Source: an optimization exercise on an open RTL-to-GDS flow (aim: small area). Production flows keep margins and buffers that such runs may drop. Function was checked by simulation only, so behaviour that the tests miss may differ from the original. Not every run is shown, and edits may drop behaviour that the tests do not exercise. Power and IR drop assume default switching activity.

[flow/design.v]
`timescale 1ns / 1ps
module registerfile(
 input clock, reset, regwrite,
input [4:0] RA, RB , RW,
input [31:0] busw,
output reg [31:0] busa,busb);
(* mem2reg *) reg [31:0] Registers [0:31];   
always@ (*)
begin
busa= (RA == 5'd0) ? 32'd0 : Registers[RA];   
busb= (RB == 5'd0) ? 32'd0 : Registers[RB];
end
integer i;
always @ (posedge clock)
begin
if (reset)
   for ( i=1 ; i <= 31 ; i=i+1)
        Registers[i]<= 32'd0;
else
if(regwrite)
Registers[RW] <= busw;
end
endmodule
`timescale 1ns / 1ps
module getOperand(
output [31:0] operand1,
output reg [31:0] operand2,
input [31:0] instruction,write_data,
input RegDst, clk,reset,extendopt, regwrite,ALUsrc
);
reg [4:0] mux1;
wire [31:0] ALUsrc0;
reg [31:0] extend_out;
registerfile reg1(clk,reset,regwrite,instruction[25:21],instruction[20:16],mux1,write_data,operand1,ALUsrc0);
always@(*)
begin
	if(extendopt)
		extend_out = {{16{instruction[15]}},instruction[15:0]};
	else
		extend_out = {16'd0,instruction[15:0]};
	if(RegDst)
		mux1 = instruction[15:11];
	else
		mux1 = instruction[20:16];
	if(ALUsrc)
		operand2 = extend_out;
	else 
		operand2 = ALUsrc0;
end
endmodule
[flow/run.sh]
#!/bin/bash
# synth_recipe.tcl (not shown) runs the flow's synth.tcl, then flattens the netlist and writes it again
# the make line also repeats each setting of config.mk as NAME=value (left out here)
make -C /OpenROAD-flow-scripts/flow DESIGN_CONFIG=/design/flow/config.mk WORK_HOME=/design/flow/orfs CLKGATE_MAP_FILE= SYNTH_SCRIPT=/design/flow/synth_recipe.tcl finish
[flow/config.mk]
export PLATFORM = sky130hd
export DESIGN_NAME = getOperand
export DESIGN_NICKNAME = getOperand
export VERILOG_FILES = /design/flow/design.v
export SDC_FILE = /design/flow/constraint.sdc
export NUM_CORES = 4
export LEC_CHECK = 0
export CAP_MARGIN = 20
export CORE_MARGIN = 2
export CORE_UTILIZATION = 30
export SETUP_SLACK_MARGIN = 0.3
export SLEW_MARGIN = 20
[flow/constraint.sdc]
create_clock -name core_clock -period 6.0 [get_ports {clk}]
set_input_delay 1.2000 -clock core_clock [delete_from_list [all_inputs] [get_ports {clk}]]
set_output_delay 1.2000 -clock core_clock [all_outputs]
set_load 0.01 [all_outputs]
==> impl_metrics.json, run 1 <==
{
  "status": "timing/DRC/antenna clean",
  "final_hold_viol_count": 0,
  "synthArstFlopShare": 0,
  "min_period_ns": 5.81,
  "regMostFlops": "reg1.Registers",
  "boundaryPins": 134,
  "setup_ws_ns": 0.189,
  "sh_seq_area": 0.341,
  "synthCells": 6307,
  "cts-root-buf": "clkbuf_16",
  "netlist.top_cell.by_area": "dfxtp_1",
  "synth_top_cells_by_count": "1753 x nand2_1, 992 x dfxtp_1, 888 x a21oi_1",
  "die-area_um2": 163000,
  "inv_count": 12,
  "final_cell_area_um2": 58300,
  "firstDrtPassIters": 13,
  "drive_gt1_frac": 0.127,
  "utilization": 0.368,
  "post_dp_cell_area_um2": 54100,
  "fillers": 16400,
  "io_buffers": 127,
  "hold_ws_ns": 0.471,
  "drv_slew": 0,
  "syn_area_per_cell_um2": 7.60,
  "r2r-start": "reg1.Registers[6][30]$_SDFFE_PP0P_",
  "crit_path_max_fanout": 22,
  "buf_share": 0.100,
  "rows": 146,
  "drt_iter0_drc": 12200,
  "die_x_um": 404,
  "final_nets": 6429,
  "hold_depth": 2,
  "dp.cells": 8307,
  "power.share.switching": 0.279,
  "dpl.hpwl_mm": 215,
  "synth_edf_count": 0,
  "pwr-share-comb": 0.089,
  "p_leak_nw": 19.1,
  "slew_headroom": 0.211,
  "final_cell_count_no_fill": 8556,
  "seqPwrFrac": 0.428,
  "ys_types": 73,
  "setup.worst_path.start_class": "primary input",
  "start_util": 0.302,
  "antenna_found_initial": 38,
  "wl_per_cell_um": 40.1,
  "core_area_um2": 159000,
  "clock_buffers": 149,
  "largest_reg_flops": 992,
  "fmax_ghz": 0.172,
  "numCtsBuffers": 112,
  "taps": 2072,
  "min_period_over_period": 0.968,
  "place_congestion": 1.04,
  "insertion_delay_ns": 0.80,
  "grt_first_pass_wirelength_mm": 452,
  "total_power_mw": 15.6,
  "netlist_area_um2": 47900,
  "routed_via_density": 6.71,
  "cts.sinks": 992,
  "seq_cell_count": 992,
  "areaGrowthSynthToFinish_pct": 21.7,
  "power_switching_mw": 4.36,
  "post-place-ws_ns": -0.111,
  "worstPathArrival_ns": 4.61,
  "grt_pass1_vias": 51400,
  "crit_path_end_kind": "output pin",
  "ctsHoldBuffers": 0,
  "htreeDepth": 3,
  "largest_class": "multi-input gates",
  "cts_tree": "built",
  "multi_input_cells": 4673,
  "worstSetupEndpoint": "operand1[20]",
  "max_cap_violations": 0,
  "synthesis.nets": 6377,
  "overflow": 0,
  "post-route-drc-count": 0,
  "grt_max_degree": 169,
  "antenna_left": 0
}
run 1: kinds of logic after synthesis:
group           Yosys count  synth area share
mux                     292            0.0615
compound gates         1890             0.252
flops                   992             0.415
buf+inv                 642            0.0584
simple gates           2491             0.214
run 1: cell usage in the layout (no fill, tap or decap), drive strengths merged, types with 7 or more instances in the layout:
master / netlist / layout
nand4: 97 / 97
a32oi: 17 / 17
nand3b: 12 / 12
nor2b: 8 / 8
clkinv: 0 / 32
a221o: 8 / 8
nand2: 1754 / 1754
a22o: 32 / 32
clkinvlp: 0 / 11
o211ai: 7 / 7
a221oi: 26 / 26
clkbuf: 397 / 150
mux2: 20 / 20
inv: 12 / 18
a222oi: 30 / 30
nor3: 78 / 78
o22ai: 10 / 10
clkdlybuf4s50: 0 / 105
a31oi: 20 / 20
o21ai: 60 / 60
dfxtp: 992 / 992
a211oi: 10 / 10
nand2b: 13 / 13
nor2: 375 / 375
mux2i: 272 / 272
diode: 0 / 27
nor4: 22 / 22
nand3: 48 / 48
buf: 233 / 462
and3: 27 / 27
bufinv: 0 / 14
a21oi: 888 / 888
a22oi: 727 / 727
or2: 30 / 30
a2111oi: 24 / 24
run 1: metal layers:
metal	wire [um]	GRT usage
met3	55200	0.169
met1	124000	0.503
met2	131000	0.538
met5	240	0.00862
met4	32600	0.322
run 1: power groups by stage:
stage          sequential, mW  clock (mW)  combinational [mW]
2_1_floorplan            6.82           0               0.533
3_3_place_gp             6.84           0                1.28
3_5_place_dp             6.84           0                1.28
4_1_cts                  6.69        7.53                1.29
5_1_grt                  6.70        7.79                1.35
6_report                 6.70        7.55                1.39
run 1: worst max-delay path: stages:
cell and delay [ns]:
clkdlybuf4s50_1 0.51, buf_12 0.22, nand2b_2 0.36, buf_4 0.22, nor3_4 0.05, buf_4 0.35
a22oi_1 0.22, nand2_1 0.07, nor4_1 0.54, a21oi_1 0.26, clkdlybuf4s50_1 0.55
run 1: what timing repair did:
item                                    4_1_cts  5_1_grt
setup buffers                                 4        6
gates resized for setup                       8       12
endpoints found under the setup margin       12       22
hold endpoints to repair                      0        0
pin swaps                                     1        1
Run 1, the metal 1 layer:
Supply wires on this layer in gray. Cells faint in the background.
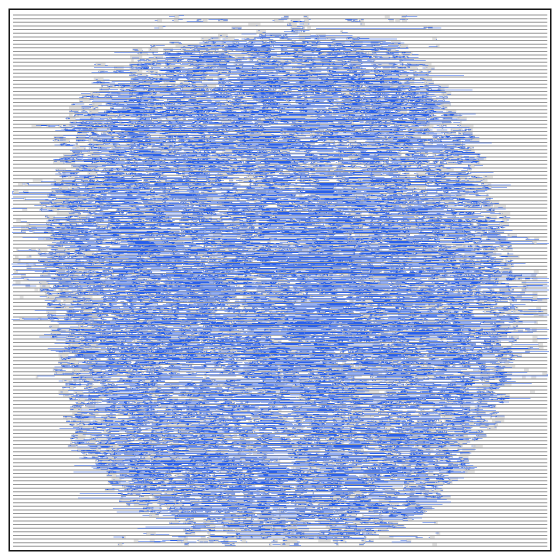
The longest straight run is 132 um. The wires run mostly horizontal.

Run 1, metal 2:
Bar = 100 um.
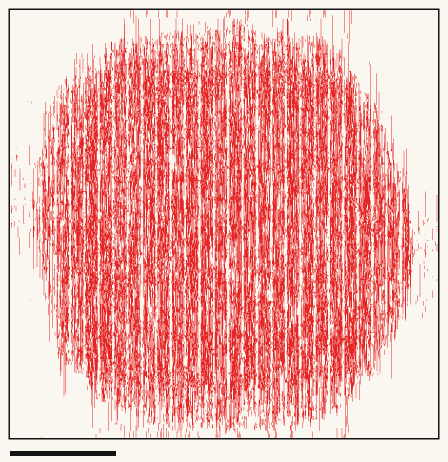
The wires run mostly vertical. 4782 nets have wire on it. The layer holds 38% of the routed length. The layer carries 131 mm of wire. The longest straight run is 103 um.

Run 1, M3 wires:
Cells faint in the background.
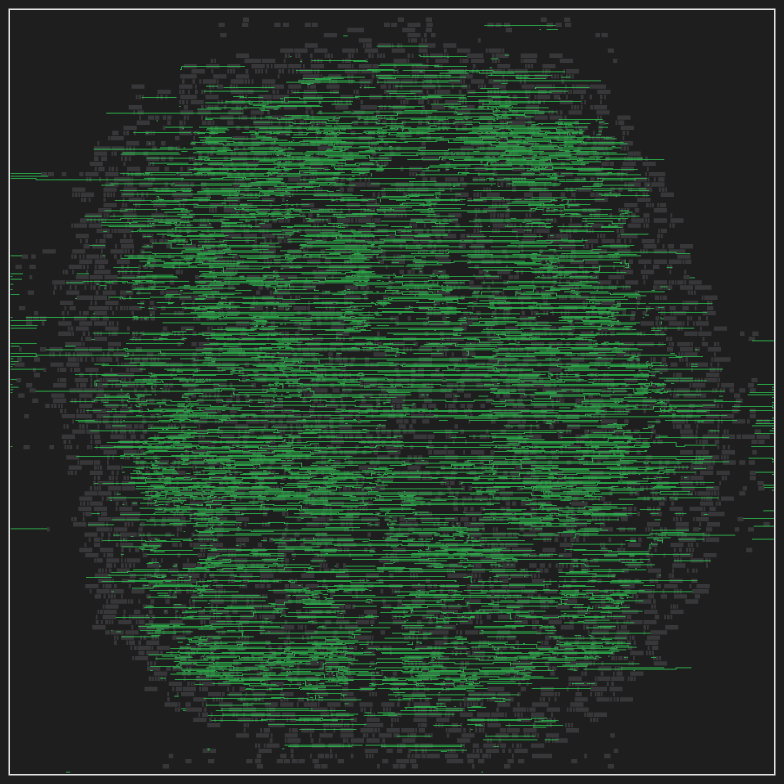
1092 nets have wire on it. The wires run mostly horizontal. The longest straight run is 193 um. The layer holds 16% of the routed length. The layer carries 55.2 mm of wire.

==> run 2, diff against run 1 <==
==> flow/design.v (replaced) <==
module rf_aoi222(input a1, a2, b1, b2, c1, c2, output y);
  assign y = ~((a1 & a2) | (b1 & b2) | (c1 & c2));
endmodule
module rf_aoi22(input a1, a2, b1, b2, output y);
  assign y = ~((a1 & a2) | (b1 & b2));
endmodule
module rf_nand2(input a, b, output y);
  assign y = ~(a & b);
endmodule
module rf_nand11(input [10:0] n, output y);
  assign y = ~&n;
endmodule
module rf_readbit(input [31:1] sel, input [31:1] d, input x1, x2, output y);
  wire [10:0] n;
  genvar g;
  generate
    for (g = 0; g < 10; g = g + 1) begin : g_aoi
      rf_aoi222 u(.a1(sel[3*g+1]), .a2(d[3*g+1]),
                  .b1(sel[3*g+2]), .b2(d[3*g+2]),
                  .c1(sel[3*g+3]), .c2(d[3*g+3]), .y(n[g]));
    end
  endgenerate
  rf_aoi22 u_last(.a1(sel[31]), .a2(d[31]), .b1(x1), .b2(x2), .y(n[10]));
  rf_nand11 u_or(.n(n), .y(y));
endmodule
module rf_readbit_a(input [31:1] sel, input [31:1] d, output y);
  wire [10:0] n;
  genvar g;
  generate
    for (g = 0; g < 10; g = g + 1) begin : g_aoi
      rf_aoi222 u(.a1(sel[3*g+1]), .a2(d[3*g+1]),
                  .b1(sel[3*g+2]), .b2(d[3*g+2]),
                  .c1(sel[3*g+3]), .c2(d[3*g+3]), .y(n[g]));
    end
  endgenerate
  rf_nand2 u_last(.a(sel[31]), .b(d[31]), .y(n[10]));
  rf_nand11 u_or(.n(n), .y(y));
endmodule
module getOperand(
  output [31:0] operand1,
  output [31:0] operand2,
  input  [31:0] instruction, write_data,
  input         RegDst, clk, reset, extendopt, regwrite, ALUsrc
);
  wire [4:0]  rs   = instruction[25:21];
  wire [4:0]  rt   = instruction[20:16];
  wire [4:0]  wreg = RegDst ? instruction[15:11] : instruction[20:16];
  wire [31:0] imm  = {{16{extendopt & instruction[15]}}, instruction[15:0]};
  wire [31:0] wdata = reset ? 32'd0 : write_data;
  reg  [31:0] Registers [1:31];
  wire [31:1] selA, selB;
  wire [31:1] col [0:31];
  genvar i, b;
  generate
    for (i = 1; i < 32; i = i + 1) begin : g_reg
      wire wen = reset | (regwrite & (wreg == i));
      always @(posedge clk)
        if (wen) Registers[i] <= wdata;
      assign selA[i] = (rs == i);
      assign selB[i] = (rt == i) & ~ALUsrc;
      for (b = 0; b < 32; b = b + 1) begin : g_col
        assign col[b][i] = Registers[i][b];
      end
    end
    for (b = 0; b < 32; b = b + 1) begin : g_bit
      rf_readbit_a u_a(.sel(selA), .d(col[b]), .y(operand1[b]));
      rf_readbit   u_b(.sel(selB), .d(col[b]), .x1(ALUsrc), .x2(imm[b]),
                       .y(operand2[b]));
    end
  endgenerate
endmodule
--- a/flow/config.mk
+++ b/flow/config.mk
@@ -7,6 +7,6 @@
 export LEC_CHECK = 0
 export CAP_MARGIN = 20
 export CORE_MARGIN = 2
-export CORE_UTILIZATION = 30
-export SETUP_SLACK_MARGIN = 0.3
+export CORE_UTILIZATION = 50
 export SLEW_MARGIN = 20
+export SYNTH_HIERARCHICAL = 1
Run 2, M3 wires:
Cells faint in the background.
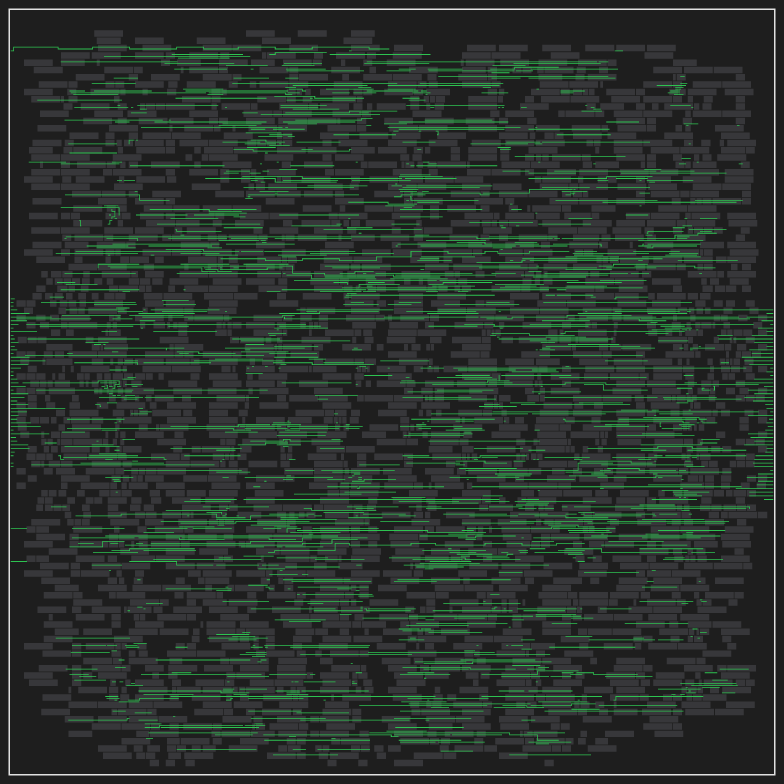
The layer holds 14% of the routed length. 567 nets have wire on it. The longest straight run is 153 um. The layer carries 19900 um of wire.
total wire length: 142 mm
routing usage on met3: 0.0724
via count: 28700

Run 2, the metal 4 layer:
Bar = 100 um. Supply wires on this layer in gray.
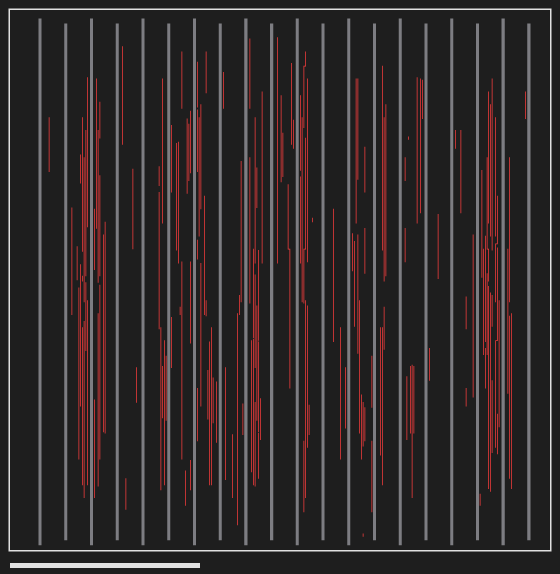
The wires run mostly vertical. The layer carries 8530 um of wire. The layer holds 6.0% of the routed length.

Run 2, wires after detailed routing:
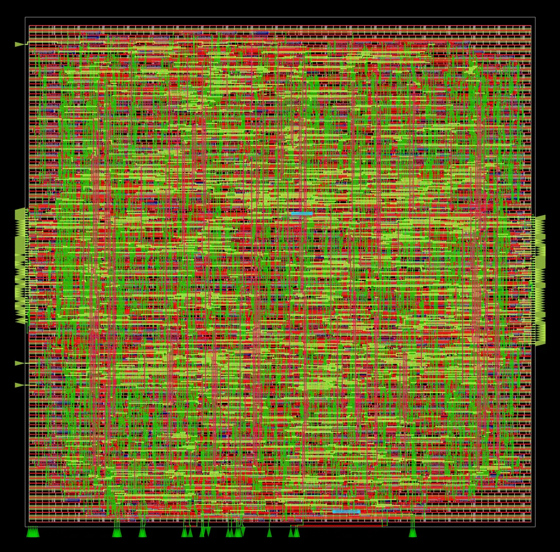
GRT Total Usage: 0.341
Routed met3 length: 19.9 mm

Run 2, the metal 1 layer:
Supply wires on this layer in gray. Cells faint in the background.
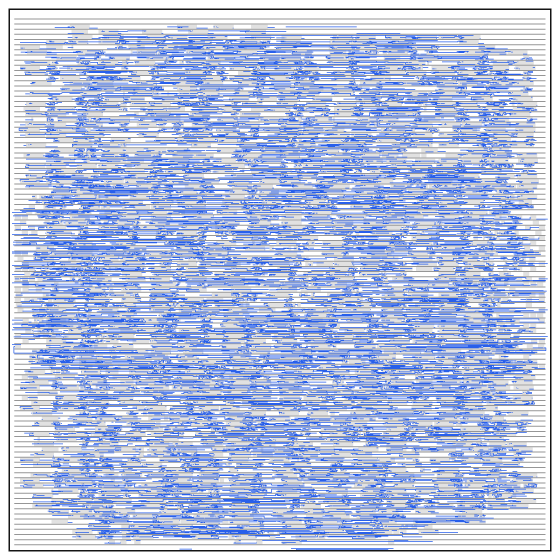
The layer holds 37% of the routed length. 2383 nets have wire on it.
met1 GRT Util: 0.480

==> impl_metrics.json, run 2 <==
{
  "min_period_over_period": 0.989,
  "crit_path_max_fanout": 26,
  "die-area_um2": 81100,
  "ys_seq_area_frac": 0.755,
  "critPathBufInv": 3,
  "clock_path_buffers": 3,
  "final_hold_viol_count": 0,
  "hold_class": "in -> reg",
  "place_congestion": 0.963,
  "grt_max_degree": 44,
  "total_power_mw": 16.1,
  "netlist.top_cell.by_area": "edfxtp_1",
  "worstPathArrival_ns": 4.74,
  "io_buffers": 127,
  "boundaryPins": 134,
  "rows": 102,
  "top_layer": "met5",
  "antenna_left": 0,
  "crit_path_end_kind": "output pin",
  "hold_depth": 2,
  "areaGrowthSynthToFinish_pct": 19.4,
  "core_area_um2": 77700,
  "cts.sinks": 992,
  "synth_edf_count": 992,
  "min_to": "Registers[18][12]$_DFFE_PP_",
  "setup_tns_ns": 0,
  "rsz0062_at_grt": "false",
  "post-cts-setup-buffers": 0,
  "wl_per_cell_um": 39.4,
  "final_cell_count_no_fill": 3608,
  "synthCells": 2149,
  "critical-path-top-delay-family": "simple AND/OR/NAND/NOR gates",
  "drv_slew": 0,
  "synth_top_cells_by_count": "992 x edfxtp_1, 640 x a222oi_1, 128 x nand4_1",
  "numCtsBuffers": 101,
  "post_cts_resize_count": 0,
  "fmax_ghz": 0.168,
  "utilization": 0.606,
  "p_leak_nw": 15.2,
  "peakVddDrop_uv": 217,
  "syn_area_per_cell_um2": 18.4,
  "ys.flop_type": "edfxtp_1",
  "final_common_cell": "edfxtp_1",
  "htreeDepth": 3,
  "routed_via_density": 7.94,
  "drive_gt1_frac": 0.170,
  "crit_type": "in -> out",
  "tightest_slew_ns": 1.15,
  "ys_ff_latch": 992,
  "cts-root-buf": "clkbuf_16",
  "hold_start": "write_data[12]",
  "power_density_nw_per_um2": 341,
  "dp.cells": 3421,
  "start_util": 0.507,
  "grt_first_pass_wirelength_mm": 197,
  "setup.worst_path.start_class": "primary input",
  "netlist_area_um2": 39400,
  "cts_tree": "built",
  "firstDrtPassIters": 11,
  "largest_reg_flops": 992,
  "drt_iter0_drc": 7758,
  "setup_viol": 0,
  "min_period_ns": 5.94,
  "clk_pin_slew_ns": 0.06,
  "synth_top_area_share": 0.755,
  "wl_met1_mm": 51.9,
  "slew_headroom": 0.232,
  "final_nets": 2557,
  "synthArstFlopShare": 0,
  "cpMaxStageDelayCell": "nor2_4",
  "die_y_um": 285,
  "yosys_warnings": 9,
  "ctsHoldBuffers": 0,
  "post-route-drc-count": 0,
  "regMostFlops": "Registers",
  "grt_pass1_vias": 27500,
  "wl_met2_mm": 61.8,
  "final_cell_mix": "992 x edfxtp_1, 640 x a222oi_1, 128 x nand4_1",
  "synthesis.nets": 2219,
  "overflow": 0,
  "antenna_found_initial": 3,
  "status": "timing/DRC/antenna clean",
  "critPathMaxStageDelay_ns": 0.86,
  "required_ns": 4.80,
  "max_cap_violations": 0,
  "die_x_um": 285,
  "crit_chain": "clkdlybuf4s50_1, or3_1, nor2_4, buf_4, a222oi_1, nand4_1, or3_1, clkdlybuf4s50_1",
  "reg_top3": "Registers: 992 flops",
  "ys_top_cells_by_area": "edfxtp_1 76%, a222oi_1 16%, nand4_1 2.0%, or3_1 1.0%, a22oi_2 1.0%",
  "dpl.hpwl_mm": 83.4,
  "ys_types": 30,
  "synth.most_common_cell": "edfxtp_1"
}
==> run 2: per-stage QoR <==
stage	instance area [um^2]	setup WS [ns]	hold slack (ns)
after detailed placement	43700	0.151	2.06
after global placement	43600	0.168	2.16
after global routing	47100	0.0443	1.38
after floorplan	39400	0.895	1.74
after CTS	46900	0.149	1.38
final	47100	0.0635	1.37
==> run 2: report_power, final <==
group / switching (mW) / internal (mW) / total [mW]
clock: 2.60 / 3.62 / 6.22
sequential: 0.294 / 8.31 / 8.61
combinational: 0.839 / 0.408 / 1.25
total: 3.74 / 12.3 / 16.1
==> run 2: area by class of cell <==
type | instances | area [um^2]
tap | 1040 | 1300
timing repair buffer | 255 | 2600
inverter | 4 | 15.0
fill | 5685 | 30600
clock buffer | 124 | 2680
clock inverter | 59 | 562
sequential | 992 | 29800
multi-input combinational | 1133 | 10100
antenna | 1 | 2.50
==> run 2: per-module statistics from Yosys, one instance, submodules excluded, excerpt <==
module      area [um^2]  flip-flops and latches  cells inside
rf_nand11          23.8                       0             4
rf_nand2           3.75                       0             1
rf_aoi22           12.5                       0             1
rf_aoi222          10.0                       0             1
getOperand        31000                     992          1189
==> run 2: cells by family (layout without fill, tap and decap cells) <==
group                  Yosys count  after routing  synth area share
flip-flops                     992            992             0.755
AO/OA/AOI/OAI                  711            711             0.183
AND/OR/NAND/NOR                421            421            0.0581
buffers and inverters           24            442           0.00292
multiplexers                     1              1          0.000254
other                            0              1                 0
==> run 2: layer usage <==
| metal | global-route usage | vias to the layer above |
|---|---|---|
| li1 | - | 11400 |
| met2 | 0.500 | 2546 |
| met1 | 0.480 | 14400 |
| met3 | 0.0724 | 368 |
| met5 | 0.00349 | - |
| met4 | 0.182 | 4 |
==> run 2: worst max path at each step <==
stage	startpoint	slack, ns	to	depth (start not counted)
2_1_floorplan	instruction[18]	0.89	operand2[0]	6
3_3_place_gp	instruction[25]	0.17	operand1[19]	7
3_5_place_dp	instruction[25]	0.15	operand1[2]	8
4_1_cts	instruction[25]	0.15	operand1[2]	8
5_1_grt	instruction[25]	0.04	operand1[2]	8
6_report	instruction[25]	0.06	operand1[2]	8
==> run 3, diff against run 2 <==
==> flow/flow/run.sh (new file) <==
#!/bin/bash
# Standard layout, with the smallest port buffers and a clock tree of
# clkbuf_8 leaf clusters without dummy loads.
set -euo pipefail
bash standard.sh \
  "BUFFER_PORTS_ARGS=-buffer_cell sky130_fd_sc_hd__buf_1" \
  "CTS_ARGS=-sink_clustering_enable -repair_clock_nets -dont_use_dummy_load -buf_list sky130_fd_sc_hd__clkbuf_8 -sink_clustering_size 15 -sink_clustering_max_diameter 80" \
  finish > make_finish.log 2>&1
==> flow/standard.sh (new file) <==
#!/bin/bash
# synth_recipe.tcl (not shown) runs the flow's synth.tcl, then flattens the netlist and writes it again
# the make line also repeats each setting of config.mk as NAME=value (left out here)
make -C /OpenROAD-flow-scripts/flow DESIGN_CONFIG=/design/flow/config.mk WORK_HOME=/design/flow/orfs CLKGATE_MAP_FILE= SYNTH_SCRIPT=/design/flow/synth_recipe.tcl "${@:-finish}"
removed: flow/run.sh
Run 3, the metal 1 layer:
Supply wires on this layer in gray. Cells faint in the background.
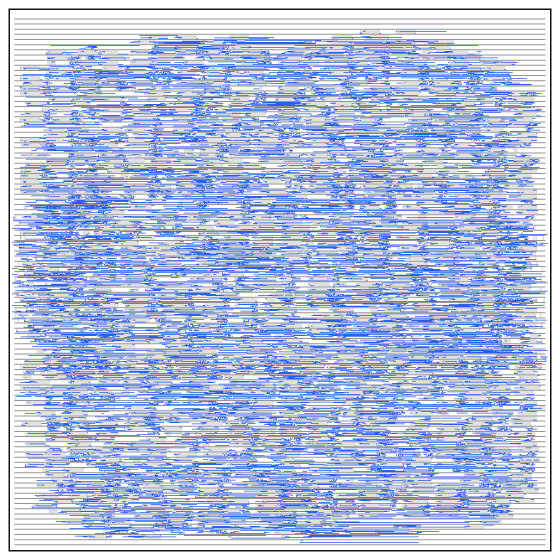
2358 nets have wire on it. The layer carries 52.1 mm of wire. The longest straight run is 121 um. The wires run mostly horizontal.

Run 3, wires after detailed routing:
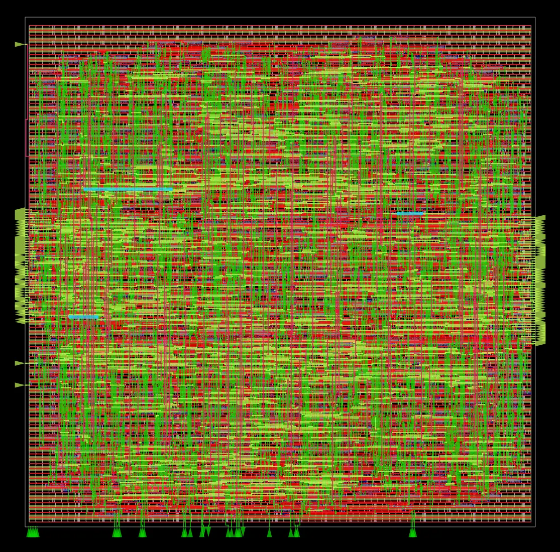
GRT Total Usage: 0.343
Routed met3 length: 20.9 mm
via count: 28500
top sig layer: met5
met1 WL: 52.1 mm

Run 3, congestion heat map:
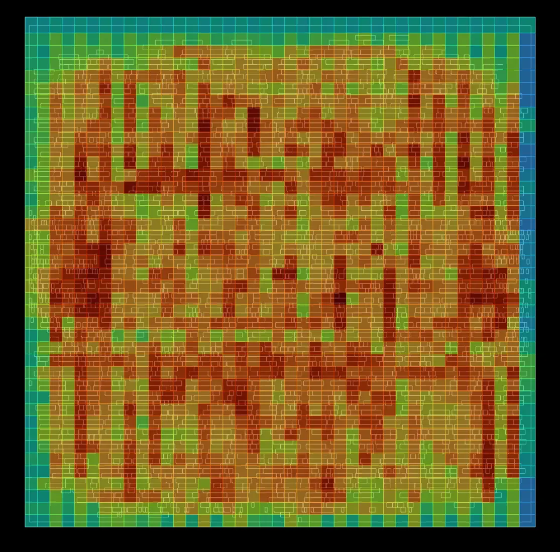
met1 GRT Util: 0.488
post-layout util: 0.563
routing usage on met3: 0.0795

Run 3, M3 wires:
Cells faint in the background.
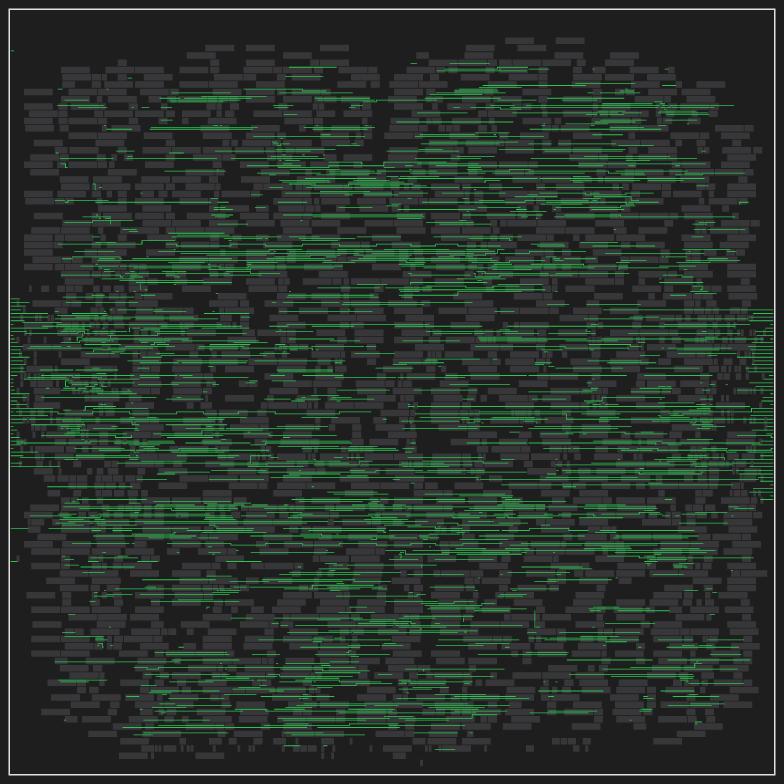
The longest straight run is 155 um. 588 nets have wire on it. The layer carries 20.9 mm of wire.

==> impl_metrics.json, run 3 <==
{
  "fmax_ghz": 0.183,
  "hold_class": "in -> reg",
  "ys_ff_latch": 992,
  "ys.flop_type": "edfxtp_1",
  "syn_area_per_cell_um2": 18.4,
  "synth_simple_gate_area_frac": 0.0581,
  "netlist.top_cell.by_area": "edfxtp_1",
  "post-cts-setup-buffers": 0,
  "peakVddDrop_uv": 171,
  "numCtsBuffers": 76,
  "min_period_ns": 5.47,
  "total_power_mw": 12.9,
  "areaGrowthSynthToFinish_pct": 11.0,
  "power_density_nw_per_um2": 296,
  "setup_ws_ns": 0.531,
  "path_common_cell": "buf_1",
  "fillers": 6003,
  "antenna_found_initial": 4,
  "wl_per_cell_um": 41.1,
  "synth_top_cells_by_count": "992 x edfxtp_1, 640 x a222oi_1, 128 x nand4_1",
  "clk_pin_slew_ns": 0.10,
  "dpl.hpwl_mm": 84.3,
  "setup_viol": 0,
  "synth_xor_area_frac": 0,
  "synth.most_common_cell": "edfxtp_1",
  "reg_top3": "Registers: 992 flops",
  "final_cell_mix": "992 x edfxtp_1, 640 x a222oi_1, 128 x nand4_1",
  "clock_path_buffers": 3,
  "cts_tree": "built",
  "start_util": 0.507,
  "ys_top_cells_by_area": "edfxtp_1 76%, a222oi_1 16%, nand4_1 2.0%, or3_1 1.0%, a22oi_2 1.0%",
  "routed_via_density": 8.15,
  "crit_path_max_fanout": 22,
  "setup_tns_ns": 0,
  "ys_seq_area_frac": 0.755,
  "status": "timing/DRC/antenna clean",
  "synthCells": 2149,
  "totalWireLength_mm": 143,
  "critPathBufInv": 3,
  "die_y_um": 285,
  "required_ns": 4.80,
  "synth_edf_count": 992,
  "post-route-drc-count": 0
}
-- run 3: cell counts after synthesis --
Identical to the previous run, type by type.
-- run 3: modules after synthesis (local to each module, per instance), a selection --
module	times used	cells inside
rf_nand2	32	1
rf_aoi222	640	1
getOperand	1	1189
rf_nand11	64	4
rf_aoi22	32	1
-- run 3: metal layers --
metal,vias up,GRT usage,share of wire
met4,6,0.163,0.055
met3,361,0.0795,0.15
met2,2649,0.504,0.44
li1,11200,-,-
met1,14300,0.488,0.36
met5,-,0.00407,0.00052
-- run 3: power by group --
group          total (mW)  internal [mW]  switching, mW  leakage, nW
sequential           8.59           8.29          0.292         9.59
combinational        1.12          0.278          0.842         3.53
clock                3.23           1.14           2.10        0.546
total                12.9           9.71           3.23         13.7
-- run 3: path summary, 6_finish.rpt --
check | start | end | slack (ns) | cells after the start
worst min-delay path | write_data[23] | Registers[18][23]$_DFFE_PP_ | 0.97 | 2
worst max-delay path | instruction[18] | operand2[9] | 0.53 | 9
-- run 3: area by class of cell --
type	count	area, um^2	area share
Sequential cell	992	29800	0.681
Multi-Input combinational cell	1133	10200	0.232
Timing Repair Buffer	244	1450	0.0331
Tap cell	1040	1300	0.0297
Clock buffer	76	1050	0.0239
Inverter	4	15.0	0.000343
Antenna cell	4	10.0	0.000229
-- run 3: stage by stage --
stage                     cell area [um^2]   util  std cells
after floorplan                      39400      -       2149
after global placement               42500  0.546       3409
after detailed placement             42500  0.547       3409
after CTS                            43500  0.560       3485
after global routing                 43800  0.563       3492
final                                43800  0.563       3493
-- run 3: cell families after synthesis --
kind of cell,count (synthesis)
DFF,992
AOI/OAI and AO/OA,711
muxes,1
buffers and inverters,24
and+or+nand+nor,421
## Run 4: files that changed since run 3, shown whole
==> flow/design.v <==
module rf_aoi222(input a1, a2, b1, b2, c1, c2, output y);
  assign y = ~((a1 & a2) | (b1 & b2) | (c1 & c2));
endmodule
module rf_aoi22(input a1, a2, b1, b2, output y);
  assign y = ~((a1 & a2) | (b1 & b2));
endmodule
module rf_nand2(input a, b, output y);
  assign y = ~(a & b);
endmodule
module rf_nand4(input a, b, c, d, output y);
  assign y = ~(a & b & c & d);
endmodule
module rf_nor2(input a, b, output y);
  assign y = ~(a | b);
endmodule
module rf_nor3(input a, b, c, output y);
  assign y = ~(a | b | c);
endmodule
module rf_and2(input a, b, output y);
  assign y = a & b;
endmodule
module rf_ao21(input a1, a2, b1, output y);
  assign y = (a1 & a2) | b1;
endmodule
module rf_predec2(input [1:0] a, output [3:0] y);
  assign y = 4'b0001 << a;
endmodule
module rf_predec2e(input [1:0] a, input en, output [3:0] y);
  assign y = {3'd0, en} << a;
endmodule
module rf_predec3(input [2:0] a, output [7:0] y);
  assign y = 8'b00000001 << a;
endmodule
module rf_predec3e(input [2:0] a, input en, output [7:0] y);
  assign y = {7'd0, en} << a;
endmodule
module rf_dec5(input [4:0] a, output [31:1] sel);
  wire [3:0] lo;
  wire [7:0] hi;
  rf_predec2 u_lo(.a(a[1:0]), .y(lo));
  rf_predec3 u_hi(.a(a[4:2]), .y(hi));
  genvar i;
  generate
    for (i = 1; i < 32; i = i + 1) begin : g_sel
      rf_and2 u(.a(lo[i % 4]), .b(hi[i / 4]), .y(sel[i]));
    end
  endgenerate
endmodule
module rf_dec5e(input [4:0] a, input en, output [31:1] sel);
  wire [3:0] lo;
  wire [7:0] hi;
  rf_predec2  u_lo(.a(a[1:0]), .y(lo));
  rf_predec3e u_hi(.a(a[4:2]), .en(en), .y(hi));
  genvar i;
  generate
    for (i = 1; i < 32; i = i + 1) begin : g_sel
      rf_and2 u(.a(lo[i % 4]), .b(hi[i / 4]), .y(sel[i]));
    end
  endgenerate
endmodule
module rf_wdec5(input [4:0] a, input en, input rst, output [31:1] wen);
  wire [3:0] lo;
  wire [7:0] hi;
  rf_predec2e u_lo(.a(a[1:0]), .en(en), .y(lo));
  rf_predec3  u_hi(.a(a[4:2]), .y(hi));
  genvar i;
  generate
    for (i = 1; i < 32; i = i + 1) begin : g_wen
      rf_ao21 u(.a1(lo[i % 4]), .a2(hi[i / 4]), .b1(rst), .y(wen[i]));
    end
  endgenerate
endmodule
module rf_groups(input [31:1] sel, input [31:1] d, output [9:0] n);
  genvar g;
  generate
    for (g = 0; g < 10; g = g + 1) begin : g_aoi
      rf_aoi222 u(.a1(sel[3*g+1]), .a2(d[3*g+1]),
                  .b1(sel[3*g+2]), .b2(d[3*g+2]),
                  .c1(sel[3*g+3]), .c2(d[3*g+3]), .y(n[g]));
    end
  endgenerate
endmodule
module rf_or_tree(input [9:0] n, input n10, input x, output y);
  wire x0, x1, a;
  rf_nand4 u0(.a(n[0]), .b(n[1]), .c(n[2]), .d(n[3]), .y(x0));
  rf_nand4 u1(.a(n[4]), .b(n[5]), .c(n[6]), .d(n[7]), .y(x1));
  rf_nor3  u2(.a(x0), .b(x1), .c(x), .y(a));
  rf_nand4 u3(.a(a), .b(n[8]), .c(n[9]), .d(n10), .y(y));
endmodule
module rf_or_tree2(input [9:0] n, input n10, output y);
  wire x0, x1, a;
  rf_nand4 u0(.a(n[0]), .b(n[1]), .c(n[2]), .d(n[3]), .y(x0));
  rf_nand4 u1(.a(n[4]), .b(n[5]), .c(n[6]), .d(n[7]), .y(x1));
  rf_nor2  u2(.a(x0), .b(x1), .y(a));
  rf_nand4 u3(.a(a), .b(n[8]), .c(n[9]), .d(n10), .y(y));
endmodule
module getOperand(
  output [31:0] operand1,
  output [31:0] operand2,
  input  [31:0] instruction, write_data,
  input         RegDst, clk, reset, extendopt, regwrite, ALUsrc
);
  wire [4:0]  rs   = instruction[25:21];
  wire [4:0]  rt   = instruction[20:16];
  wire [4:0]  wreg = RegDst ? instruction[15:11] : instruction[20:16];
  wire        se   = ALUsrc & extendopt & instruction[15];
  wire [31:0] wdata = reset ? 32'd0 : write_data;
  reg  [31:0] Registers [1:31];
  wire [31:1] selA, selB, wen;
  wire [31:1] col [0:31];
  rf_wdec5 u_wdec(.a(wreg), .en(regwrite), .rst(reset), .wen(wen));
  rf_dec5  u_deca(.a(rs), .sel(selA));
  rf_dec5e u_decb(.a(rt), .en(~ALUsrc), .sel(selB));
  genvar i, b;
  generate
    for (i = 1; i < 32; i = i + 1) begin : g_reg
      always @(posedge clk)
        if (wen[i]) Registers[i] <= wdata;
      for (b = 0; b < 32; b = b + 1) begin : g_col
        assign col[b][i] = Registers[i][b];
      end
    end
    for (b = 0; b < 32; b = b + 1) begin : g_bit
      wire [9:0] na, nb;
      wire       na10, nb10;
      rf_groups u_ga(.sel(selA), .d(col[b]), .n(na));
      rf_groups u_gb(.sel(selB), .d(col[b]), .n(nb));
      rf_nand2  u_la(.a(selA[31]), .b(col[b][31]), .y(na10));
      rf_or_tree2 u_oa(.n(na), .n10(na10), .y(operand1[b]));
      if (b < 16) begin : g_lo
        rf_aoi22 u_lb(.a1(selB[31]), .a2(col[b][31]), .b1(ALUsrc),
                      .b2(instruction[b]), .y(nb10));
        rf_or_tree2 u_ob(.n(nb), .n10(nb10), .y(operand2[b]));
      end else begin : g_hi
        rf_nand2 u_lb(.a(selB[31]), .b(col[b][31]), .y(nb10));
        rf_or_tree u_ob(.n(nb), .n10(nb10), .x(se), .y(operand2[b]));
      end
    end
  endgenerate
endmodule
==> flow/flow/run.sh <==
#!/bin/bash
# Standard layout, with the smallest port buffers, high-fanout drivers
# upsized before placement, and a clock tree of clkbuf_8 leaf clusters
# without dummy loads. Global placement keeps none of its own repair
# changes (GPL_KEEP_OVERFLOW=0): the resize step repairs the final placement.
set -euo pipefail
bash standard.sh \
  "BUFFER_PORTS_ARGS=-buffer_cell sky130_fd_sc_hd__buf_1" \
  "PRE_GLOBAL_PLACE_TCL=$(pwd)/flow/upsize.tcl" \
  "CTS_ARGS=-sink_clustering_enable -repair_clock_nets -dont_use_dummy_load -buf_list sky130_fd_sc_hd__clkbuf_8 -sink_clustering_size 15 -sink_clustering_max_diameter 80" \
  GPL_KEEP_OVERFLOW=0 ${TARGET:-finish} > make_finish.log 2>&1
==> flow/flow/upsize.tcl <==
# Before global placement: give the high-fanout nets a driver strong enough
# for their load, so that repair does not buffer them, and return single-load
# gates that synthesis sized up to the smallest size.
set upsize_map {
  sky130_fd_sc_hd__and2_0  sky130_fd_sc_hd__and2_2
  sky130_fd_sc_hd__and2_1  sky130_fd_sc_hd__and2_2
  sky130_fd_sc_hd__nor2b_1 sky130_fd_sc_hd__nor2b_2
  sky130_fd_sc_hd__a31o_1  sky130_fd_sc_hd__a31o_2
  sky130_fd_sc_hd__a21o_1  sky130_fd_sc_hd__a21o_2
}
# and single-load gates that synthesis sized up, back to the smallest size
set downsize_map {
  sky130_fd_sc_hd__a22oi_2 sky130_fd_sc_hd__a22oi_1
  sky130_fd_sc_hd__nor3_2  sky130_fd_sc_hd__nor3_1
}
set upsized 0
set downsized 0
foreach inst [[ord::get_db_block] getInsts] {
  set master [[$inst getMaster] getName]
  if {![dict exists $upsize_map $master] && ![dict exists $downsize_map $master]} continue
  set fanout 0
  foreach it [$inst getITerms] {
    if {[$it isOutputSignal] && [$it getNet] != "NULL"} {
      set fanout [expr {[llength [[$it getNet] getITerms]] - 1}]
    }
  }
  if {[dict exists $upsize_map $master] && $fanout >= 20} {
    replace_cell [$inst getName] [dict get $upsize_map $master]
    incr upsized
  } elseif {[dict exists $downsize_map $master] && $fanout == 1} {
    replace_cell [$inst getName] [dict get $downsize_map $master]
    incr downsized
  }
}
puts "upsize.tcl: upsized $upsized high-fanout drivers, downsized $downsized gates"
==> flow/config.mk <==
export PLATFORM = sky130hd
export DESIGN_NAME = getOperand
export DESIGN_NICKNAME = getOperand
export VERILOG_FILES = /design/flow/design.v
export SDC_FILE = /design/flow/constraint.sdc
export NUM_CORES = 4
export LEC_CHECK = 0
export CAP_MARGIN = 0
export CORE_MARGIN = 2
export CORE_UTILIZATION = 60
export SLEW_MARGIN = 0
export SYNTH_HIERARCHICAL = 1
Run 4, the metal 1 layer:
Supply wires on this layer in gray. Cells faint in the background.
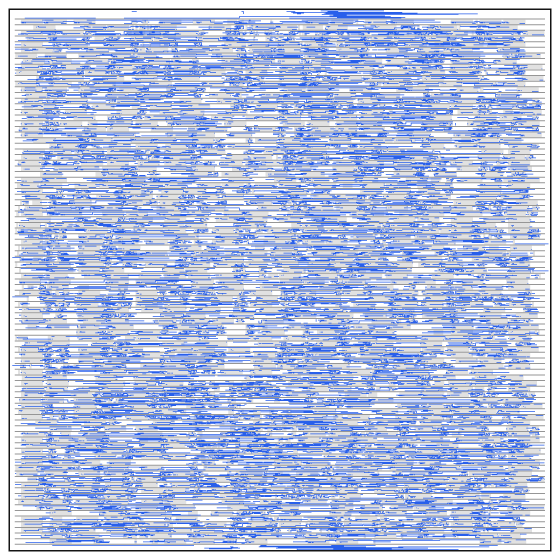
2298 nets have wire on it. The layer holds 33% of the routed length. The layer carries 46.5 mm of wire.
via count: 28500
total wire length: 142 mm
met1 GRT Util: 0.543

Run 4, the metal 4 layer:
Bar = 100 um. Supply wires on this layer in gray.
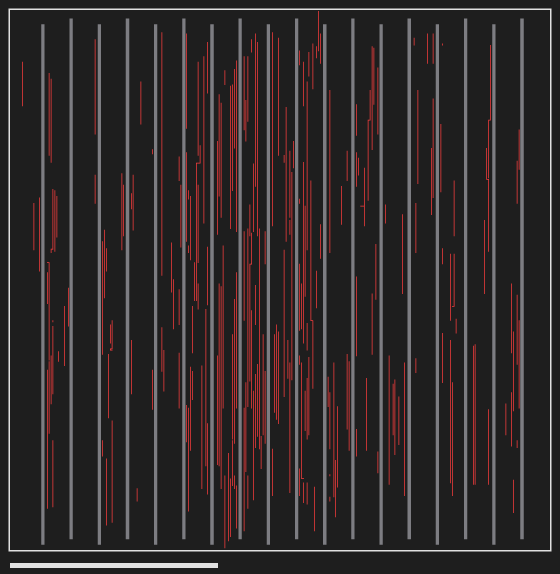
109 nets have wire on it. The layer carries 7570 um of wire. The longest straight run is 117 um. The wires run mostly vertical. The layer holds 5.3% of the routed length.

Run 4, wires after detailed routing:
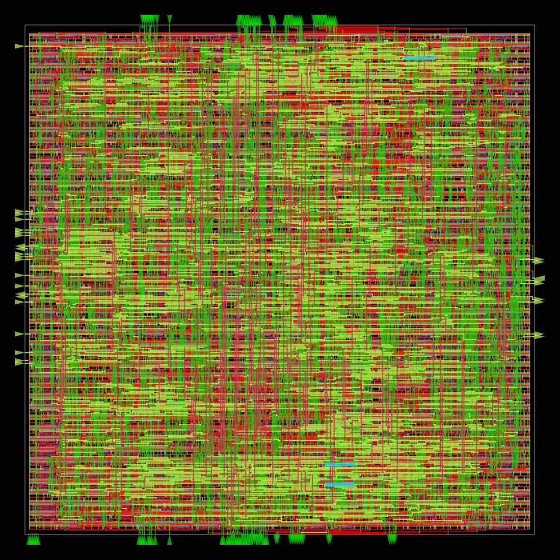
met1 WL: 46.5 mm
drt wl/cell: 44.6 um
DR WL met2: 61.4 mm

Run 4, congestion heat map:
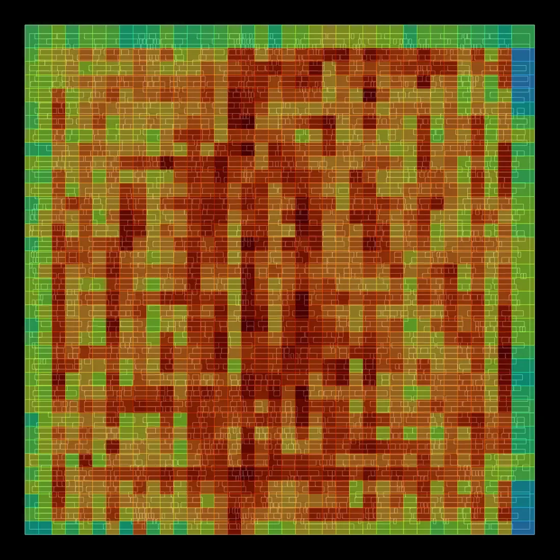
routing usage on met3: 0.164
GRT met2 Usage: 0.599
GRT Total Usage: 0.414

==> impl_metrics.json, run 4 <==
{
  "io_buffers": 127,
  "place_congestion": 0.888,
  "synth_top_area_share": 0.757,
  "die_x_um": 260,
  "drv_slew": 92,
  "final_nets": 2399,
  "antenna_left": 0,
  "synth_top_family_by_area": "compound AO/OA/AOI/OAI gates",
  "crit_path_end_kind": "output pin",
  "cts-root-buf": "clkbuf_8",
  "drt_iter0_drc": 7748,
  "synthArstFlopShare": 0,
  "synth_compound_area_frac": 0.174,
  "ys_top_cells_by_area": "edfxtp_1 76%, a222oi_1 16%, nand4_1 3.1%, and2_1 0.99%, a21o_1 0.59%",
  "clk_pin_slew_ns": 0.10,
  "cts_tree": "built",
  "hold_start": "write_data[9]",
  "largest_class": "flip-flops and latches",
  "syn_area_per_cell_um2": 18.5,
  "ys_ff_latch": 992,
  "final_cell_area_um2": 42100,
  "setup_viol": 0,
  "synth.most_common_cell": "edfxtp_1",
  "max_cap_violations": 3,
  "setup_tns_ns": 0,
  "min_to": "Registers[1][9]$_DFFE_PP_",
  "multi_input_cells": 1127,
  "post_dp_cell_area_um2": 41000,
  "fillers": 4538,
  "buf_share": 0.0135,
  "muxShareOfSynthArea": 0.00143,
  "inv_count": 1,
  "peakVddDrop_uv": 250,
  "crit_type": "in -> out",
  "buffers": 131,
  "die-area_um2": 67600,
  "so_faults": "max-capacitance violations, max-slew violations",
  "reg_top3": "Registers: 992 flops",
  "final_cell_mix": "992 x edfxtp_1, 640 x a222oi_1, 192 x nand4_1",
  "overflow": 0,
  "status": "failed layout checks",
  "multi_input_area_share": 0.228,
  "post-route-drc-count": 0,
  "netlist.top_cell.by_area": "edfxtp_1",
  "worstPathArrival_ns": 4.58,
  "yosys_warnings": 9,
  "crit_path_max_fanout": 32,
  "boundaryPins": 134,
  "final_hold_viol_count": 0,
  "power_density_nw_per_um2": 306,
  "sh_seq_area": 0.708,
  "total_power_mw": 12.9,
  "ctsHoldBuffers": 0,
  "met3WireLength_mm": 26.5,
  "start_util": 0.609,
  "ys_types": 26,
  "clock_path_buffers": 3,
  "min_period_over_period": 0.963,
  "ys_seq_area_frac": 0.757,
  "taps": 855,
  "setup.worst_path.start_class": "primary input",
  "seq_cell_count": 992,
  "gr-max-usage-layer": "met2",
  "final_common_cell": "edfxtp_1",
  "rsz0062_at_grt": "false",
  "synthCells": 2123,
  "netlist_area_um2": 39300,
  "areaGrowthSynthToFinish_pct": 6.92,
  "drive_gt1_frac": 0.0984,
  "clock_area_frac": 0.0249,
  "synth_edf_count": 992,
  "antennaDiodeCount": 2,
  "numCtsBuffers": 76,
  "grt_max_degree": 47,
  "grt_pass1_vias": 27900,
  "multiInputGateArea_um2": 9570,
  "die_y_um": 260,
  "synth_top_cells_by_count": "992 x edfxtp_1, 640 x a222oi_1, 192 x nand4_1",
  "core_area_um2": 64600,
  "synth_fa_ha_area_frac": 0,
  "p_leak_nw": 12.9,
  "synth_simple_gate_area_frac": 0.0669,
  "synth_xor_area_frac": 0,
  "hold_depth": 2,
  "fmax_ghz": 0.173,
  "tightest_slew_ns": 1.51,
  "dpl.hpwl_mm": 72.9,
  "largest_reg_flops": 992,
  "htreeDepth": 3,
  "routed_via_density": 8.95,
  "regMostFlops": "Registers",
  "ys.flop_type": "edfxtp_1",
  "required_ns": 4.80,
  "top_layer": "met5",
  "cts.sinks": 992,
  "synthesis.nets": 2193,
  "slew_headroom": -0.0104,
  "clock_buffers": 76
}
-- run 4: cell types whose count changed in the layout (fill, tap and decap cells not counted), moves of 16 or more --
cell and change:
nor2b_2 +22, buf_4 -111, nor2_1 +46, nand4_1 +64, or3_1 -66, and2_2 +64
a31o_2 -28, nor2b_4 -22, a21o_2 +31, nand3_1 -67, nor3_1 +18, nor2_4 -42
a22oi_2 -32, a22oi_1 +16
-- run 4: per-stage QoR --
| stage | std cells | setup WS (ns) | hold WS, ns |
|---|---|---|---|
| 2_1_floorplan | 2123 | 2.04 | 1.64 |
| 3_3_place_gp | 3102 | -0.297 | 1.80 |
| 3_5_place_dp | 3104 | 0.154 | 1.81 |
| 4_1_cts | 3180 | 0.138 | 1.06 |
| 5_1_grt | 3183 | 0.200 | 0.963 |
| 6_report | 3184 | 0.222 | 0.997 |
-- run 4: report_power, final --
group          internal (mW)  switching (mW)  total (mW)
clock                   1.14            2.08        3.21
sequential              8.31           0.296        8.61
combinational          0.233           0.829        1.06
total                   9.68            3.20        12.9
-- run 4: critical path, cell delays in order --
cell	delay (ns)
clkbuf_2	0.32
buf_16	0.20
inv_1	0.12
and4b_2	0.28
and2_2	0.55
a222oi_1	0.53
nand4_1	0.38
nor3_1	0.55
nand4_1	0.21
buf_1	0.20
-- run 4: how the worst max path moves through the flow --
stage                 from      endpoint  slack (ns)  cells past startpoint
finish              ALUsrc  operand2[31]        0.22                     10
global route        ALUsrc  operand2[31]        0.20                     10
CTS                 ALUsrc  operand2[31]        0.14                     10
detailed placement  ALUsrc  operand2[31]        0.15                     10
global placement    ALUsrc  operand2[31]       -0.30                      9
floorplan           ALUsrc  operand2[16]        2.04                      7
-- run 4: modules after synthesis (local to each module, per instance), excerpt --
module       flops+latches  cells inside  cell area, um^2  copies in the design
rf_predec2               0             4             26.3                     2
rf_nand4                 0             1             6.26                   192
rf_predec3               0             8             65.1                     2
getOperand             992          1034            30100                     1
rf_nor3                  0             1             10.0                    16
rf_nand2                 0             1             3.75                    48
rf_predec3e              0             8             96.3                     1
rf_and2                  0             1             6.26                    62
rf_ao21                  0             1             7.51                    31
rf_predec2e              0             4             37.5                     1
rf_aoi222                0             1             10.0                   640
rf_aoi22                 0             1             12.5                    16
rf_nor2                  0             1             3.75                    48
-- run 4: what timing repair did --
action	CTS	global route
setup endpoints to repair	0	2
resized for setup	0	1
setup buffers	0	0
==> run 5, diff against run 4 <==
--- a/flow/config.mk
+++ b/flow/config.mk
@@ -5,8 +5,8 @@
 export SDC_FILE = /design/flow/constraint.sdc
 export NUM_CORES = 4
 export LEC_CHECK = 0
-export CAP_MARGIN = 0
+export CAP_MARGIN = 20
 export CORE_MARGIN = 2
 export CORE_UTILIZATION = 60
-export SLEW_MARGIN = 0
+export SLEW_MARGIN = 20
 export SYNTH_HIERARCHICAL = 1
Run 5, the metal 1 layer:
Supply wires on this layer in gray. Cells faint in the background.
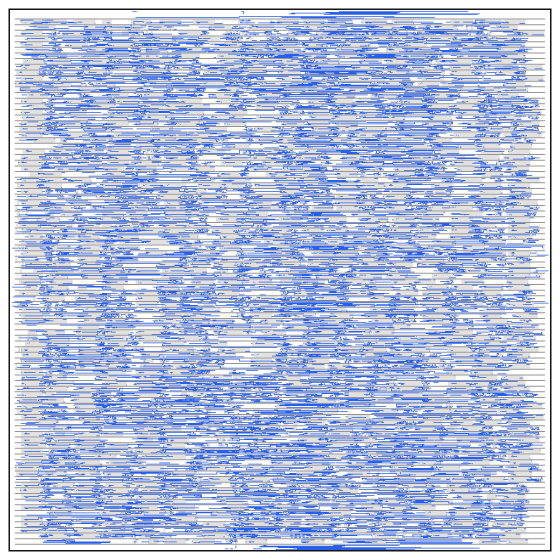
The longest straight run is 89.7 um. The wires run mostly horizontal. 2316 nets have wire on it.

Run 5, the metal 4 layer:
Bar = 100 um. Supply wires on this layer in gray.
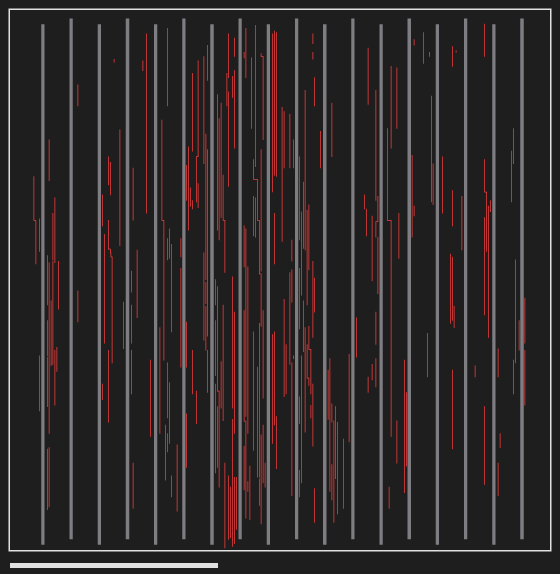
The wires run mostly vertical. 111 nets have wire on it. The layer carries 7220 um of wire.

Run 5, congestion heat map:
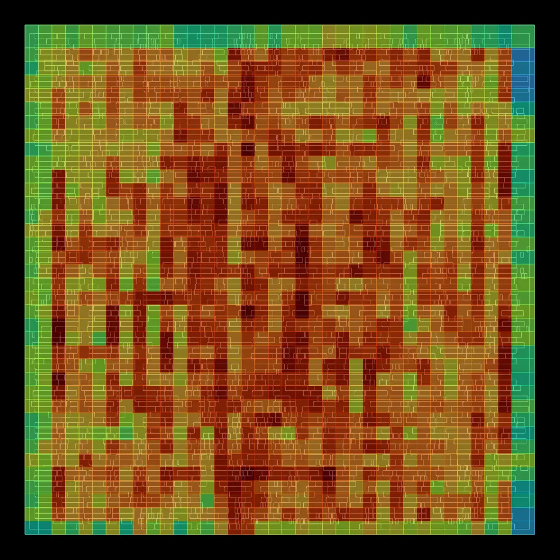
busiest layer in global routing: met2
GRT met2 Usage: 0.594
drt wl/cell: 44.6 um

Run 5, wires after detailed routing:
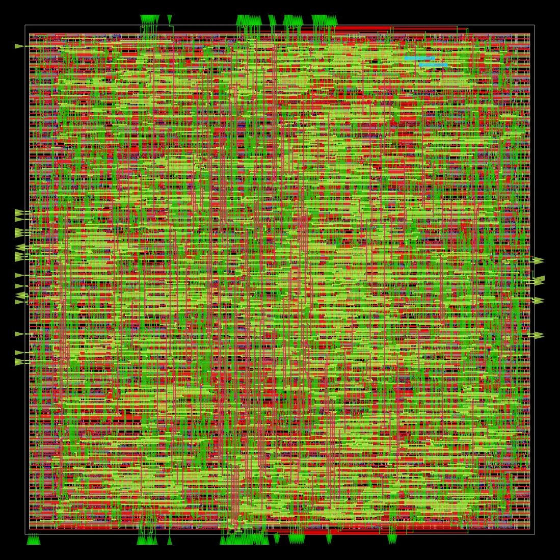
GRT Total Usage: 0.412
total wire length: 142 mm
Routed met3 length: 27.1 mm

==> impl_metrics.json, run 5 <==
{
  "crit_path_max_fanout": 32,
  "min_period_ns": 5.85,
  "crit_type": "in -> out",
  "rsz0062_at_grt": "false",
  "rows": 93,
  "antenna_found_initial": 7,
  "critPathMaxStageDelay_ns": 0.57,
  "die_x_um": 260,
  "start_util": 0.609,
  "synthesis.nets": 2193,
  "peakVddDrop_uv": 219,
  "drv_slew": 0,
  "final_cell_mix": "992 x edfxtp_1, 640 x a222oi_1, 192 x nand4_1",
  "antenna_left": 0,
  "setup_viol": 0,
  "min_to": "Registers[2][12]$_DFFE_PP_",
  "max_cap_violations": 0,
  "cts-root-buf": "clkbuf_8",
  "io_buffers": 127,
  "yosys_warnings": 9,
  "clk_pin_slew_ns": 0.10,
  "die-area_um2": 67600,
  "path_depth": 9,
  "vias": 28700,
  "grt_max_degree": 33,
  "dp.cells": 3106,
  "synth_top_cells_by_count": "992 x edfxtp_1, 640 x a222oi_1, 192 x nand4_1",
  "critical-path-top-delay-family": "simple AND/OR/NAND/NOR gates",
  "seqCellArea_um2": 29800,
  "worstPathArrival_ns": 4.65,
  "grt_first_pass_wirelength_mm": 194,
  "largest_reg_flops": 992,
  "netlist_area_um2": 39300,
  "ctsHoldBuffers": 0,
  "clock_path_buffers": 3,
  "fillers": 4567,
  "post-route-drc-count": 0,
  "final_common_cell": "edfxtp_1",
  "power.share.switching": 0.249,
  "cts.sinks": 992,
  "overflow": 0,
  "power.share.clock": 0.249,
  "final_nets": 2401,
  "synth.most_common_cell": "edfxtp_1",
  "areaGrowthSynthToFinish_pct": 7.64,
  "setup.worst_path.start_class": "primary input",
  "seqPwrFrac": 0.666,
  "tightest_slew_ns": 1.30,
  "synth_edf_count": 992,
  "boundaryPins": 134,
  "cts_tree": "built",
  "cpMaxStageDelayCell": "nor3_1",
  "htreeDepth": 3,
  "path_common_cell": "nand4_1",
  "ys_seq_area_frac": 0.757,
  "routed_via_density": 9.01,
  "hold_ws_ns": 0.970,
  "post_cts_resize_count": 0,
  "power_switching_mw": 3.22,
  "hold_depth": 2,
  "p_leak_nw": 13.1,
  "netlist.top_cell.by_area": "edfxtp_1",
  "crit_chain": "clkbuf_4, inv_1, and4bb_2, and2_2, a222oi_1, nand4_1, nor3_1, nand4_1, buf_1",
  "place_congestion": 0.888,
  "status": "timing/DRC/antenna clean"
}
## run 5: cell counts after synthesis
No cell type changed its count.
## run 5: worst max path at each step
stage	endpoint	startpoint
after floorplan	operand2[16]	ALUsrc
after global placement	operand2[31]	ALUsrc
after detailed placement	operand2[31]	ALUsrc
after CTS	operand2[31]	ALUsrc
after global routing	operand2[31]	ALUsrc
final	operand2[31]	ALUsrc
## run 5: logic make-up (layout without fill, tap and decap cells)
kind of cell    Yosys count  count (layout)  share of synthesized area
compound gates          687             687                      0.174
buf+inv                   4             210                   0.000477
flops                   992             992                      0.757
simple gates            435             435                     0.0669
other cells               0               4                          0
mux                       5               5                    0.00143
## run 5: Yosys stat by module (local to each module, per instance), a selection
module       copies in the design  area [um^2]  cells  flip-flops and latches
rf_predec3e                     1         96.3      8                       0
rf_and2                        62         6.26      1                       0
rf_predec2                      2         26.3      4                       0
rf_predec2e                     1         37.5      4                       0
rf_aoi222                     640         10.0      1                       0
rf_nor2                        48         3.75      1                       0
rf_predec3                      2         65.1      8                       0
rf_nor3                        16         10.0      1                       0
rf_ao21                        31         7.51      1                       0
rf_aoi22                       16         12.5      1                       0
rf_nand4                      192         6.26      1                       0
rf_nand2                       48         3.75      1                       0
getOperand                      1        30100   1034                     992
## run 5: per-layer routing
layer | vias up | track usage | share of wire
li1 | 10900 | - | -
met1 | 14200 | 0.552 | 0.33
met2 | 3130 | 0.594 | 0.43
met3 | 539 | 0.151 | 0.19
met4 | 4 | 0.209 | 0.051
met5 | - | 0 | 0.00018
## run 5: power groups by stage
stage / clock [mW] / combinational (mW) / sequential (mW)
after global placement: 0 / 0.975 / 8.70
after floorplan: 0 / 0.500 / 8.66
after detailed placement: 0 / 1.01 / 8.75
after CTS: 3.21 / 1.01 / 8.59
after global routing: 3.45 / 1.09 / 8.66
final: 3.22 / 1.09 / 8.60
## run 5: through the flow
step	area [um^2]	util	power, mW
2_1_floorplan	39300	-	9.16
3_3_place_gp	40900	0.633	9.68
3_5_place_dp	41100	0.637	9.76
4_1_cts	42200	0.653	12.8
5_1_grt	42300	0.656	13.2
6_report	42300	0.656	12.9
## run 5: area by class of cell
type                            count  share of cell area
Timing Repair Buffer              133              0.0144
Sequential cell                   992               0.704
Antenna cell                        4            0.000236
Tap cell                          855              0.0253
Clock buffer                       76              0.0247
Multi-Input combinational cell   1127               0.232
Inverter                            1           0.0000886
==> run 6, diff against run 5 <==
--- a/flow/flow/upsize.tcl
+++ b/flow/flow/upsize.tcl
@@ -4,7 +4,6 @@
 set upsize_map {
   sky130_fd_sc_hd__and2_0  sky130_fd_sc_hd__and2_2
   sky130_fd_sc_hd__and2_1  sky130_fd_sc_hd__and2_2
-  sky130_fd_sc_hd__nor2b_1 sky130_fd_sc_hd__nor2b_2
   sky130_fd_sc_hd__a31o_1  sky130_fd_sc_hd__a31o_2
   sky130_fd_sc_hd__a21o_1  sky130_fd_sc_hd__a21o_2
 }
@@ -32,4 +31,26 @@
     incr downsized
   }
 }
+# The reset gates of the write data (nor2b: Y = !A & B_N) load reset with the
+# large A input of a strong nor2b; and2b (X = !A_N & B) computes the same with
+# small inputs, so rebuild each high-fanout one as an and2b_2.
+set block [ord::get_db_block]
+set and2b [[ord::get_db] findMaster sky130_fd_sc_hd__and2b_2]
+set swapped 0
+foreach inst [$block getInsts] {
+  if {[[$inst getMaster] getName] ne "sky130_fd_sc_hd__nor2b_1"} continue
+  set na [[$inst findITerm A] getNet]
+  set nb [[$inst findITerm B_N] getNet]
+  set ny [[$inst findITerm Y] getNet]
+  if {$na eq "NULL" || $nb eq "NULL" || $ny eq "NULL"} continue
+  if {[llength [$ny getITerms]] - 1 < 20} continue
+  set name [$inst getName]
+  odb::dbInst_destroy $inst
+  set new [odb::dbInst_create $block $and2b $name]
+  [$new findITerm A_N] connect $na
+  [$new findITerm B] connect $nb
+  [$new findITerm X] connect $ny
+  incr swapped
+}
+puts "upsize.tcl: rebuilt $swapped reset gates as and2b_2"
 puts "upsize.tcl: upsized $upsized high-fanout drivers, downsized $downsized gates"
Run 6, the metal 4 layer:
Bar = 100 um. Supply wires on this layer in gray.
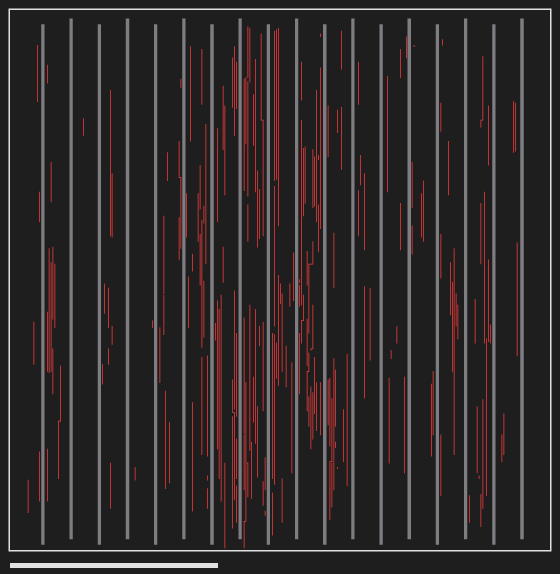
The layer carries 6370 um of wire. The longest straight run is 99.3 um.
total wire length: 142 mm
via count: 28300

Run 6, congestion heat map:
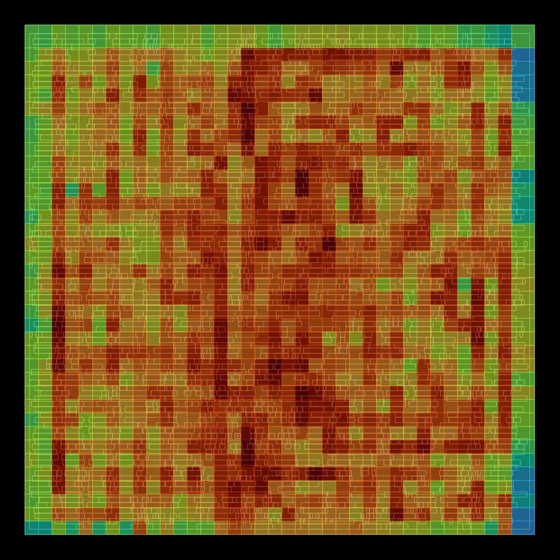
GRT Total Usage: 0.412
routing usage on met3: 0.148
drt wl/cell: 44.5 um
met1 GRT Util: 0.559
post-layout util: 0.653

Run 6, wires after detailed routing:
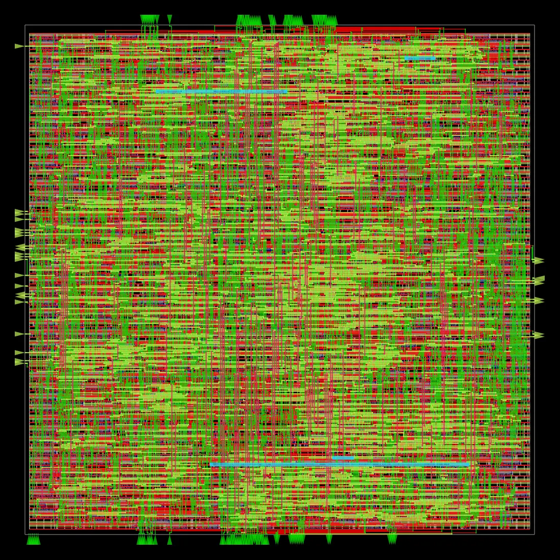
met1 WL: 47.0 mm
DR WL met2: 62.2 mm
Routed met3 length: 25.8 mm

Run 6, metal 2:
Bar = 100 um.
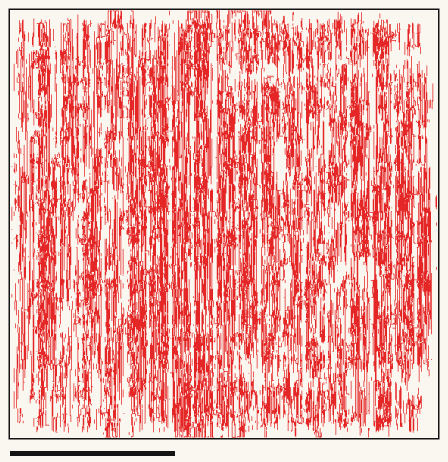
The layer carries 62.2 mm of wire. The longest straight run is 135 um. 2247 nets have wire on it. The wires run mostly vertical. The layer holds 44% of the routed length.

==> impl_metrics.json, run 6 <==
{
  "min_period_ns": 5.83,
  "rsz0062_at_grt": "false",
  "power_density_nw_per_um2": 306,
  "hold_class": "in -> reg",
  "start_util": 0.609,
  "routed_via_density": 8.90,
  "tightest_slew_ns": 1.25,
  "place_congestion": 0.872,
  "setup.worst_path.start_class": "primary input",
  "reg_top3": "Registers: 992 flops",
  "peakVddDrop_uv": 225,
  "critical-path-top-delay-family": "simple AND/OR/NAND/NOR gates",
  "ys_ff_latch": 992,
  "rows": 93,
  "dp.cells": 3104,
  "synth_top_area_share": 0.757,
  "total_power_mw": 12.9,
  "max_cap_violations": 0,
  "io_buffers": 127,
  "path_common_cell": "nand4_1",
  "clock_path_buffers": 3,
  "drive_gt1_frac": 0.0985,
  "areaGrowthSynthToFinish_pct": 7.13,
  "cts_tree": "built",
  "die_x_um": 260,
  "fillers": 4487,
  "netlist.top_cell.by_area": "edfxtp_1",
  "final_hold_viol_count": 0,
  "crit_chain": "buf_2, inv_1, and4b_2, and2_2, a222oi_1, nand4_1, nor3_1, nand4_1, buf_1",
  "final_common_cell": "edfxtp_1",
  "numCtsBuffers": 76,
  "boundaryPins": 134,
  "ys.flop_type": "edfxtp_1",
  "final_nets": 2398,
  "dpl.hpwl_mm": 73.1,
  "synthCells": 2123,
  "yosys_warnings": 9,
  "syn_area_per_cell_um2": 18.5,
  "antenna_found_initial": 5,
  "largest_reg_flops": 992,
  "final_cell_count_no_fill": 3184,
  "crit_type": "in -> out",
  "grt_max_degree": 44,
  "final_cell_mix": "992 x edfxtp_1, 640 x a222oi_1, 192 x nand4_1",
  "post_cts_resize_count": 0,
  "die_y_um": 260,
  "ys_seq_area_frac": 0.757,
  "antenna_left": 0,
  "post-route-drc-count": 0,
  "min_period_over_period": 0.972,
  "worstPathArrival_ns": 4.63,
  "cpMaxStageDelayCell": "buf_2",
  "setup_viol": 0,
  "hold_ws_ns": 1.19,
  "grt_pass1_vias": 27600,
  "ys_top_cells_by_area": "edfxtp_1 76%, a222oi_1 16%, nand4_1 3.1%, and2_1 0.99%, a21o_1 0.59%",
  "synth_edf_count": 992,
  "ctsHoldBuffers": 0,
  "cts-root-buf": "clkbuf_8",
  "regMostFlops": "Registers",
  "slew_headroom": 0.165,
  "core_area_um2": 64600,
  "required_ns": 4.80,
  "crit_path_max_fanout": 32,
  "synthArstFlopShare": 0,
  "die-area_um2": 67600,
  "clk_pin_slew_ns": 0.10,
  "critPathBufInv": 3,
  "crit_path_end_kind": "output pin",
  "fmax_ghz": 0.171,
  "synth.most_common_cell": "edfxtp_1",
  "post-place-ws_ns": 0.354,
  "drv_slew": 0,
  "synth_top_cells_by_count": "992 x edfxtp_1, 640 x a222oi_1, 192 x nand4_1",
  "htreeDepth": 3,
  "critPathMaxStageDelay_ns": 0.53,
  "overflow": 0,
  "setup_ws_ns": 0.166,
  "drt_iter0_drc": 7284,
  "grt_first_pass_wirelength_mm": 194,
  "synthesis.nets": 2193,
  "ys_types": 26,
  "netlist_area_um2": 39300,
  "cts.sinks": 992,
  "firstDrtPassIters": 14,
  "post-cts-setup-buffers": 0,
  "status": "timing/DRC/antenna clean",
  "p_leak_nw": 13.0
}
## run 6: cell counts after synthesis
No cell type changed its count.
## run 6: power breakdown
group	internal, mW	leakage (nW)	switching (mW)	total, mW
combinational	0.239	2.83	0.826	1.06
clock	1.14	0.546	2.09	3.23
sequential	8.31	9.59	0.294	8.60
total	9.68	13.0	3.21	12.9
## run 6: cell families (layout without fill, tap and decap cells)
group / Yosys count / after routing / synth area share
DFF: 992 / 992 / 0.757
and+or+nand+nor: 435 / 435 / 0.0669
AOI/OAI and AO/OA: 687 / 687 / 0.174
other: 0 / 3 / 0
buffers and inverters: 4 / 207 / 0.000477
muxes: 5 / 5 / 0.00143
## run 6: per-module statistics from Yosys (local to each module, per instance), excerpt
module | flops+latches | copies in the design
rf_ao21 | 0 | 31
rf_aoi22 | 0 | 16
rf_aoi222 | 0 | 640
rf_nand2 | 0 | 48
rf_nand4 | 0 | 192
rf_predec2 | 0 | 2
rf_predec3 | 0 | 2
rf_predec3e | 0 | 1
## run 6: metrics by stage
step	TNS, ns	cell area [um^2]
6_report	0	42100
5_1_grt	0	42100
4_1_cts	0	42100
3_5_place_dp	0	41000
3_3_place_gp	-2.48	40900
2_1_floorplan	0	39300
## run 6: worst paths after layout
path | startpoint | endpoint | slack, ns | cells after the start
worst min-delay path | write_data[16] | Registers[30][16]$_DFFE_PP_ | 1.19 | 2
worst max-delay path | ALUsrc | operand2[22] | 0.17 | 9
## run 6: routing by layer
metal / up-vias / GRT usage / wire (um)
met5: - / 0.0142 / 218
met4: 8 / 0.185 / 6370
met3: 469 / 0.148 / 25800
met2: 2960 / 0.600 / 62200
met1: 14000 / 0.559 / 47000
li1: 10900 / - / -
## run 6: final cells by class
| cell class | count | area, um^2 | share of cell area |
|---|---|---|---|
| Inverter | 1 | 3.75 | 0.0000891 |
| Timing Repair Buffer | 130 | 547 | 0.0130 |
| Tap cell | 855 | 1070 | 0.0254 |
| Multi-Input combinational cell | 1127 | 9680 | 0.230 |
| Clock buffer | 76 | 1050 | 0.0248 |
| Antenna cell | 3 | 7.51 | 0.000178 |
| Sequential cell | 992 | 29800 | 0.707 |
==> run 7, diff against run 6 <==
--- a/flow/config.mk
+++ b/flow/config.mk
@@ -7,6 +7,6 @@
 export LEC_CHECK = 0
 export CAP_MARGIN = 20
 export CORE_MARGIN = 2
-export CORE_UTILIZATION = 60
+export CORE_UTILIZATION = 70
 export SLEW_MARGIN = 20
 export SYNTH_HIERARCHICAL = 1
Run 7, the metal 4 layer:
Bar = 50 um. Supply wires on this layer in gray.
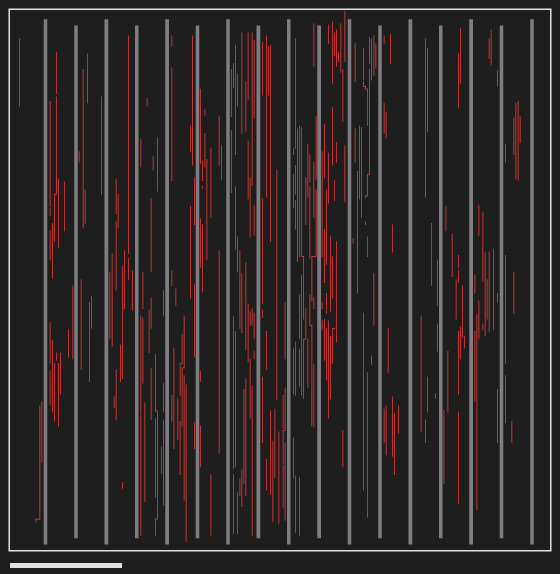
148 nets have wire on it. The layer holds 5.5% of the routed length. The layer carries 7490 um of wire. The longest straight run is 103 um. The wires run mostly vertical.

Run 7, the metal 1 layer:
Supply wires on this layer in gray. Cells faint in the background.
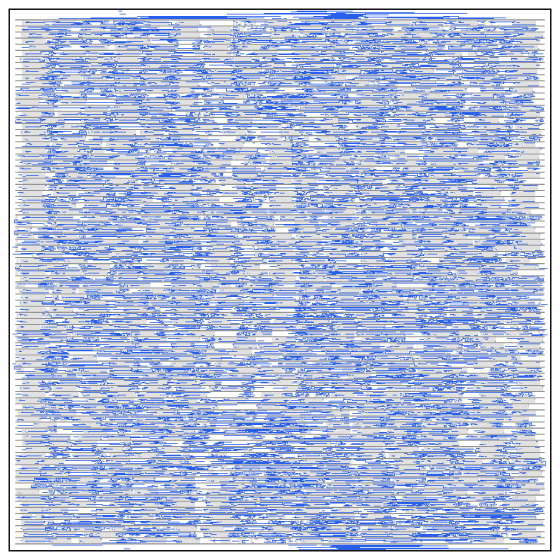
The layer holds 30% of the routed length. The layer carries 41.3 mm of wire. 2300 nets have wire on it. The wires run mostly horizontal. The longest straight run is 83.7 um.

Run 7, wires after detailed routing:
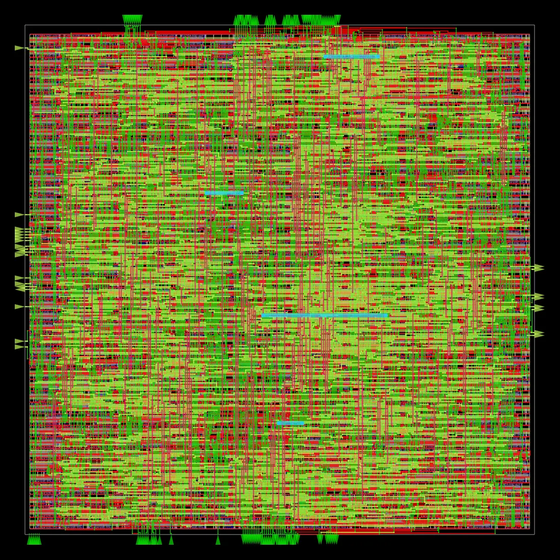
GRT Total Usage: 0.462
drt wl/cell: 44.1 um
via count: 29000
DR WL met2: 56.9 mm

Run 7, M3 wires:
Cells faint in the background.
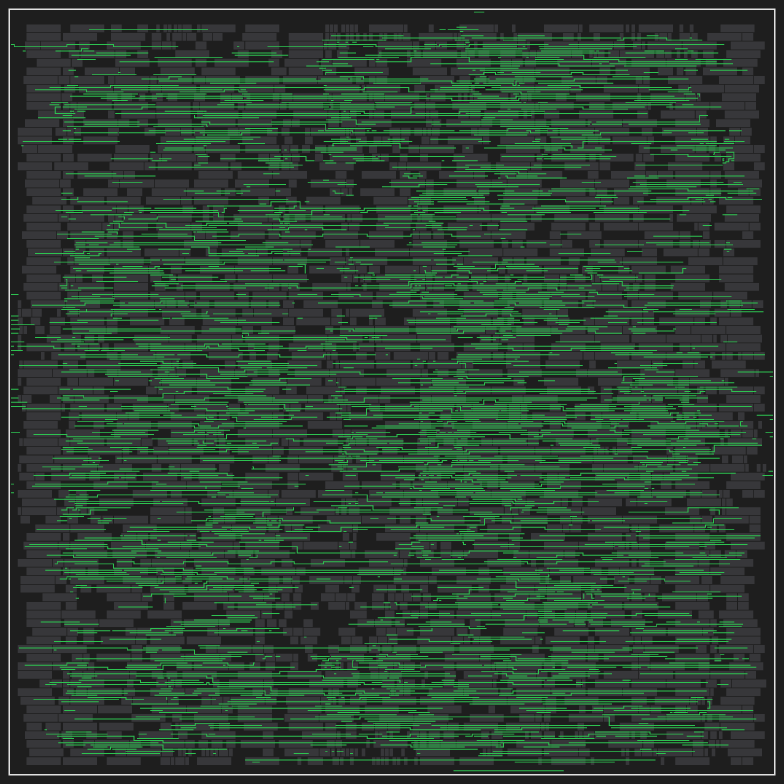
The longest straight run is 156 um. 555 nets have wire on it. The layer carries 29.7 mm of wire. The layer holds 22% of the routed length.
total wire length: 136 mm
routing usage on met3: 0.231

==> impl_metrics.json, run 7 <==
{
  "rows": 86,
  "synth.most_common_cell": "edfxtp_1",
  "setup_tns_ns": -0.115,
  "firstDrtPassIters": 11,
  "hold_depth": 2,
  "synthCells": 2123,
  "routed_via_density": 9.44,
  "fmax_ghz": 0.165,
  "cts.sinks": 992,
  "netlist.top_cell.by_area": "edfxtp_1",
  "ys_top_cells_by_area": "edfxtp_1 76%, a222oi_1 16%, nand4_1 3.1%, and2_1 0.99%, a21o_1 0.59%",
  "clock_path_buffers": 3,
  "so_faults": "negative setup slack",
  "die_y_um": 241,
  "p_comb_mw": 1.06,
  "start_util": 0.711,
  "post-cts-setup-buffers": 0,
  "power.share.clock": 0.248,
  "slew_headroom": 0.148,
  "htreeDepth": 3,
  "drive_gt1_frac": 0.0981,
  "max_cap_violations": 0,
  "dp.cells": 2996,
  "final_nets": 2397,
  "largest_reg_flops": 992,
  "seq-power_mw": 8.62,
  "overflow": 0,
  "cts-root-buf": "clkbuf_8",
  "required_ns": 4.80,
  "worstPathArrival_ns": 4.87,
  "final_cell_count_no_fill": 3076,
  "netlist_area_um2": 39300,
  "final_cell_mix": "992 x edfxtp_1, 640 x a222oi_1, 192 x nand4_1",
  "antenna_found_initial": 4,
  "areaGrowthSynthToFinish_pct": 6.60,
  "wl_met1_mm": 41.3,
  "power.internal_mw": 9.68,
  "io_buffers": 127,
  "reg_top3": "Registers: 992 flops",
  "met3WireLength_mm": 29.7,
  "grt_pass1_vias": 28100,
  "power_switching_mw": 3.17,
  "boundaryPins": 134,
  "tightest_slew_ns": 1.28,
  "top_layer": "met5",
  "synthArstFlopShare": 0,
  "hold_start": "write_data[26]",
  "utilization": 0.758,
  "status": "failed layout checks",
  "hold_ws_ns": 1.18,
  "grt_max_degree": 46,
  "dpl.hpwl_mm": 70.6,
  "peakVddDrop_uv": 288,
  "ys_ff_latch": 992,
  "numCtsBuffers": 76,
  "clk-power_mw": 3.18,
  "power_leader": "sequential cells",
  "ys_seq_area_frac": 0.757,
  "power_density_nw_per_um2": 307,
  "ctsHoldBuffers": 0,
  "synth_top_cells_by_count": "992 x edfxtp_1, 640 x a222oi_1, 192 x nand4_1",
  "final_hold_viol_count": 0,
  "post-route-drc-count": 0,
  "die-area_um2": 58100,
  "seqPwrFrac": 0.670,
  "drv_slew": 0,
  "cts_tree": "built",
  "die_x_um": 241,
  "setup_viol": 2,
  "crit_path_max_fanout": 32,
  "grt_first_pass_wirelength_mm": 186,
  "post_cts_resize_count": 0,
  "final_common_cell": "edfxtp_1",
  "regMostFlops": "Registers",
  "setup_ws_ns": -0.0697,
  "drt_iter0_drc": 7956,
  "synth_edf_count": 992,
  "pwr-share-comb": 0.082,
  "ys.flop_type": "edfxtp_1",
  "yosys_warnings": 9,
  "min_period_ns": 6.07,
  "min_to": "Registers[25][26]$_DFFE_PP_",
  "syn_area_per_cell_um2": 18.5,
  "clk_pin_slew_ns": 0.10
}
[run 7: cell counts after synthesis]
No cell type changed its count.
[run 7: worst max-delay path by stage]
stage          startpoint           end  slack (ns)  cells past startpoint
3_5_place_dp       ALUsrc  operand2[21]        0.36                      9
6_report           ALUsrc  operand2[21]       -0.07                      9
3_3_place_gp       ALUsrc  operand2[21]       -0.23                      9
5_1_grt            ALUsrc  operand2[16]        0.01                      9
2_1_floorplan      ALUsrc  operand2[16]        2.04                      7
4_1_cts            ALUsrc  operand2[21]        0.35                      9
[run 7: per-stage QoR]
step	setup slack [ns]	area (um^2)	power, mW
final	-0.0697	41900	12.9
after global routing	0.0118	41900	13.1
after CTS	0.346	41800	12.7
after detailed placement	0.361	40800	9.72
after global placement	-0.227	40800	9.63
after floorplan	2.04	39300	9.16
[run 7: logic make-up (layout without fill, tap and decap cells)]
logic type,Yosys count,in the layout,share of synthesized area
DFF,992,992,0.757
buffers and inverters,4,206,0.000477
and+or+nand+nor,435,435,0.0669
AOI/OAI and AO/OA,687,687,0.174
other,0,3,0
muxes,5,5,0.00143
[run 7: per-layer routing]
layer | vias up | global-route usage
met3 | 674 | 0.231
met5 | - | 0.00337
li1 | 10900 | -
met1 | 13900 | 0.606
met2 | 3586 | 0.644
met4 | 8 | 0.226
[run 7: area by class of cell]
class	count	area [um^2]
antenna	3	7.51
multi-input combinational	1127	9630
timing repair buffer	129	519
fill	3226	13400
sequential	992	29800
inverter	1	3.75
clock buffer	76	1050
tap	748	936
[run 7: critical path: stages]
cell and delay [ns]:
buf_2 0.63, inv_1 0.27, and4bb_2 0.34, and2_2 0.52, a222oi_1 0.52, nand4_1 0.40, nor3_1 0.59, nand4_1 0.17
buf_1 0.18
[run 7: Yosys stat by module (local to each module, per instance), a selection]
| module | area [um^2] | cells |
|---|---|---|
| rf_nand4 | 6.26 | 1 |
| rf_aoi222 | 10.0 | 1 |
| rf_predec3e | 96.3 | 8 |
| rf_nor3 | 10.0 | 1 |
| rf_predec2e | 37.5 | 4 |
| rf_nor2 | 3.75 | 1 |
| rf_predec3 | 65.1 | 8 |
| rf_ao21 | 7.51 | 1 |
| rf_nand2 | 3.75 | 1 |
| rf_aoi22 | 12.5 | 1 |
| rf_predec2 | 26.3 | 4 |
| getOperand | 30100 | 1034 |
| rf_and2 | 6.26 | 1 |
==> run 8, diff against run 7 <==
--- a/flow/flow/run.sh
+++ b/flow/flow/run.sh
@@ -7,5 +7,5 @@
 bash standard.sh \
   "BUFFER_PORTS_ARGS=-buffer_cell sky130_fd_sc_hd__buf_1" \
   "PRE_GLOBAL_PLACE_TCL=$(pwd)/flow/upsize.tcl" \
-  "CTS_ARGS=-sink_clustering_enable -repair_clock_nets -dont_use_dummy_load -buf_list sky130_fd_sc_hd__clkbuf_8 -sink_clustering_size 15 -sink_clustering_max_diameter 80" \
+  "CTS_ARGS=-sink_clustering_enable -repair_clock_nets -dont_use_dummy_load -buf_list sky130_fd_sc_hd__clkbuf_8 -sink_clustering_size 16 -sink_clustering_max_diameter 70" \
   GPL_KEEP_OVERFLOW=0 ${TARGET:-finish} > make_finish.log 2>&1
--- a/flow/config.mk
+++ b/flow/config.mk
@@ -7,6 +7,6 @@
 export LEC_CHECK = 0
 export CAP_MARGIN = 20
 export CORE_MARGIN = 2
-export CORE_UTILIZATION = 70
+export CORE_UTILIZATION = 60
 export SLEW_MARGIN = 20
 export SYNTH_HIERARCHICAL = 1
Run 8, congestion heat map:
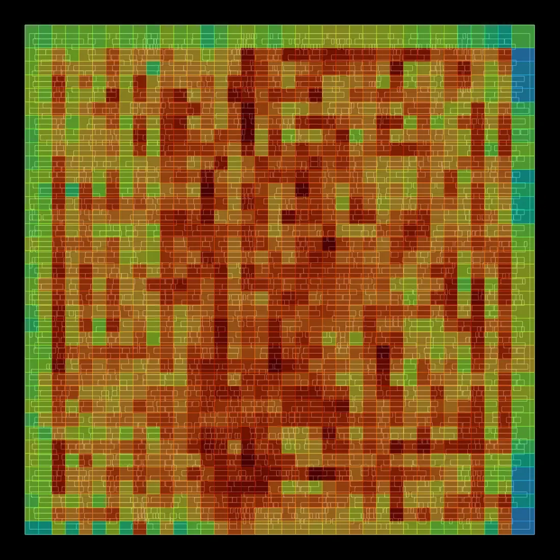
post-layout util: 0.652
drt wl/cell: 44.5 um
met1 GRT Util: 0.549

Run 8, wires after detailed routing:
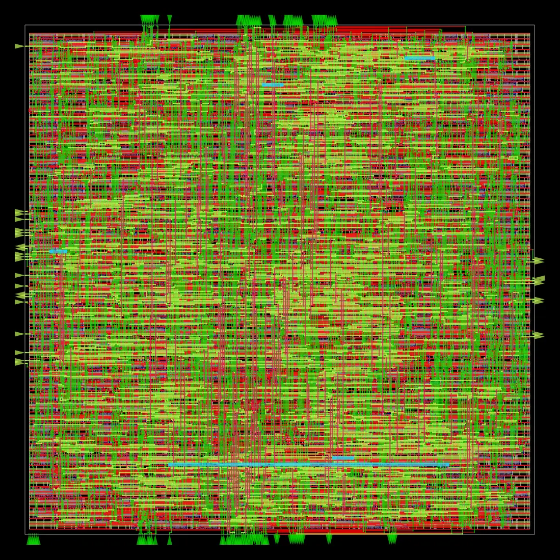
DR WL met2: 61.8 mm
total wire length: 141 mm
GRT Total Usage: 0.410
via count: 28400

Run 8, the metal 4 layer:
Bar = 100 um. Supply wires on this layer in gray.
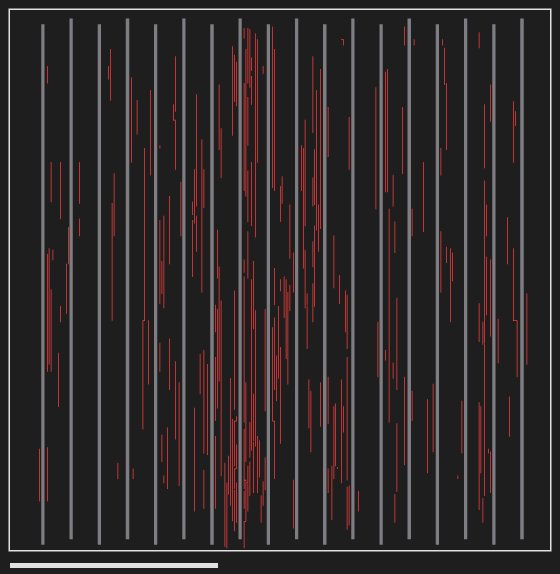
114 nets have wire on it. The layer holds 4.6% of the routed length. The layer carries 6440 um of wire.

Run 8, metal 2:
Bar = 100 um.
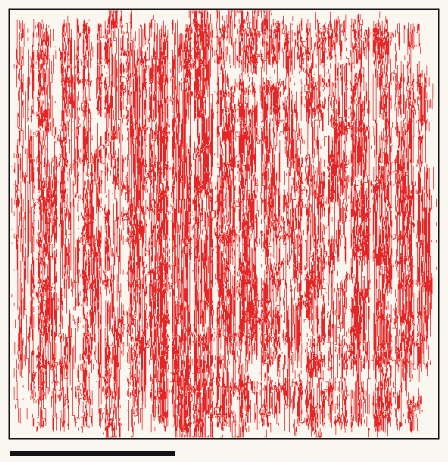
The layer carries 61.8 mm of wire. The layer holds 44% of the routed length.

==> impl_metrics.json, run 8 <==
{
  "setup_tns_ns": 0,
  "power_switching_mw": 3.18,
  "syn_area_per_cell_um2": 18.5,
  "setup_ws_ns": 0.159,
  "ctsHoldBuffers": 0,
  "synth_top_cells_by_count": "992 x edfxtp_1, 640 x a222oi_1, 192 x nand4_1",
  "multiInputGateArea_um2": 9670,
  "crit_chain": "buf_2, inv_1, and4bb_2, and2_2, a222oi_1, nand4_1, nor3_1, nand4_1, buf_1",
  "die_y_um": 260,
  "synth_edf_count": 992,
  "crit_path_end_kind": "output pin",
  "synth_top_area_share": 0.757,
  "final_nets": 2394,
  "setup_viol": 0,
  "netlist_area_um2": 39300,
  "synthesis.nets": 2193,
  "reg_top3": "Registers: 992 flops",
  "slew_headroom": 0.170,
  "hold_class": "in -> reg",
  "cts.sinks": 992,
  "boundaryPins": 134,
  "ys_top_cells_by_area": "edfxtp_1 76%, a222oi_1 16%, nand4_1 3.1%, and2_1 0.99%, a21o_1 0.59%",
  "htreeDepth": 3,
  "post_dp_cell_area_um2": 41000,
  "die_x_um": 260,
  "drv_slew": 0,
  "final_cell_mix": "992 x edfxtp_1, 640 x a222oi_1, 192 x nand4_1",
  "place_congestion": 0.872,
  "netlist.top_cell.by_area": "edfxtp_1",
  "overflow": 0,
  "final_hold_viol_count": 0,
  "cts_tree": "built",
  "routed_via_density": 8.93,
  "post-cts-setup-buffers": 0,
  "worstPathArrival_ns": 4.64,
  "synthArstFlopShare": 0,
  "tightest_slew_ns": 1.25,
  "crit_path_max_fanout": 32,
  "path_common_cell": "nand4_1",
  "p_leak_nw": 12.9,
  "max_cap_violations": 0,
  "firstDrtPassIters": 12,
  "clk_pin_slew_ns": 0.10,
  "final_common_cell": "edfxtp_1",
  "grt_first_pass_wirelength_mm": 193,
  "die-area_um2": 67600,
  "core_area_um2": 64600,
  "critPathBufInv": 3,
  "post_cts_resize_count": 0,
  "status": "timing/DRC/antenna clean",
  "setup.worst_path.start_class": "primary input",
  "yosys_warnings": 9,
  "power.share.clock": 0.245
}
==> run 8: cell counts after synthesis <==
Identical to the previous run, type by type.
==> run 8: cell families (layout without fill, tap and decap cells) <==
logic type	Yosys count	in the layout	synth area share
buffers and inverters	4	203	0.000477
AOI/OAI and AO/OA	687	687	0.174
muxes	5	5	0.00143
other	0	5	0
and+or+nand+nor	435	435	0.0669
DFF	992	992	0.757
==> run 8: final timing paths <==
path / startpoint / endpoint / slack [ns] / depth (start not counted)
setup / recovery: ALUsrc / operand2[27] / 0.16 / 9
hold / removal: write_data[7] / Registers[28][7]$_DFFE_PP_ / 1.20 / 2
==> run 8: power by group through the flow <==
stage / logic (mW) / registers (mW) / clock network (mW)
5_1_grt: 1.08 / 8.66 / 3.36
3_5_place_dp: 0.998 / 8.75 / 0
2_1_floorplan: 0.500 / 8.66 / 0
6_report: 1.06 / 8.60 / 3.14
4_1_cts: 0.999 / 8.59 / 3.13
3_3_place_gp: 0.974 / 8.69 / 0
==> run 8: layout make-up <==
cell class                 instances  share of cell area
multi-input combinational       1127               0.230
clock buffer                      72              0.0235
inverter                           1           0.0000892
timing repair buffer             130              0.0130
sequential                       992               0.708
antenna                            5            0.000297
tap                              855              0.0254
==> run 8: per-stage QoR <==
step	hold WS (ns)	cells	total power [mW]
after floorplan	1.64	2123	9.16
after global placement	1.81	3102	9.67
after detailed placement	1.81	3104	9.74
after CTS	1.16	3176	12.7
after global routing	1.19	3180	13.1
final	1.20	3182	12.8
==> run 8: per-module statistics from Yosys (local to each module, per instance), excerpt <==
| module | flops+latches | cell area [um^2] | times used | cells inside |
|---|---|---|---|---|
| rf_nand4 | 0 | 6.26 | 192 | 1 |
| rf_aoi222 | 0 | 10.0 | 640 | 1 |
| rf_predec3e | 0 | 96.3 | 1 | 8 |
| rf_predec2 | 0 | 26.3 | 2 | 4 |
| rf_and2 | 0 | 6.26 | 62 | 1 |
| rf_ao21 | 0 | 7.51 | 31 | 1 |
==> run 8: per-layer routing <==
metal | part of all wire | track usage | up-vias
li1 | - | - | 10900
met1 | 0.33 | 0.549 | 14100
met2 | 0.44 | 0.598 | 2908
met3 | 0.18 | 0.156 | 496
met4 | 0.045 | 0.191 | 10
met5 | 0.0013 | 0.0164 | -
==> run 9, diff against run 8 <==
--- a/flow/design.v
+++ b/flow/design.v
@@ -3,6 +3,9 @@
 endmodule
 module rf_aoi22(input a1, a2, b1, b2, output y);
   assign y = ~((a1 & a2) | (b1 & b2));
+endmodule
+module rf_aoi21(input a1, a2, b1, output y);
+  assign y = ~((a1 & a2) | b1);
 endmodule
 module rf_nand2(input a, b, output y);
   assign y = ~(a & b);
@@ -12,9 +15,6 @@
 endmodule
 module rf_nor2(input a, b, output y);
   assign y = ~(a | b);
-endmodule
-module rf_nor3(input a, b, c, output y);
-  assign y = ~(a | b | c);
 endmodule
 module rf_and2(input a, b, output y);
   assign y = a & b;
@@ -80,14 +80,7 @@
     end
   endgenerate
 endmodule
-module rf_or_tree(input [9:0] n, input n10, input x, output y);
-  wire x0, x1, a;
-  rf_nand4 u0(.a(n[0]), .b(n[1]), .c(n[2]), .d(n[3]), .y(x0));
-  rf_nand4 u1(.a(n[4]), .b(n[5]), .c(n[6]), .d(n[7]), .y(x1));
-  rf_nor3  u2(.a(x0), .b(x1), .c(x), .y(a));
-  rf_nand4 u3(.a(a), .b(n[8]), .c(n[9]), .d(n10), .y(y));
-endmodule
-module rf_or_tree2(input [9:0] n, input n10, output y);
+module rf_or_tree(input [9:0] n, input n10, output y);
   wire x0, x1, a;
   rf_nand4 u0(.a(n[0]), .b(n[1]), .c(n[2]), .d(n[3]), .y(x0));
   rf_nand4 u1(.a(n[4]), .b(n[5]), .c(n[6]), .d(n[7]), .y(x1));
@@ -126,15 +119,14 @@
       rf_groups u_ga(.sel(selA), .d(col[b]), .n(na));
       rf_groups u_gb(.sel(selB), .d(col[b]), .n(nb));
       rf_nand2  u_la(.a(selA[31]), .b(col[b][31]), .y(na10));
-      rf_or_tree2 u_oa(.n(na), .n10(na10), .y(operand1[b]));
+      rf_or_tree u_oa(.n(na), .n10(na10), .y(operand1[b]));
       if (b < 16) begin : g_lo
         rf_aoi22 u_lb(.a1(selB[31]), .a2(col[b][31]), .b1(ALUsrc),
                       .b2(instruction[b]), .y(nb10));
-        rf_or_tree2 u_ob(.n(nb), .n10(nb10), .y(operand2[b]));
       end else begin : g_hi
-        rf_nand2 u_lb(.a(selB[31]), .b(col[b][31]), .y(nb10));
-        rf_or_tree u_ob(.n(nb), .n10(nb10), .x(se), .y(operand2[b]));
+        rf_aoi21 u_lb(.a1(selB[31]), .a2(col[b][31]), .b1(se), .y(nb10));
       end
+      rf_or_tree u_ob(.n(nb), .n10(nb10), .y(operand2[b]));
     end
   endgenerate
 endmodule
--- a/flow/flow/upsize.tcl
+++ b/flow/flow/upsize.tcl
@@ -11,6 +11,7 @@
 set downsize_map {
   sky130_fd_sc_hd__a22oi_2 sky130_fd_sc_hd__a22oi_1
   sky130_fd_sc_hd__nor3_2  sky130_fd_sc_hd__nor3_1
+  sky130_fd_sc_hd__a21oi_2 sky130_fd_sc_hd__a21oi_1
 }
 set upsized 0
 set downsized 0
Run 9, M3 wires:
Cells faint in the background.
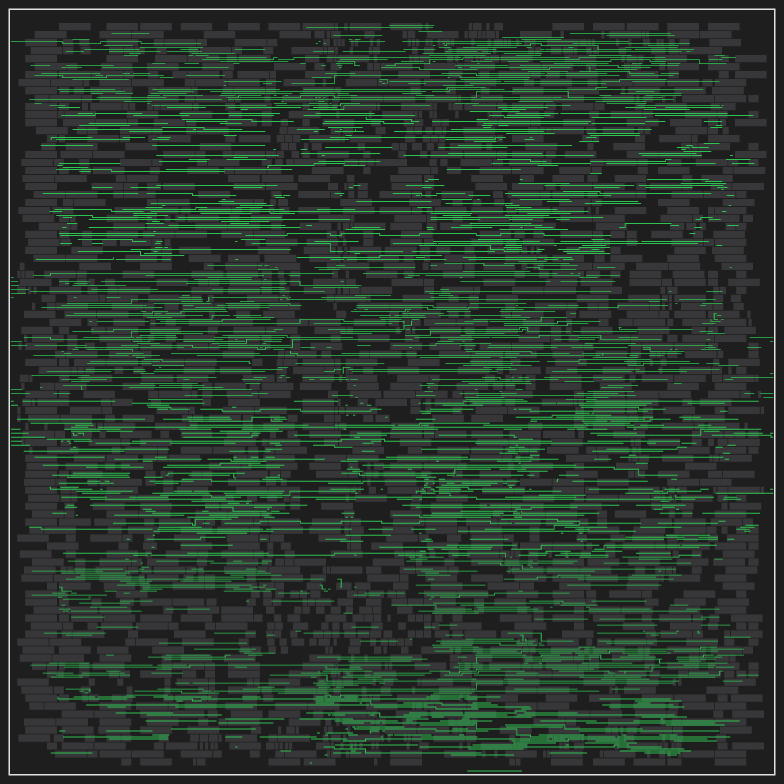
The wires run mostly horizontal. The layer holds 18% of the routed length. 469 nets have wire on it. The layer carries 25.4 mm of wire. The longest straight run is 166 um.

Run 9, congestion heat map:
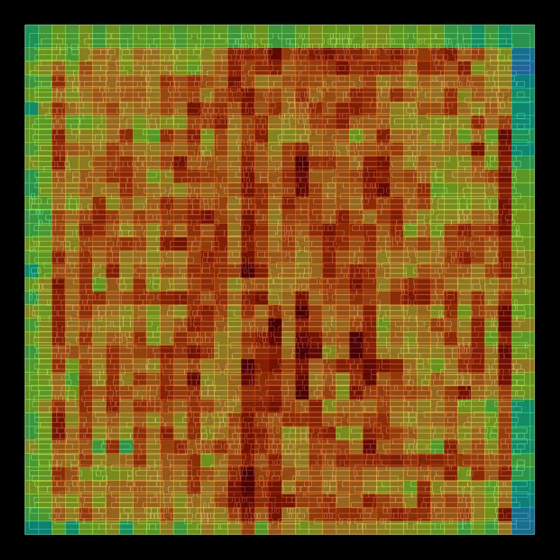
routing usage on met3: 0.136
met1 GRT Util: 0.579

Run 9, metal 2:
Bar = 100 um.
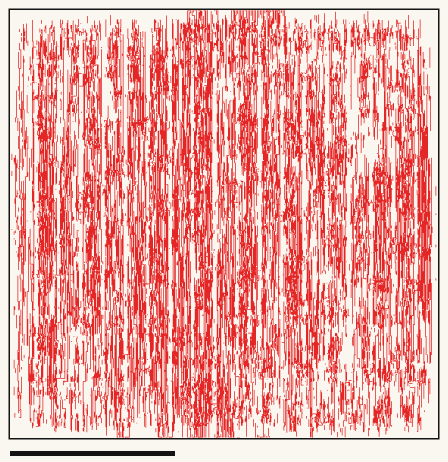
The layer carries 60.2 mm of wire. 2273 nets have wire on it. The layer holds 43% of the routed length.
via count: 28500
GRT met2 Usage: 0.596
total wire length: 141 mm

Run 9, the metal 4 layer:
Bar = 100 um. Supply wires on this layer in gray.
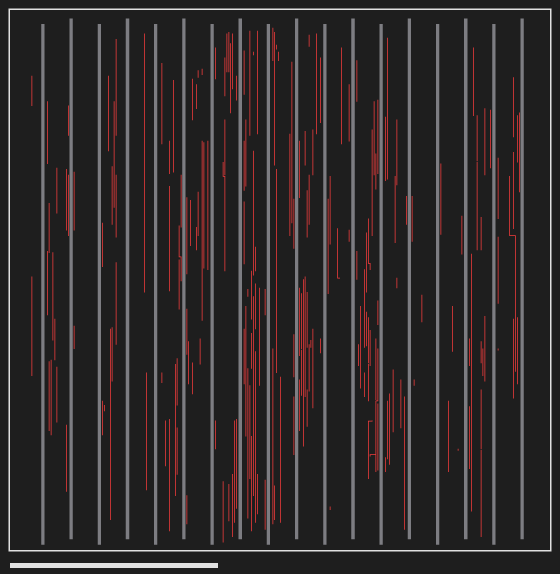
The layer carries 6340 um of wire. The wires run mostly vertical.

==> impl_metrics.json, run 9 <==
{
  "status": "timing/DRC/antenna clean",
  "htreeDepth": 3,
  "numCtsBuffers": 72,
  "largest_reg_flops": 992,
  "synth_simple_gate_area_frac": 0.0629,
  "post-route-drc-count": 0,
  "wl_per_cell_um": 44.3,
  "ys_types": 26,
  "hold_start": "write_data[9]",
  "final_nets": 2393,
  "yosys_warnings": 9,
  "power_density_nw_per_um2": 305,
  "slew_headroom": 0.140,
  "final_cell_mix": "992 x edfxtp_1, 640 x a222oi_1, 192 x nand4_1",
  "synth_xor_area_frac": 0,
  "final_cell_area_um2": 42000,
  "max_cap_violations": 0,
  "final_hold_viol_count": 0,
  "ys_ff_latch": 992,
  "netlist.top_cell.by_area": "edfxtp_1",
  "rsz0062_at_grt": "false",
  "synth_top_cells_by_count": "992 x edfxtp_1, 640 x a222oi_1, 192 x nand4_1",
  "grt_usage": 0.410,
  "setup_ws_ns": 0.330,
  "p_leak_nw": 12.9,
  "ys_seq_area_frac": 0.758,
  "cts.sinks": 992,
  "rows": 93,
  "synthCells": 2123,
  "areaGrowthSynthToFinish_pct": 6.92,
  "muxShareOfSynthArea": 0.00143,
  "clock_path_buffers": 3,
  "die_x_um": 260,
  "antenna_found_initial": 5,
  "dpl.hpwl_mm": 73.0,
  "drive_gt1_frac": 0.0965,
  "core_area_um2": 64600,
  "grt_pass1_vias": 27400,
  "ys.flop_type": "edfxtp_1",
  "ys_top_cells_by_area": "edfxtp_1 76%, a222oi_1 16%, nand4_1 3.1%, and2_1 0.99%, nor2_1 0.63%",
  "grt_max_degree": 48,
  "min_period_over_period": 0.945,
  "synth_top_family_by_area": "compound AO/OA/AOI/OAI gates",
  "tightest_slew_ns": 1.29,
  "die_y_um": 260,
  "seqCellArea_um2": 29800,
  "regMostFlops": "Registers",
  "ctsHoldBuffers": 0,
  "firstDrtPassIters": 14,
  "cts-root-buf": "clkbuf_8",
  "start_util": 0.609,
  "reg_top3": "Registers: 992 flops",
  "synth_top_area_share": 0.758,
  "crit_path_end_kind": "output pin",
  "crit_type": "in -> out",
  "drt_iter0_drc": 7752,
  "setup_viol": 0,
  "fillers": 4514,
  "synth_edf_count": 992,
  "min_period_ns": 5.67,
  "overflow": 0,
  "crit_path_max_fanout": 32,
  "antenna_left": 0,
  "boundaryPins": 134,
  "worstPathArrival_ns": 4.47,
  "routed_via_density": 8.97,
  "peakVddDrop_uv": 248,
  "multiInputGateArea_um2": 9660,
  "required_ns": 4.80,
  "post-cts-setup-buffers": 0,
  "post_cts_resize_count": 0,
  "synthArstFlopShare": 0,
  "drv_slew": 0,
  "post_dp_cell_area_um2": 40900,
  "startpoint": "ALUsrc",
  "final_common_cell": "edfxtp_1",
  "grt_first_pass_wirelength_mm": 193,
  "hold_class": "in -> reg",
  "die-area_um2": 67600,
  "synth_compound_area_frac": 0.178,
  "syn_area_per_cell_um2": 18.5,
  "place_congestion": 0.859,
  "setup.worst_path.start_class": "primary input",
  "netlist_area_um2": 39300,
  "cts_tree": "built",
  "utilization": 0.651,
  "clk_pin_slew_ns": 0.10,
  "synth_fa_ha_area_frac": 0,
  "post-place-ws_ns": 0.543,
  "fmax_ghz": 0.176,
  "synthesis.nets": 2193,
  "io_buffers": 127,
  "synth.most_common_cell": "edfxtp_1"
}
-- run 9: logic make-up (layout without fill, tap and decap cells) --
group,after synthesis,in the layout
AO/OA/AOI/OAI,703,703
other,0,1
multiplexers,5,5
AND/OR/NAND/NOR,419,419
flip-flops,992,992
buffers and inverters,4,202
-- run 9: per-layer routing --
layer  GRT usage  up-vias  part of all wire
met5           0        -           0.00016
met4       0.156        4             0.045
met3       0.136      474              0.18
met1       0.579    14200              0.35
met2       0.596     2954              0.43
li1            -    10900                 -
-- run 9: through the flow --
stage	std cells	setup TNS [ns]	total power, mW	hold slack, ns
after floorplan	2123	0	9.16	1.64
after global placement	3102	-0.0342	9.66	1.81
after detailed placement	3103	0	9.74	1.81
after CTS	3175	0	12.7	1.14
after global routing	3177	0	13.1	1.17
final	3177	0	12.8	1.18
-- run 9: path summary, 6_finish.rpt --
path,end,cells after the start
max,operand2[16],9
min,Registers[6][9]$_DFFE_PP_,2
-- run 9: critical path, cell delays in order --
cell	delay (ns)
buf_2	0.49
inv_1	0.26
and4b_2	0.33
and2_2	0.52
a222oi_1	0.51
nand4_1	0.42
nor2_1	0.35
nand4_1	0.13
buf_1	0.21
-- run 9: layout make-up --
cell class | count | area share
Antenna cell | 1 | 0.0000595
Sequential cell | 992 | 0.709
Clock buffer | 72 | 0.0236
Timing Repair Buffer | 129 | 0.0124
Multi-Input combinational cell | 1127 | 0.230
Inverter | 1 | 0.0000893
Tap cell | 855 | 0.0254
-- run 9: Yosys stat by module (local to each module, per instance), excerpt --
module / cell area, um^2 / flip-flops and latches
rf_predec3: 65.1 / 0
rf_aoi222: 10.0 / 0
getOperand: 30100 / 992
rf_nand4: 6.26 / 0
rf_predec3e: 96.3 / 0
rf_nor2: 3.75 / 0
rf_predec2: 26.3 / 0
-- run 9: report_power, final --
part | internal [mW] | leakage [nW] | switching (mW) | total (mW)
Combinational | 0.235 | 2.83 | 0.820 | 1.06
Sequential | 8.31 | 9.59 | 0.298 | 8.61
Clock | 1.08 | 0.518 | 2.06 | 3.14
Total | 9.62 | 12.9 | 3.18 | 12.8
==> run 10, diff against run 9 <==
--- a/flow/config.mk
+++ b/flow/config.mk
@@ -7,6 +7,6 @@
 export LEC_CHECK = 0
 export CAP_MARGIN = 20
 export CORE_MARGIN = 2
-export CORE_UTILIZATION = 60
+export CORE_UTILIZATION = 70
 export SLEW_MARGIN = 20
 export SYNTH_HIERARCHICAL = 1
Run 10, the metal 1 layer:
Supply wires on this layer in gray. Cells faint in the background.
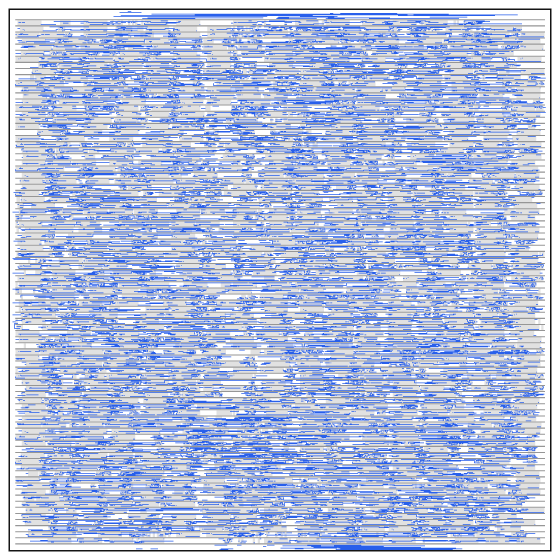
The wires run mostly horizontal. The layer holds 30% of the routed length. The longest straight run is 133 um. The layer carries 41.1 mm of wire. 2290 nets have wire on it.
met1 GRT Util: 0.605
via count: 28900
total wire length: 135 mm

Run 10, M3 wires:
Cells faint in the background.
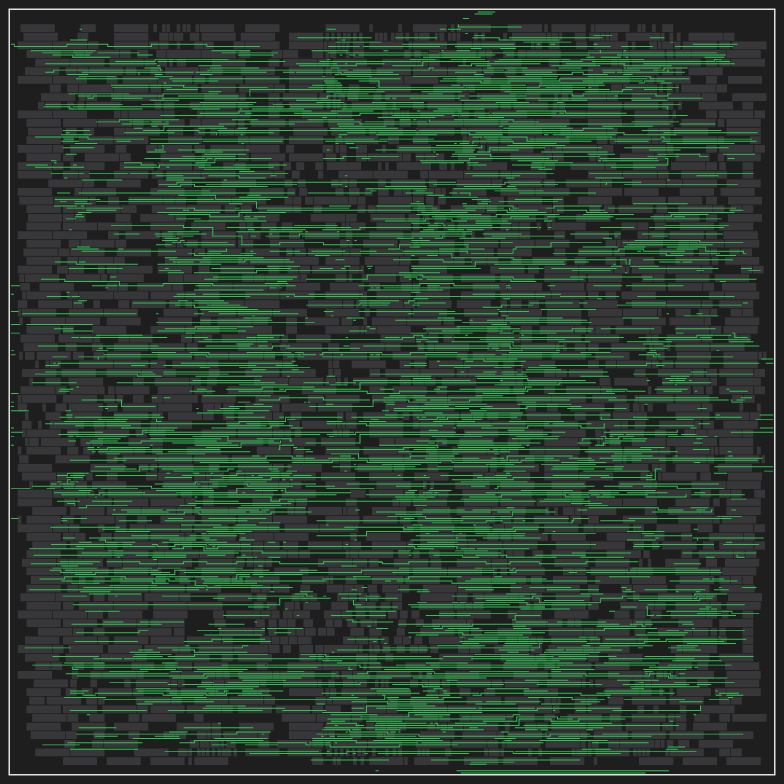
The wires run mostly horizontal. 533 nets have wire on it. The layer carries 28.2 mm of wire. The longest straight run is 128 um. The layer holds 21% of the routed length.

Run 10, metal 2:
Bar = 50 um.
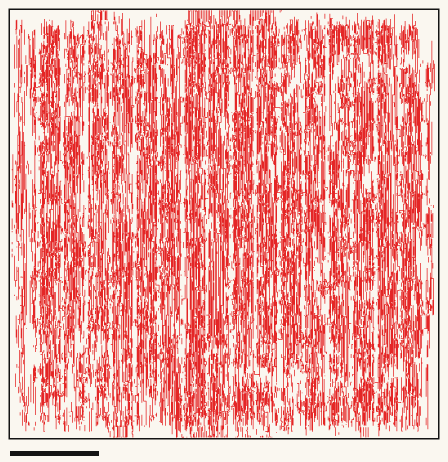
The wires run mostly vertical. The layer holds 43% of the routed length. The layer carries 58.7 mm of wire.
GRT met2 Usage: 0.666

Run 10, the metal 4 layer:
Bar = 50 um. Supply wires on this layer in gray.
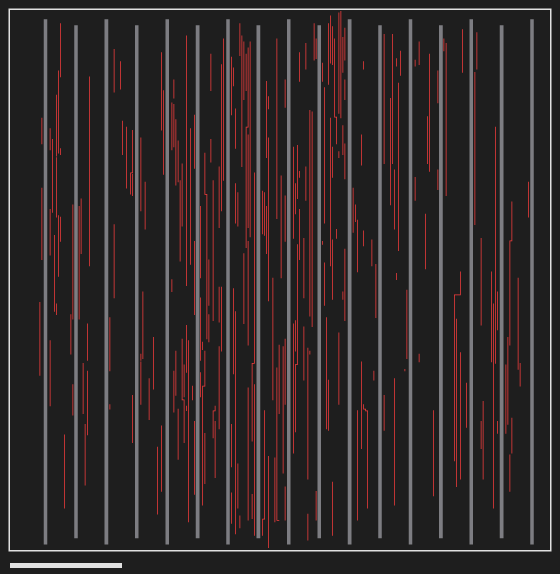
The wires run mostly vertical. The longest straight run is 112 um. The layer carries 7260 um of wire.

==> impl_metrics.json, run 10 <==
{
  "core_area_um2": 55300,
  "setup_tns_ns": 0,
  "final_cell_count_no_fill": 3072,
  "dpl.hpwl_mm": 70.7,
  "ys_types": 26,
  "hold_ws_ns": 1.19,
  "setup_viol": 0,
  "final_hold_viol_count": 0,
  "htreeDepth": 3,
  "synth_top_area_share": 0.758,
  "crit_path_max_fanout": 32,
  "grt_util_met3": 0.196,
  "grt_usage": 0.460,
  "reg_top3": "Registers: 992 flops",
  "cts.sinks": 992,
  "syn_area_per_cell_um2": 18.5,
  "areaGrowthSynthToFinish_pct": 6.56,
  "ctsHoldBuffers": 0,
  "antenna_found_initial": 6,
  "overflow": 0,
  "synthArstFlopShare": 0,
  "muxShareOfSynthArea": 0.00143,
  "die_y_um": 241,
  "ys_ff_latch": 992,
  "dp.cells": 2996,
  "synth.most_common_cell": "edfxtp_1",
  "synthesis.nets": 2193,
  "tightest_slew_ns": 1.26,
  "rsz0062_at_grt": "false",
  "max_cap_violations": 0,
  "wl_per_cell_um": 44.0,
  "boundaryPins": 134,
  "seqPwrFrac": 0.674,
  "ys_seq_area_frac": 0.758,
  "synth_xor_area_frac": 0,
  "numCtsBuffers": 72,
  "ys.flop_type": "edfxtp_1",
  "clk_pin_slew_ns": 0.09,
  "io_buffers": 127,
  "regMostFlops": "Registers",
  "setup.worst_path.start_class": "primary input",
  "final_nets": 2394,
  "netlist.top_cell.by_area": "edfxtp_1",
  "power.share.clock": 0.243,
  "final_common_cell": "edfxtp_1",
  "ys_top_cells_by_area": "edfxtp_1 76%, a222oi_1 16%, nand4_1 3.1%, and2_1 0.99%, nor2_1 0.63%",
  "clock_path_buffers": 3,
  "pwr-share-comb": 0.083,
  "power_switching_mw": 3.15,
  "post_cts_resize_count": 0,
  "worstPathArrival_ns": 4.60,
  "synth_simple_gate_area_frac": 0.0629,
  "required_ns": 4.80,
  "post-route-drc-count": 0,
  "power.share.switching": 0.247,
  "synthCells": 2123,
  "drive_gt1_frac": 0.0969,
  "crit_type": "in -> out",
  "largest_reg_flops": 992,
  "place_congestion": 0.887,
  "peakVddDrop_uv": 223,
  "total_power_mw": 12.8,
  "gr-max-usage-layer": "met2",
  "grt_first_pass_wirelength_mm": 187,
  "synth_top_cells_by_count": "992 x edfxtp_1, 640 x a222oi_1, 192 x nand4_1",
  "post-cts-setup-buffers": 0,
  "min_period_ns": 5.80,
  "netlist_area_um2": 39300,
  "antenna_left": 0,
  "fmax_ghz": 0.172,
  "firstDrtPassIters": 13,
  "post_dp_cell_area_um2": 40800,
  "drv_slew": 0,
  "final_cell_area_um2": 41900,
  "synth_edf_count": 992,
  "grt_max_degree": 46,
  "routed_via_density": 9.42,
  "synth_top_family_by_area": "compound AO/OA/AOI/OAI gates",
  "die_x_um": 241,
  "cts_tree": "built",
  "crit_path_end_kind": "output pin",
  "rows": 86,
  "p_leak_nw": 12.9,
  "status": "timing/DRC/antenna clean"
}
run 10: cell counts after synthesis:
No cell type changed its count.
run 10: path summary, 6_finish.rpt:
path / start / endpoint / slack, ns / depth (start not counted)
setup / recovery: ALUsrc / operand2[4] / 0.20 / 9
hold / removal: write_data[23] / Registers[10][23]$_DFFE_PP_ / 1.19 / 2
run 10: layout make-up:
class / count / area, um^2
antenna: 2 / 5.00
clock buffer: 72 / 991
fill: 3254 / 13400
inverter: 1 / 3.75
multi-input combinational: 1127 / 9620
sequential: 992 / 29800
tap: 748 / 936
timing repair buffer: 130 / 547
run 10: stage by stage:
step                      setup WS, ns   util
after global placement          -0.102  0.737
after global routing             0.318  0.757
after floorplan                   1.78      -
after CTS                        0.508  0.755
after detailed placement         0.523  0.738
final                            0.202  0.757
run 10: Yosys stat by module (local to each module, per instance), excerpt:
| module | times used | cells inside |
|---|---|---|
| rf_aoi222 | 640 | 1 |
| rf_aoi21 | 16 | 1 |
| rf_and2 | 62 | 1 |
| rf_predec2 | 2 | 4 |
| rf_predec3 | 2 | 8 |
| rf_predec2e | 1 | 4 |
| rf_nand2 | 32 | 1 |
| getOperand | 1 | 1034 |
| rf_aoi22 | 16 | 1 |
| rf_nor2 | 64 | 1 |
| rf_nand4 | 192 | 1 |
| rf_predec3e | 1 | 8 |
| rf_ao21 | 31 | 1 |
run 10: power groups by stage:
stage	logic [mW]	registers (mW)	clock network (mW)
2_1_floorplan	0.495	8.66	0
3_3_place_gp	0.940	8.69	0
3_5_place_dp	0.963	8.76	0
4_1_cts	0.964	8.60	3.08
5_1_grt	1.05	8.67	3.31
6_report	1.05	8.62	3.11
run 10: critical path, stage by stage:
cell and delay, ns:
buf_2 0.56, inv_1 0.27, and4b_2 0.34, and2_2 0.51
a222oi_1 0.53, nand4_1 0.43, nor2_1 0.26, nand4_1 0.15
buf_1 0.26
run 10: layer usage:
| metal | wire length, um | up-vias | part of all wire |
|---|---|---|---|
| met4 | 7260 | 10 | 0.054 |
| met5 | 57 | - | 0.00042 |
| li1 | - | 10900 | - |
| met3 | 28200 | 595 | 0.21 |
| met1 | 41100 | 14100 | 0.30 |
| met2 | 58700 | 3384 | 0.43 |
==> run 11, diff against run 10 <==
--- a/flow/config.mk
+++ b/flow/config.mk
@@ -5,8 +5,8 @@
 export SDC_FILE = /design/flow/constraint.sdc
 export NUM_CORES = 4
 export LEC_CHECK = 0
-export CAP_MARGIN = 20
+export CAP_MARGIN = 10
 export CORE_MARGIN = 2
 export CORE_UTILIZATION = 70
-export SLEW_MARGIN = 20
+export SLEW_MARGIN = 10
 export SYNTH_HIERARCHICAL = 1
Run 11, congestion heat map:
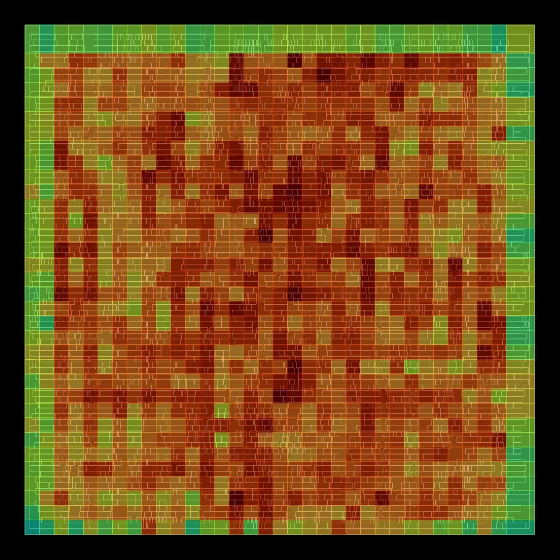
routing usage on met3: 0.196
GRT Total Usage: 0.460

Run 11, the metal 4 layer:
Bar = 50 um. Supply wires on this layer in gray.
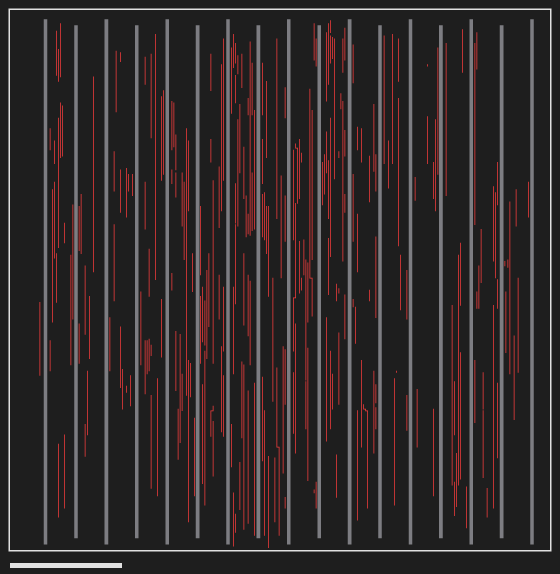
The layer carries 7730 um of wire. The wires run mostly vertical. 134 nets have wire on it. The longest straight run is 119 um.
via count: 29000
total wire length: 135 mm

Run 11, M3 wires:
Cells faint in the background.
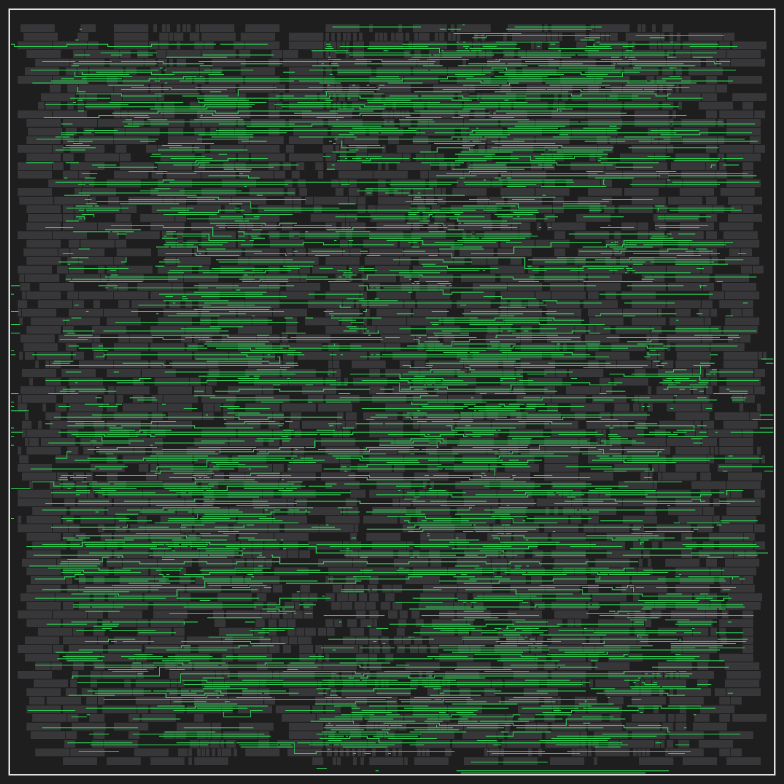
The layer carries 28.8 mm of wire. The wires run mostly horizontal.

Run 11, the metal 1 layer:
Supply wires on this layer in gray. Cells faint in the background.
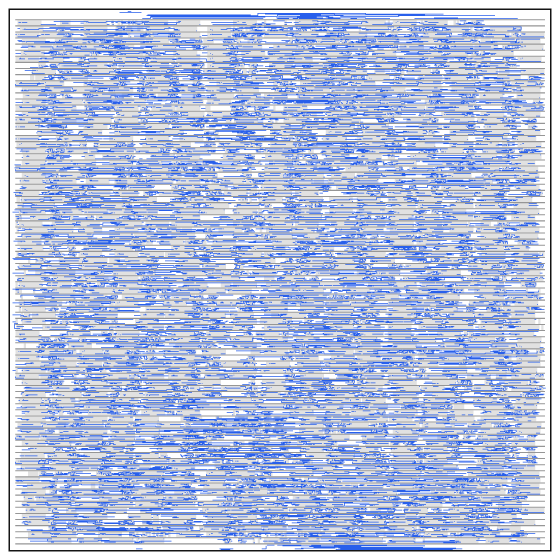
The layer holds 30% of the routed length. The wires run mostly horizontal. The longest straight run is 56.6 um. 2286 nets have wire on it. The layer carries 40.4 mm of wire.

==> impl_metrics.json, run 11 <==
{
  "post-cts-setup-buffers": 0,
  "clock_path_buffers": 3,
  "die-area_um2": 58100,
  "clk_pin_slew_ns": 0.10,
  "slew_headroom": 0.106,
  "synthArstFlopShare": 0,
  "required_ns": 4.80,
  "ys_top_cells_by_area": "edfxtp_1 76%, a222oi_1 16%, nand4_1 3.1%, and2_1 0.99%, nor2_1 0.63%",
  "netlist_area_um2": 39300,
  "yosys_warnings": 9,
  "ys_types": 26,
  "final_hold_viol_count": 0,
  "peakVddDrop_uv": 225,
  "crit_type": "in -> out",
  "dpl.hpwl_mm": 70.7,
  "die_x_um": 241,
  "min_period_over_period": 0.968,
  "synth_top_cells_by_count": "992 x edfxtp_1, 640 x a222oi_1, 192 x nand4_1",
  "final_common_cell": "edfxtp_1",
  "synth.most_common_cell": "edfxtp_1",
  "fmax_ghz": 0.172,
  "die_y_um": 241,
  "power_density_nw_per_um2": 306,
  "final_cell_mix": "992 x edfxtp_1, 640 x a222oi_1, 192 x nand4_1",
  "boundaryPins": 134,
  "status": "timing/DRC/antenna clean",
  "cts.sinks": 992,
  "grt_max_degree": 46,
  "netlist.top_cell.by_area": "edfxtp_1",
  "setup_ws_ns": 0.193,
  "overflow": 0,
  "htreeDepth": 3,
  "routed_via_density": 9.45,
  "reg_top3": "Registers: 992 flops",
  "synthCells": 2123,
  "drt_iter0_drc": 7642,
  "place_congestion": 0.887,
  "setup_viol": 0,
  "ys_ff_latch": 992,
  "drv_slew": 0,
  "post-place-ws_ns": 0.522,
  "min_period_ns": 5.81,
  "wl_per_cell_um": 44.0,
  "synthesis.nets": 2193,
  "tightest_slew_ns": 1.34,
  "drive_gt1_frac": 0.0961,
  "max_cap_violations": 0
}
-- run 11: layout make-up --
type,instances,area [um^2]
Sequential cell,992,29800
Multi-Input combinational cell,1127,9570
Timing Repair Buffer,128,499
Inverter,1,3.75
Antenna cell,1,2.50
Fill cell,3264,13500
Clock buffer,72,991
Tap cell,748,936
-- run 11: worst paths after layout --
check | startpoint | endpoint | slack [ns] | cells after the start
max | ALUsrc | operand2[3] | 0.19 | 9
min | write_data[22] | Registers[8][22]$_DFFE_PP_ | 1.19 | 2
-- run 11: critical path, stage by stage --
cell,delay [ns]
buf_2,0.58
inv_1,0.29
and4bb_2,0.35
and2_2,0.49
a222oi_1,0.56
nand4_1,0.36
nor2_1,0.35
nand4_1,0.15
buf_1,0.25
-- run 11: per-layer routing --
metal	GRT usage	wire, um	vias to the layer above
li1	-	-	10900
met5	0	67	-
met2	0.666	58000	3531
met3	0.196	28800	653
met4	0.227	7730	10
met1	0.605	40400	13900
-- run 11: metrics by stage --
step	TNS, ns	cell area, um^2	cells
5_1_grt	0	41800	3069
3_5_place_dp	0	40800	2996
6_report	0	41800	3069
4_1_cts	0	41800	3068
3_3_place_gp	-0.412	40800	2995
2_1_floorplan	0	39300	2123
-- run 11: report_power, final --
| group | leakage, nW | switching, mW | total, mW | internal [mW] |
|---|---|---|---|---|
| clock network | 0.518 | 2.02 | 3.10 | 1.08 |
| logic | 2.81 | 0.817 | 1.05 | 0.228 |
| registers | 9.59 | 0.307 | 8.62 | 8.31 |
-- run 11: cell families (layout without fill, tap and decap cells) --
logic type	count (synthesis)	in the layout	synth area share
AO/OA/AOI/OAI	703	703	0.178
buffers and inverters	4	201	0.000477
flip-flops	992	992	0.758
multiplexers	5	5	0.00143
other	0	1	0
AND/OR/NAND/NOR	419	419	0.0629
-- run 11: modules after synthesis (local to each module, per instance), a selection --
module	cells	area, um^2
rf_predec3	8	65.1
rf_aoi21	1	8.76
rf_nand4	1	6.26
rf_aoi22	1	12.5
rf_aoi222	1	10.0
rf_predec2	4	26.3

==> gallery <==
Metal 2.
shot_01.png
Bar = 50 um.
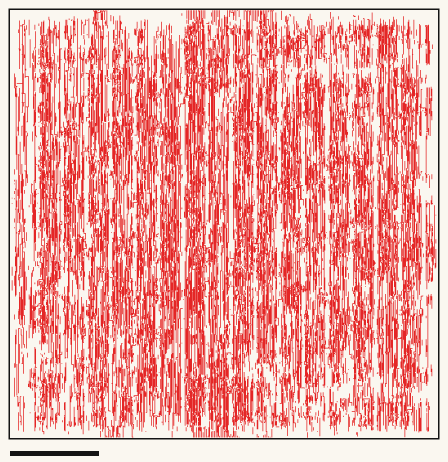
shot_02.png
Bar = 100 um.
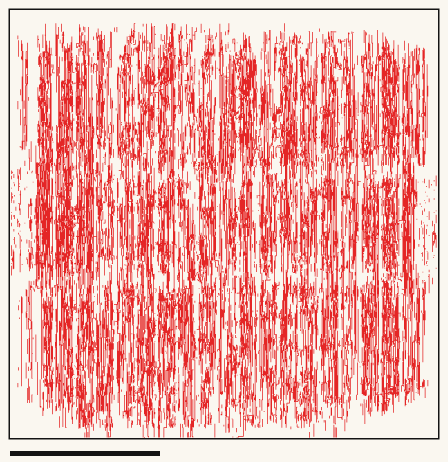
Of these, largest die: shot_02.png
Run 2 is shot_02.png.
Run 7 is shot_01.png.

Key to shot_01.png:
The wires run mostly vertical. The layer carries 56.9 mm of wire. The longest straight run is 100 um. The layer holds 42% of the routed length. 2251 nets have wire on it.


## Gallery

Metal 2.
Plate I
Bar = 100 um.
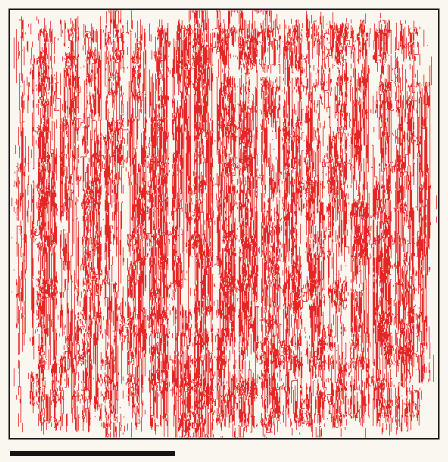
Plate II
Bar = 100 um.
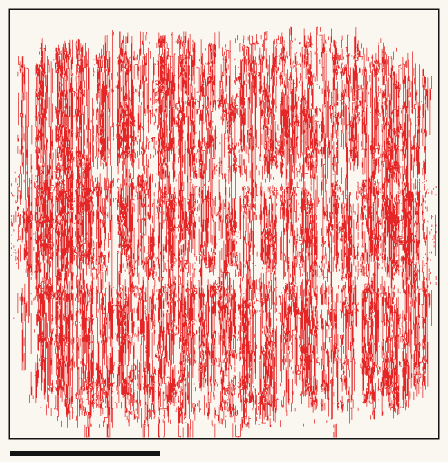
Plate III
Bar = 50 um.
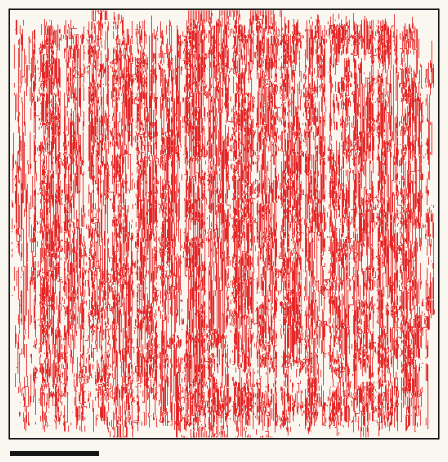
| from | picture |
|---|---|
| run 3 | Plate II |
| run 11 | Plate III |
| run 4 | Plate I |
The one with the largest die is Plate II.
The one with the smallest die is Plate III.

Key to Plate I:
2214 nets have wire on it. The wires run mostly vertical. The layer carries 61.4 mm of wire.

separate check: timing with driven ports:
Ports are ideal in the flow. The routed layouts listed here were re-timed in OpenROAD. Step 1: set_driving_cell puts a clkbuf_16 on clk and a buf_2 on each other input, an assumption about the parent block. Step 2 moves the port delays by t, midway between the first and last clock arrival at a register: inputs arrive t later, outputs are due t later. That takes back most of the time a late clock gives input paths. a / b / c = ideal / step 1 / step 2; a / b = the first two.
run	t, ns	setup WS [ns]	latest minus earliest clock arrival (ns)
run 1	0.897	0.189 / 0.161 / 0.161	0.078 / 0.078
run 2	0.721	0.064 / 0.036 / 0.036	0.034 / 0.034
run 3	0.754	0.531 / 0.509 / 0.509	0.063 / 0.064
run 4	0.757	0.222 / 0.195 / 0.195	0.062 / 0.062
run 5	0.758	0.148 / 0.117 / 0.117	0.067 / 0.067
run 6	0.759	0.166 / 0.137 / 0.137	0.068 / 0.068
run 7	0.740	-0.070 / -0.093 / -0.093	0.087 / 0.087
run 8	0.739	0.159 / 0.130 / 0.130	0.063 / 0.064
run 9	0.760	0.330 / 0.305 / 0.305	0.052 / 0.053
run 10	0.734	0.202 / 0.175 / 0.175	0.066 / 0.065
run 11	0.734	0.193 / 0.166 / 0.166	0.070 / 0.070
For run 5, which loses most, drivers alone change the setup slack by -0.031 ns; drivers and shift together by -0.031 ns.
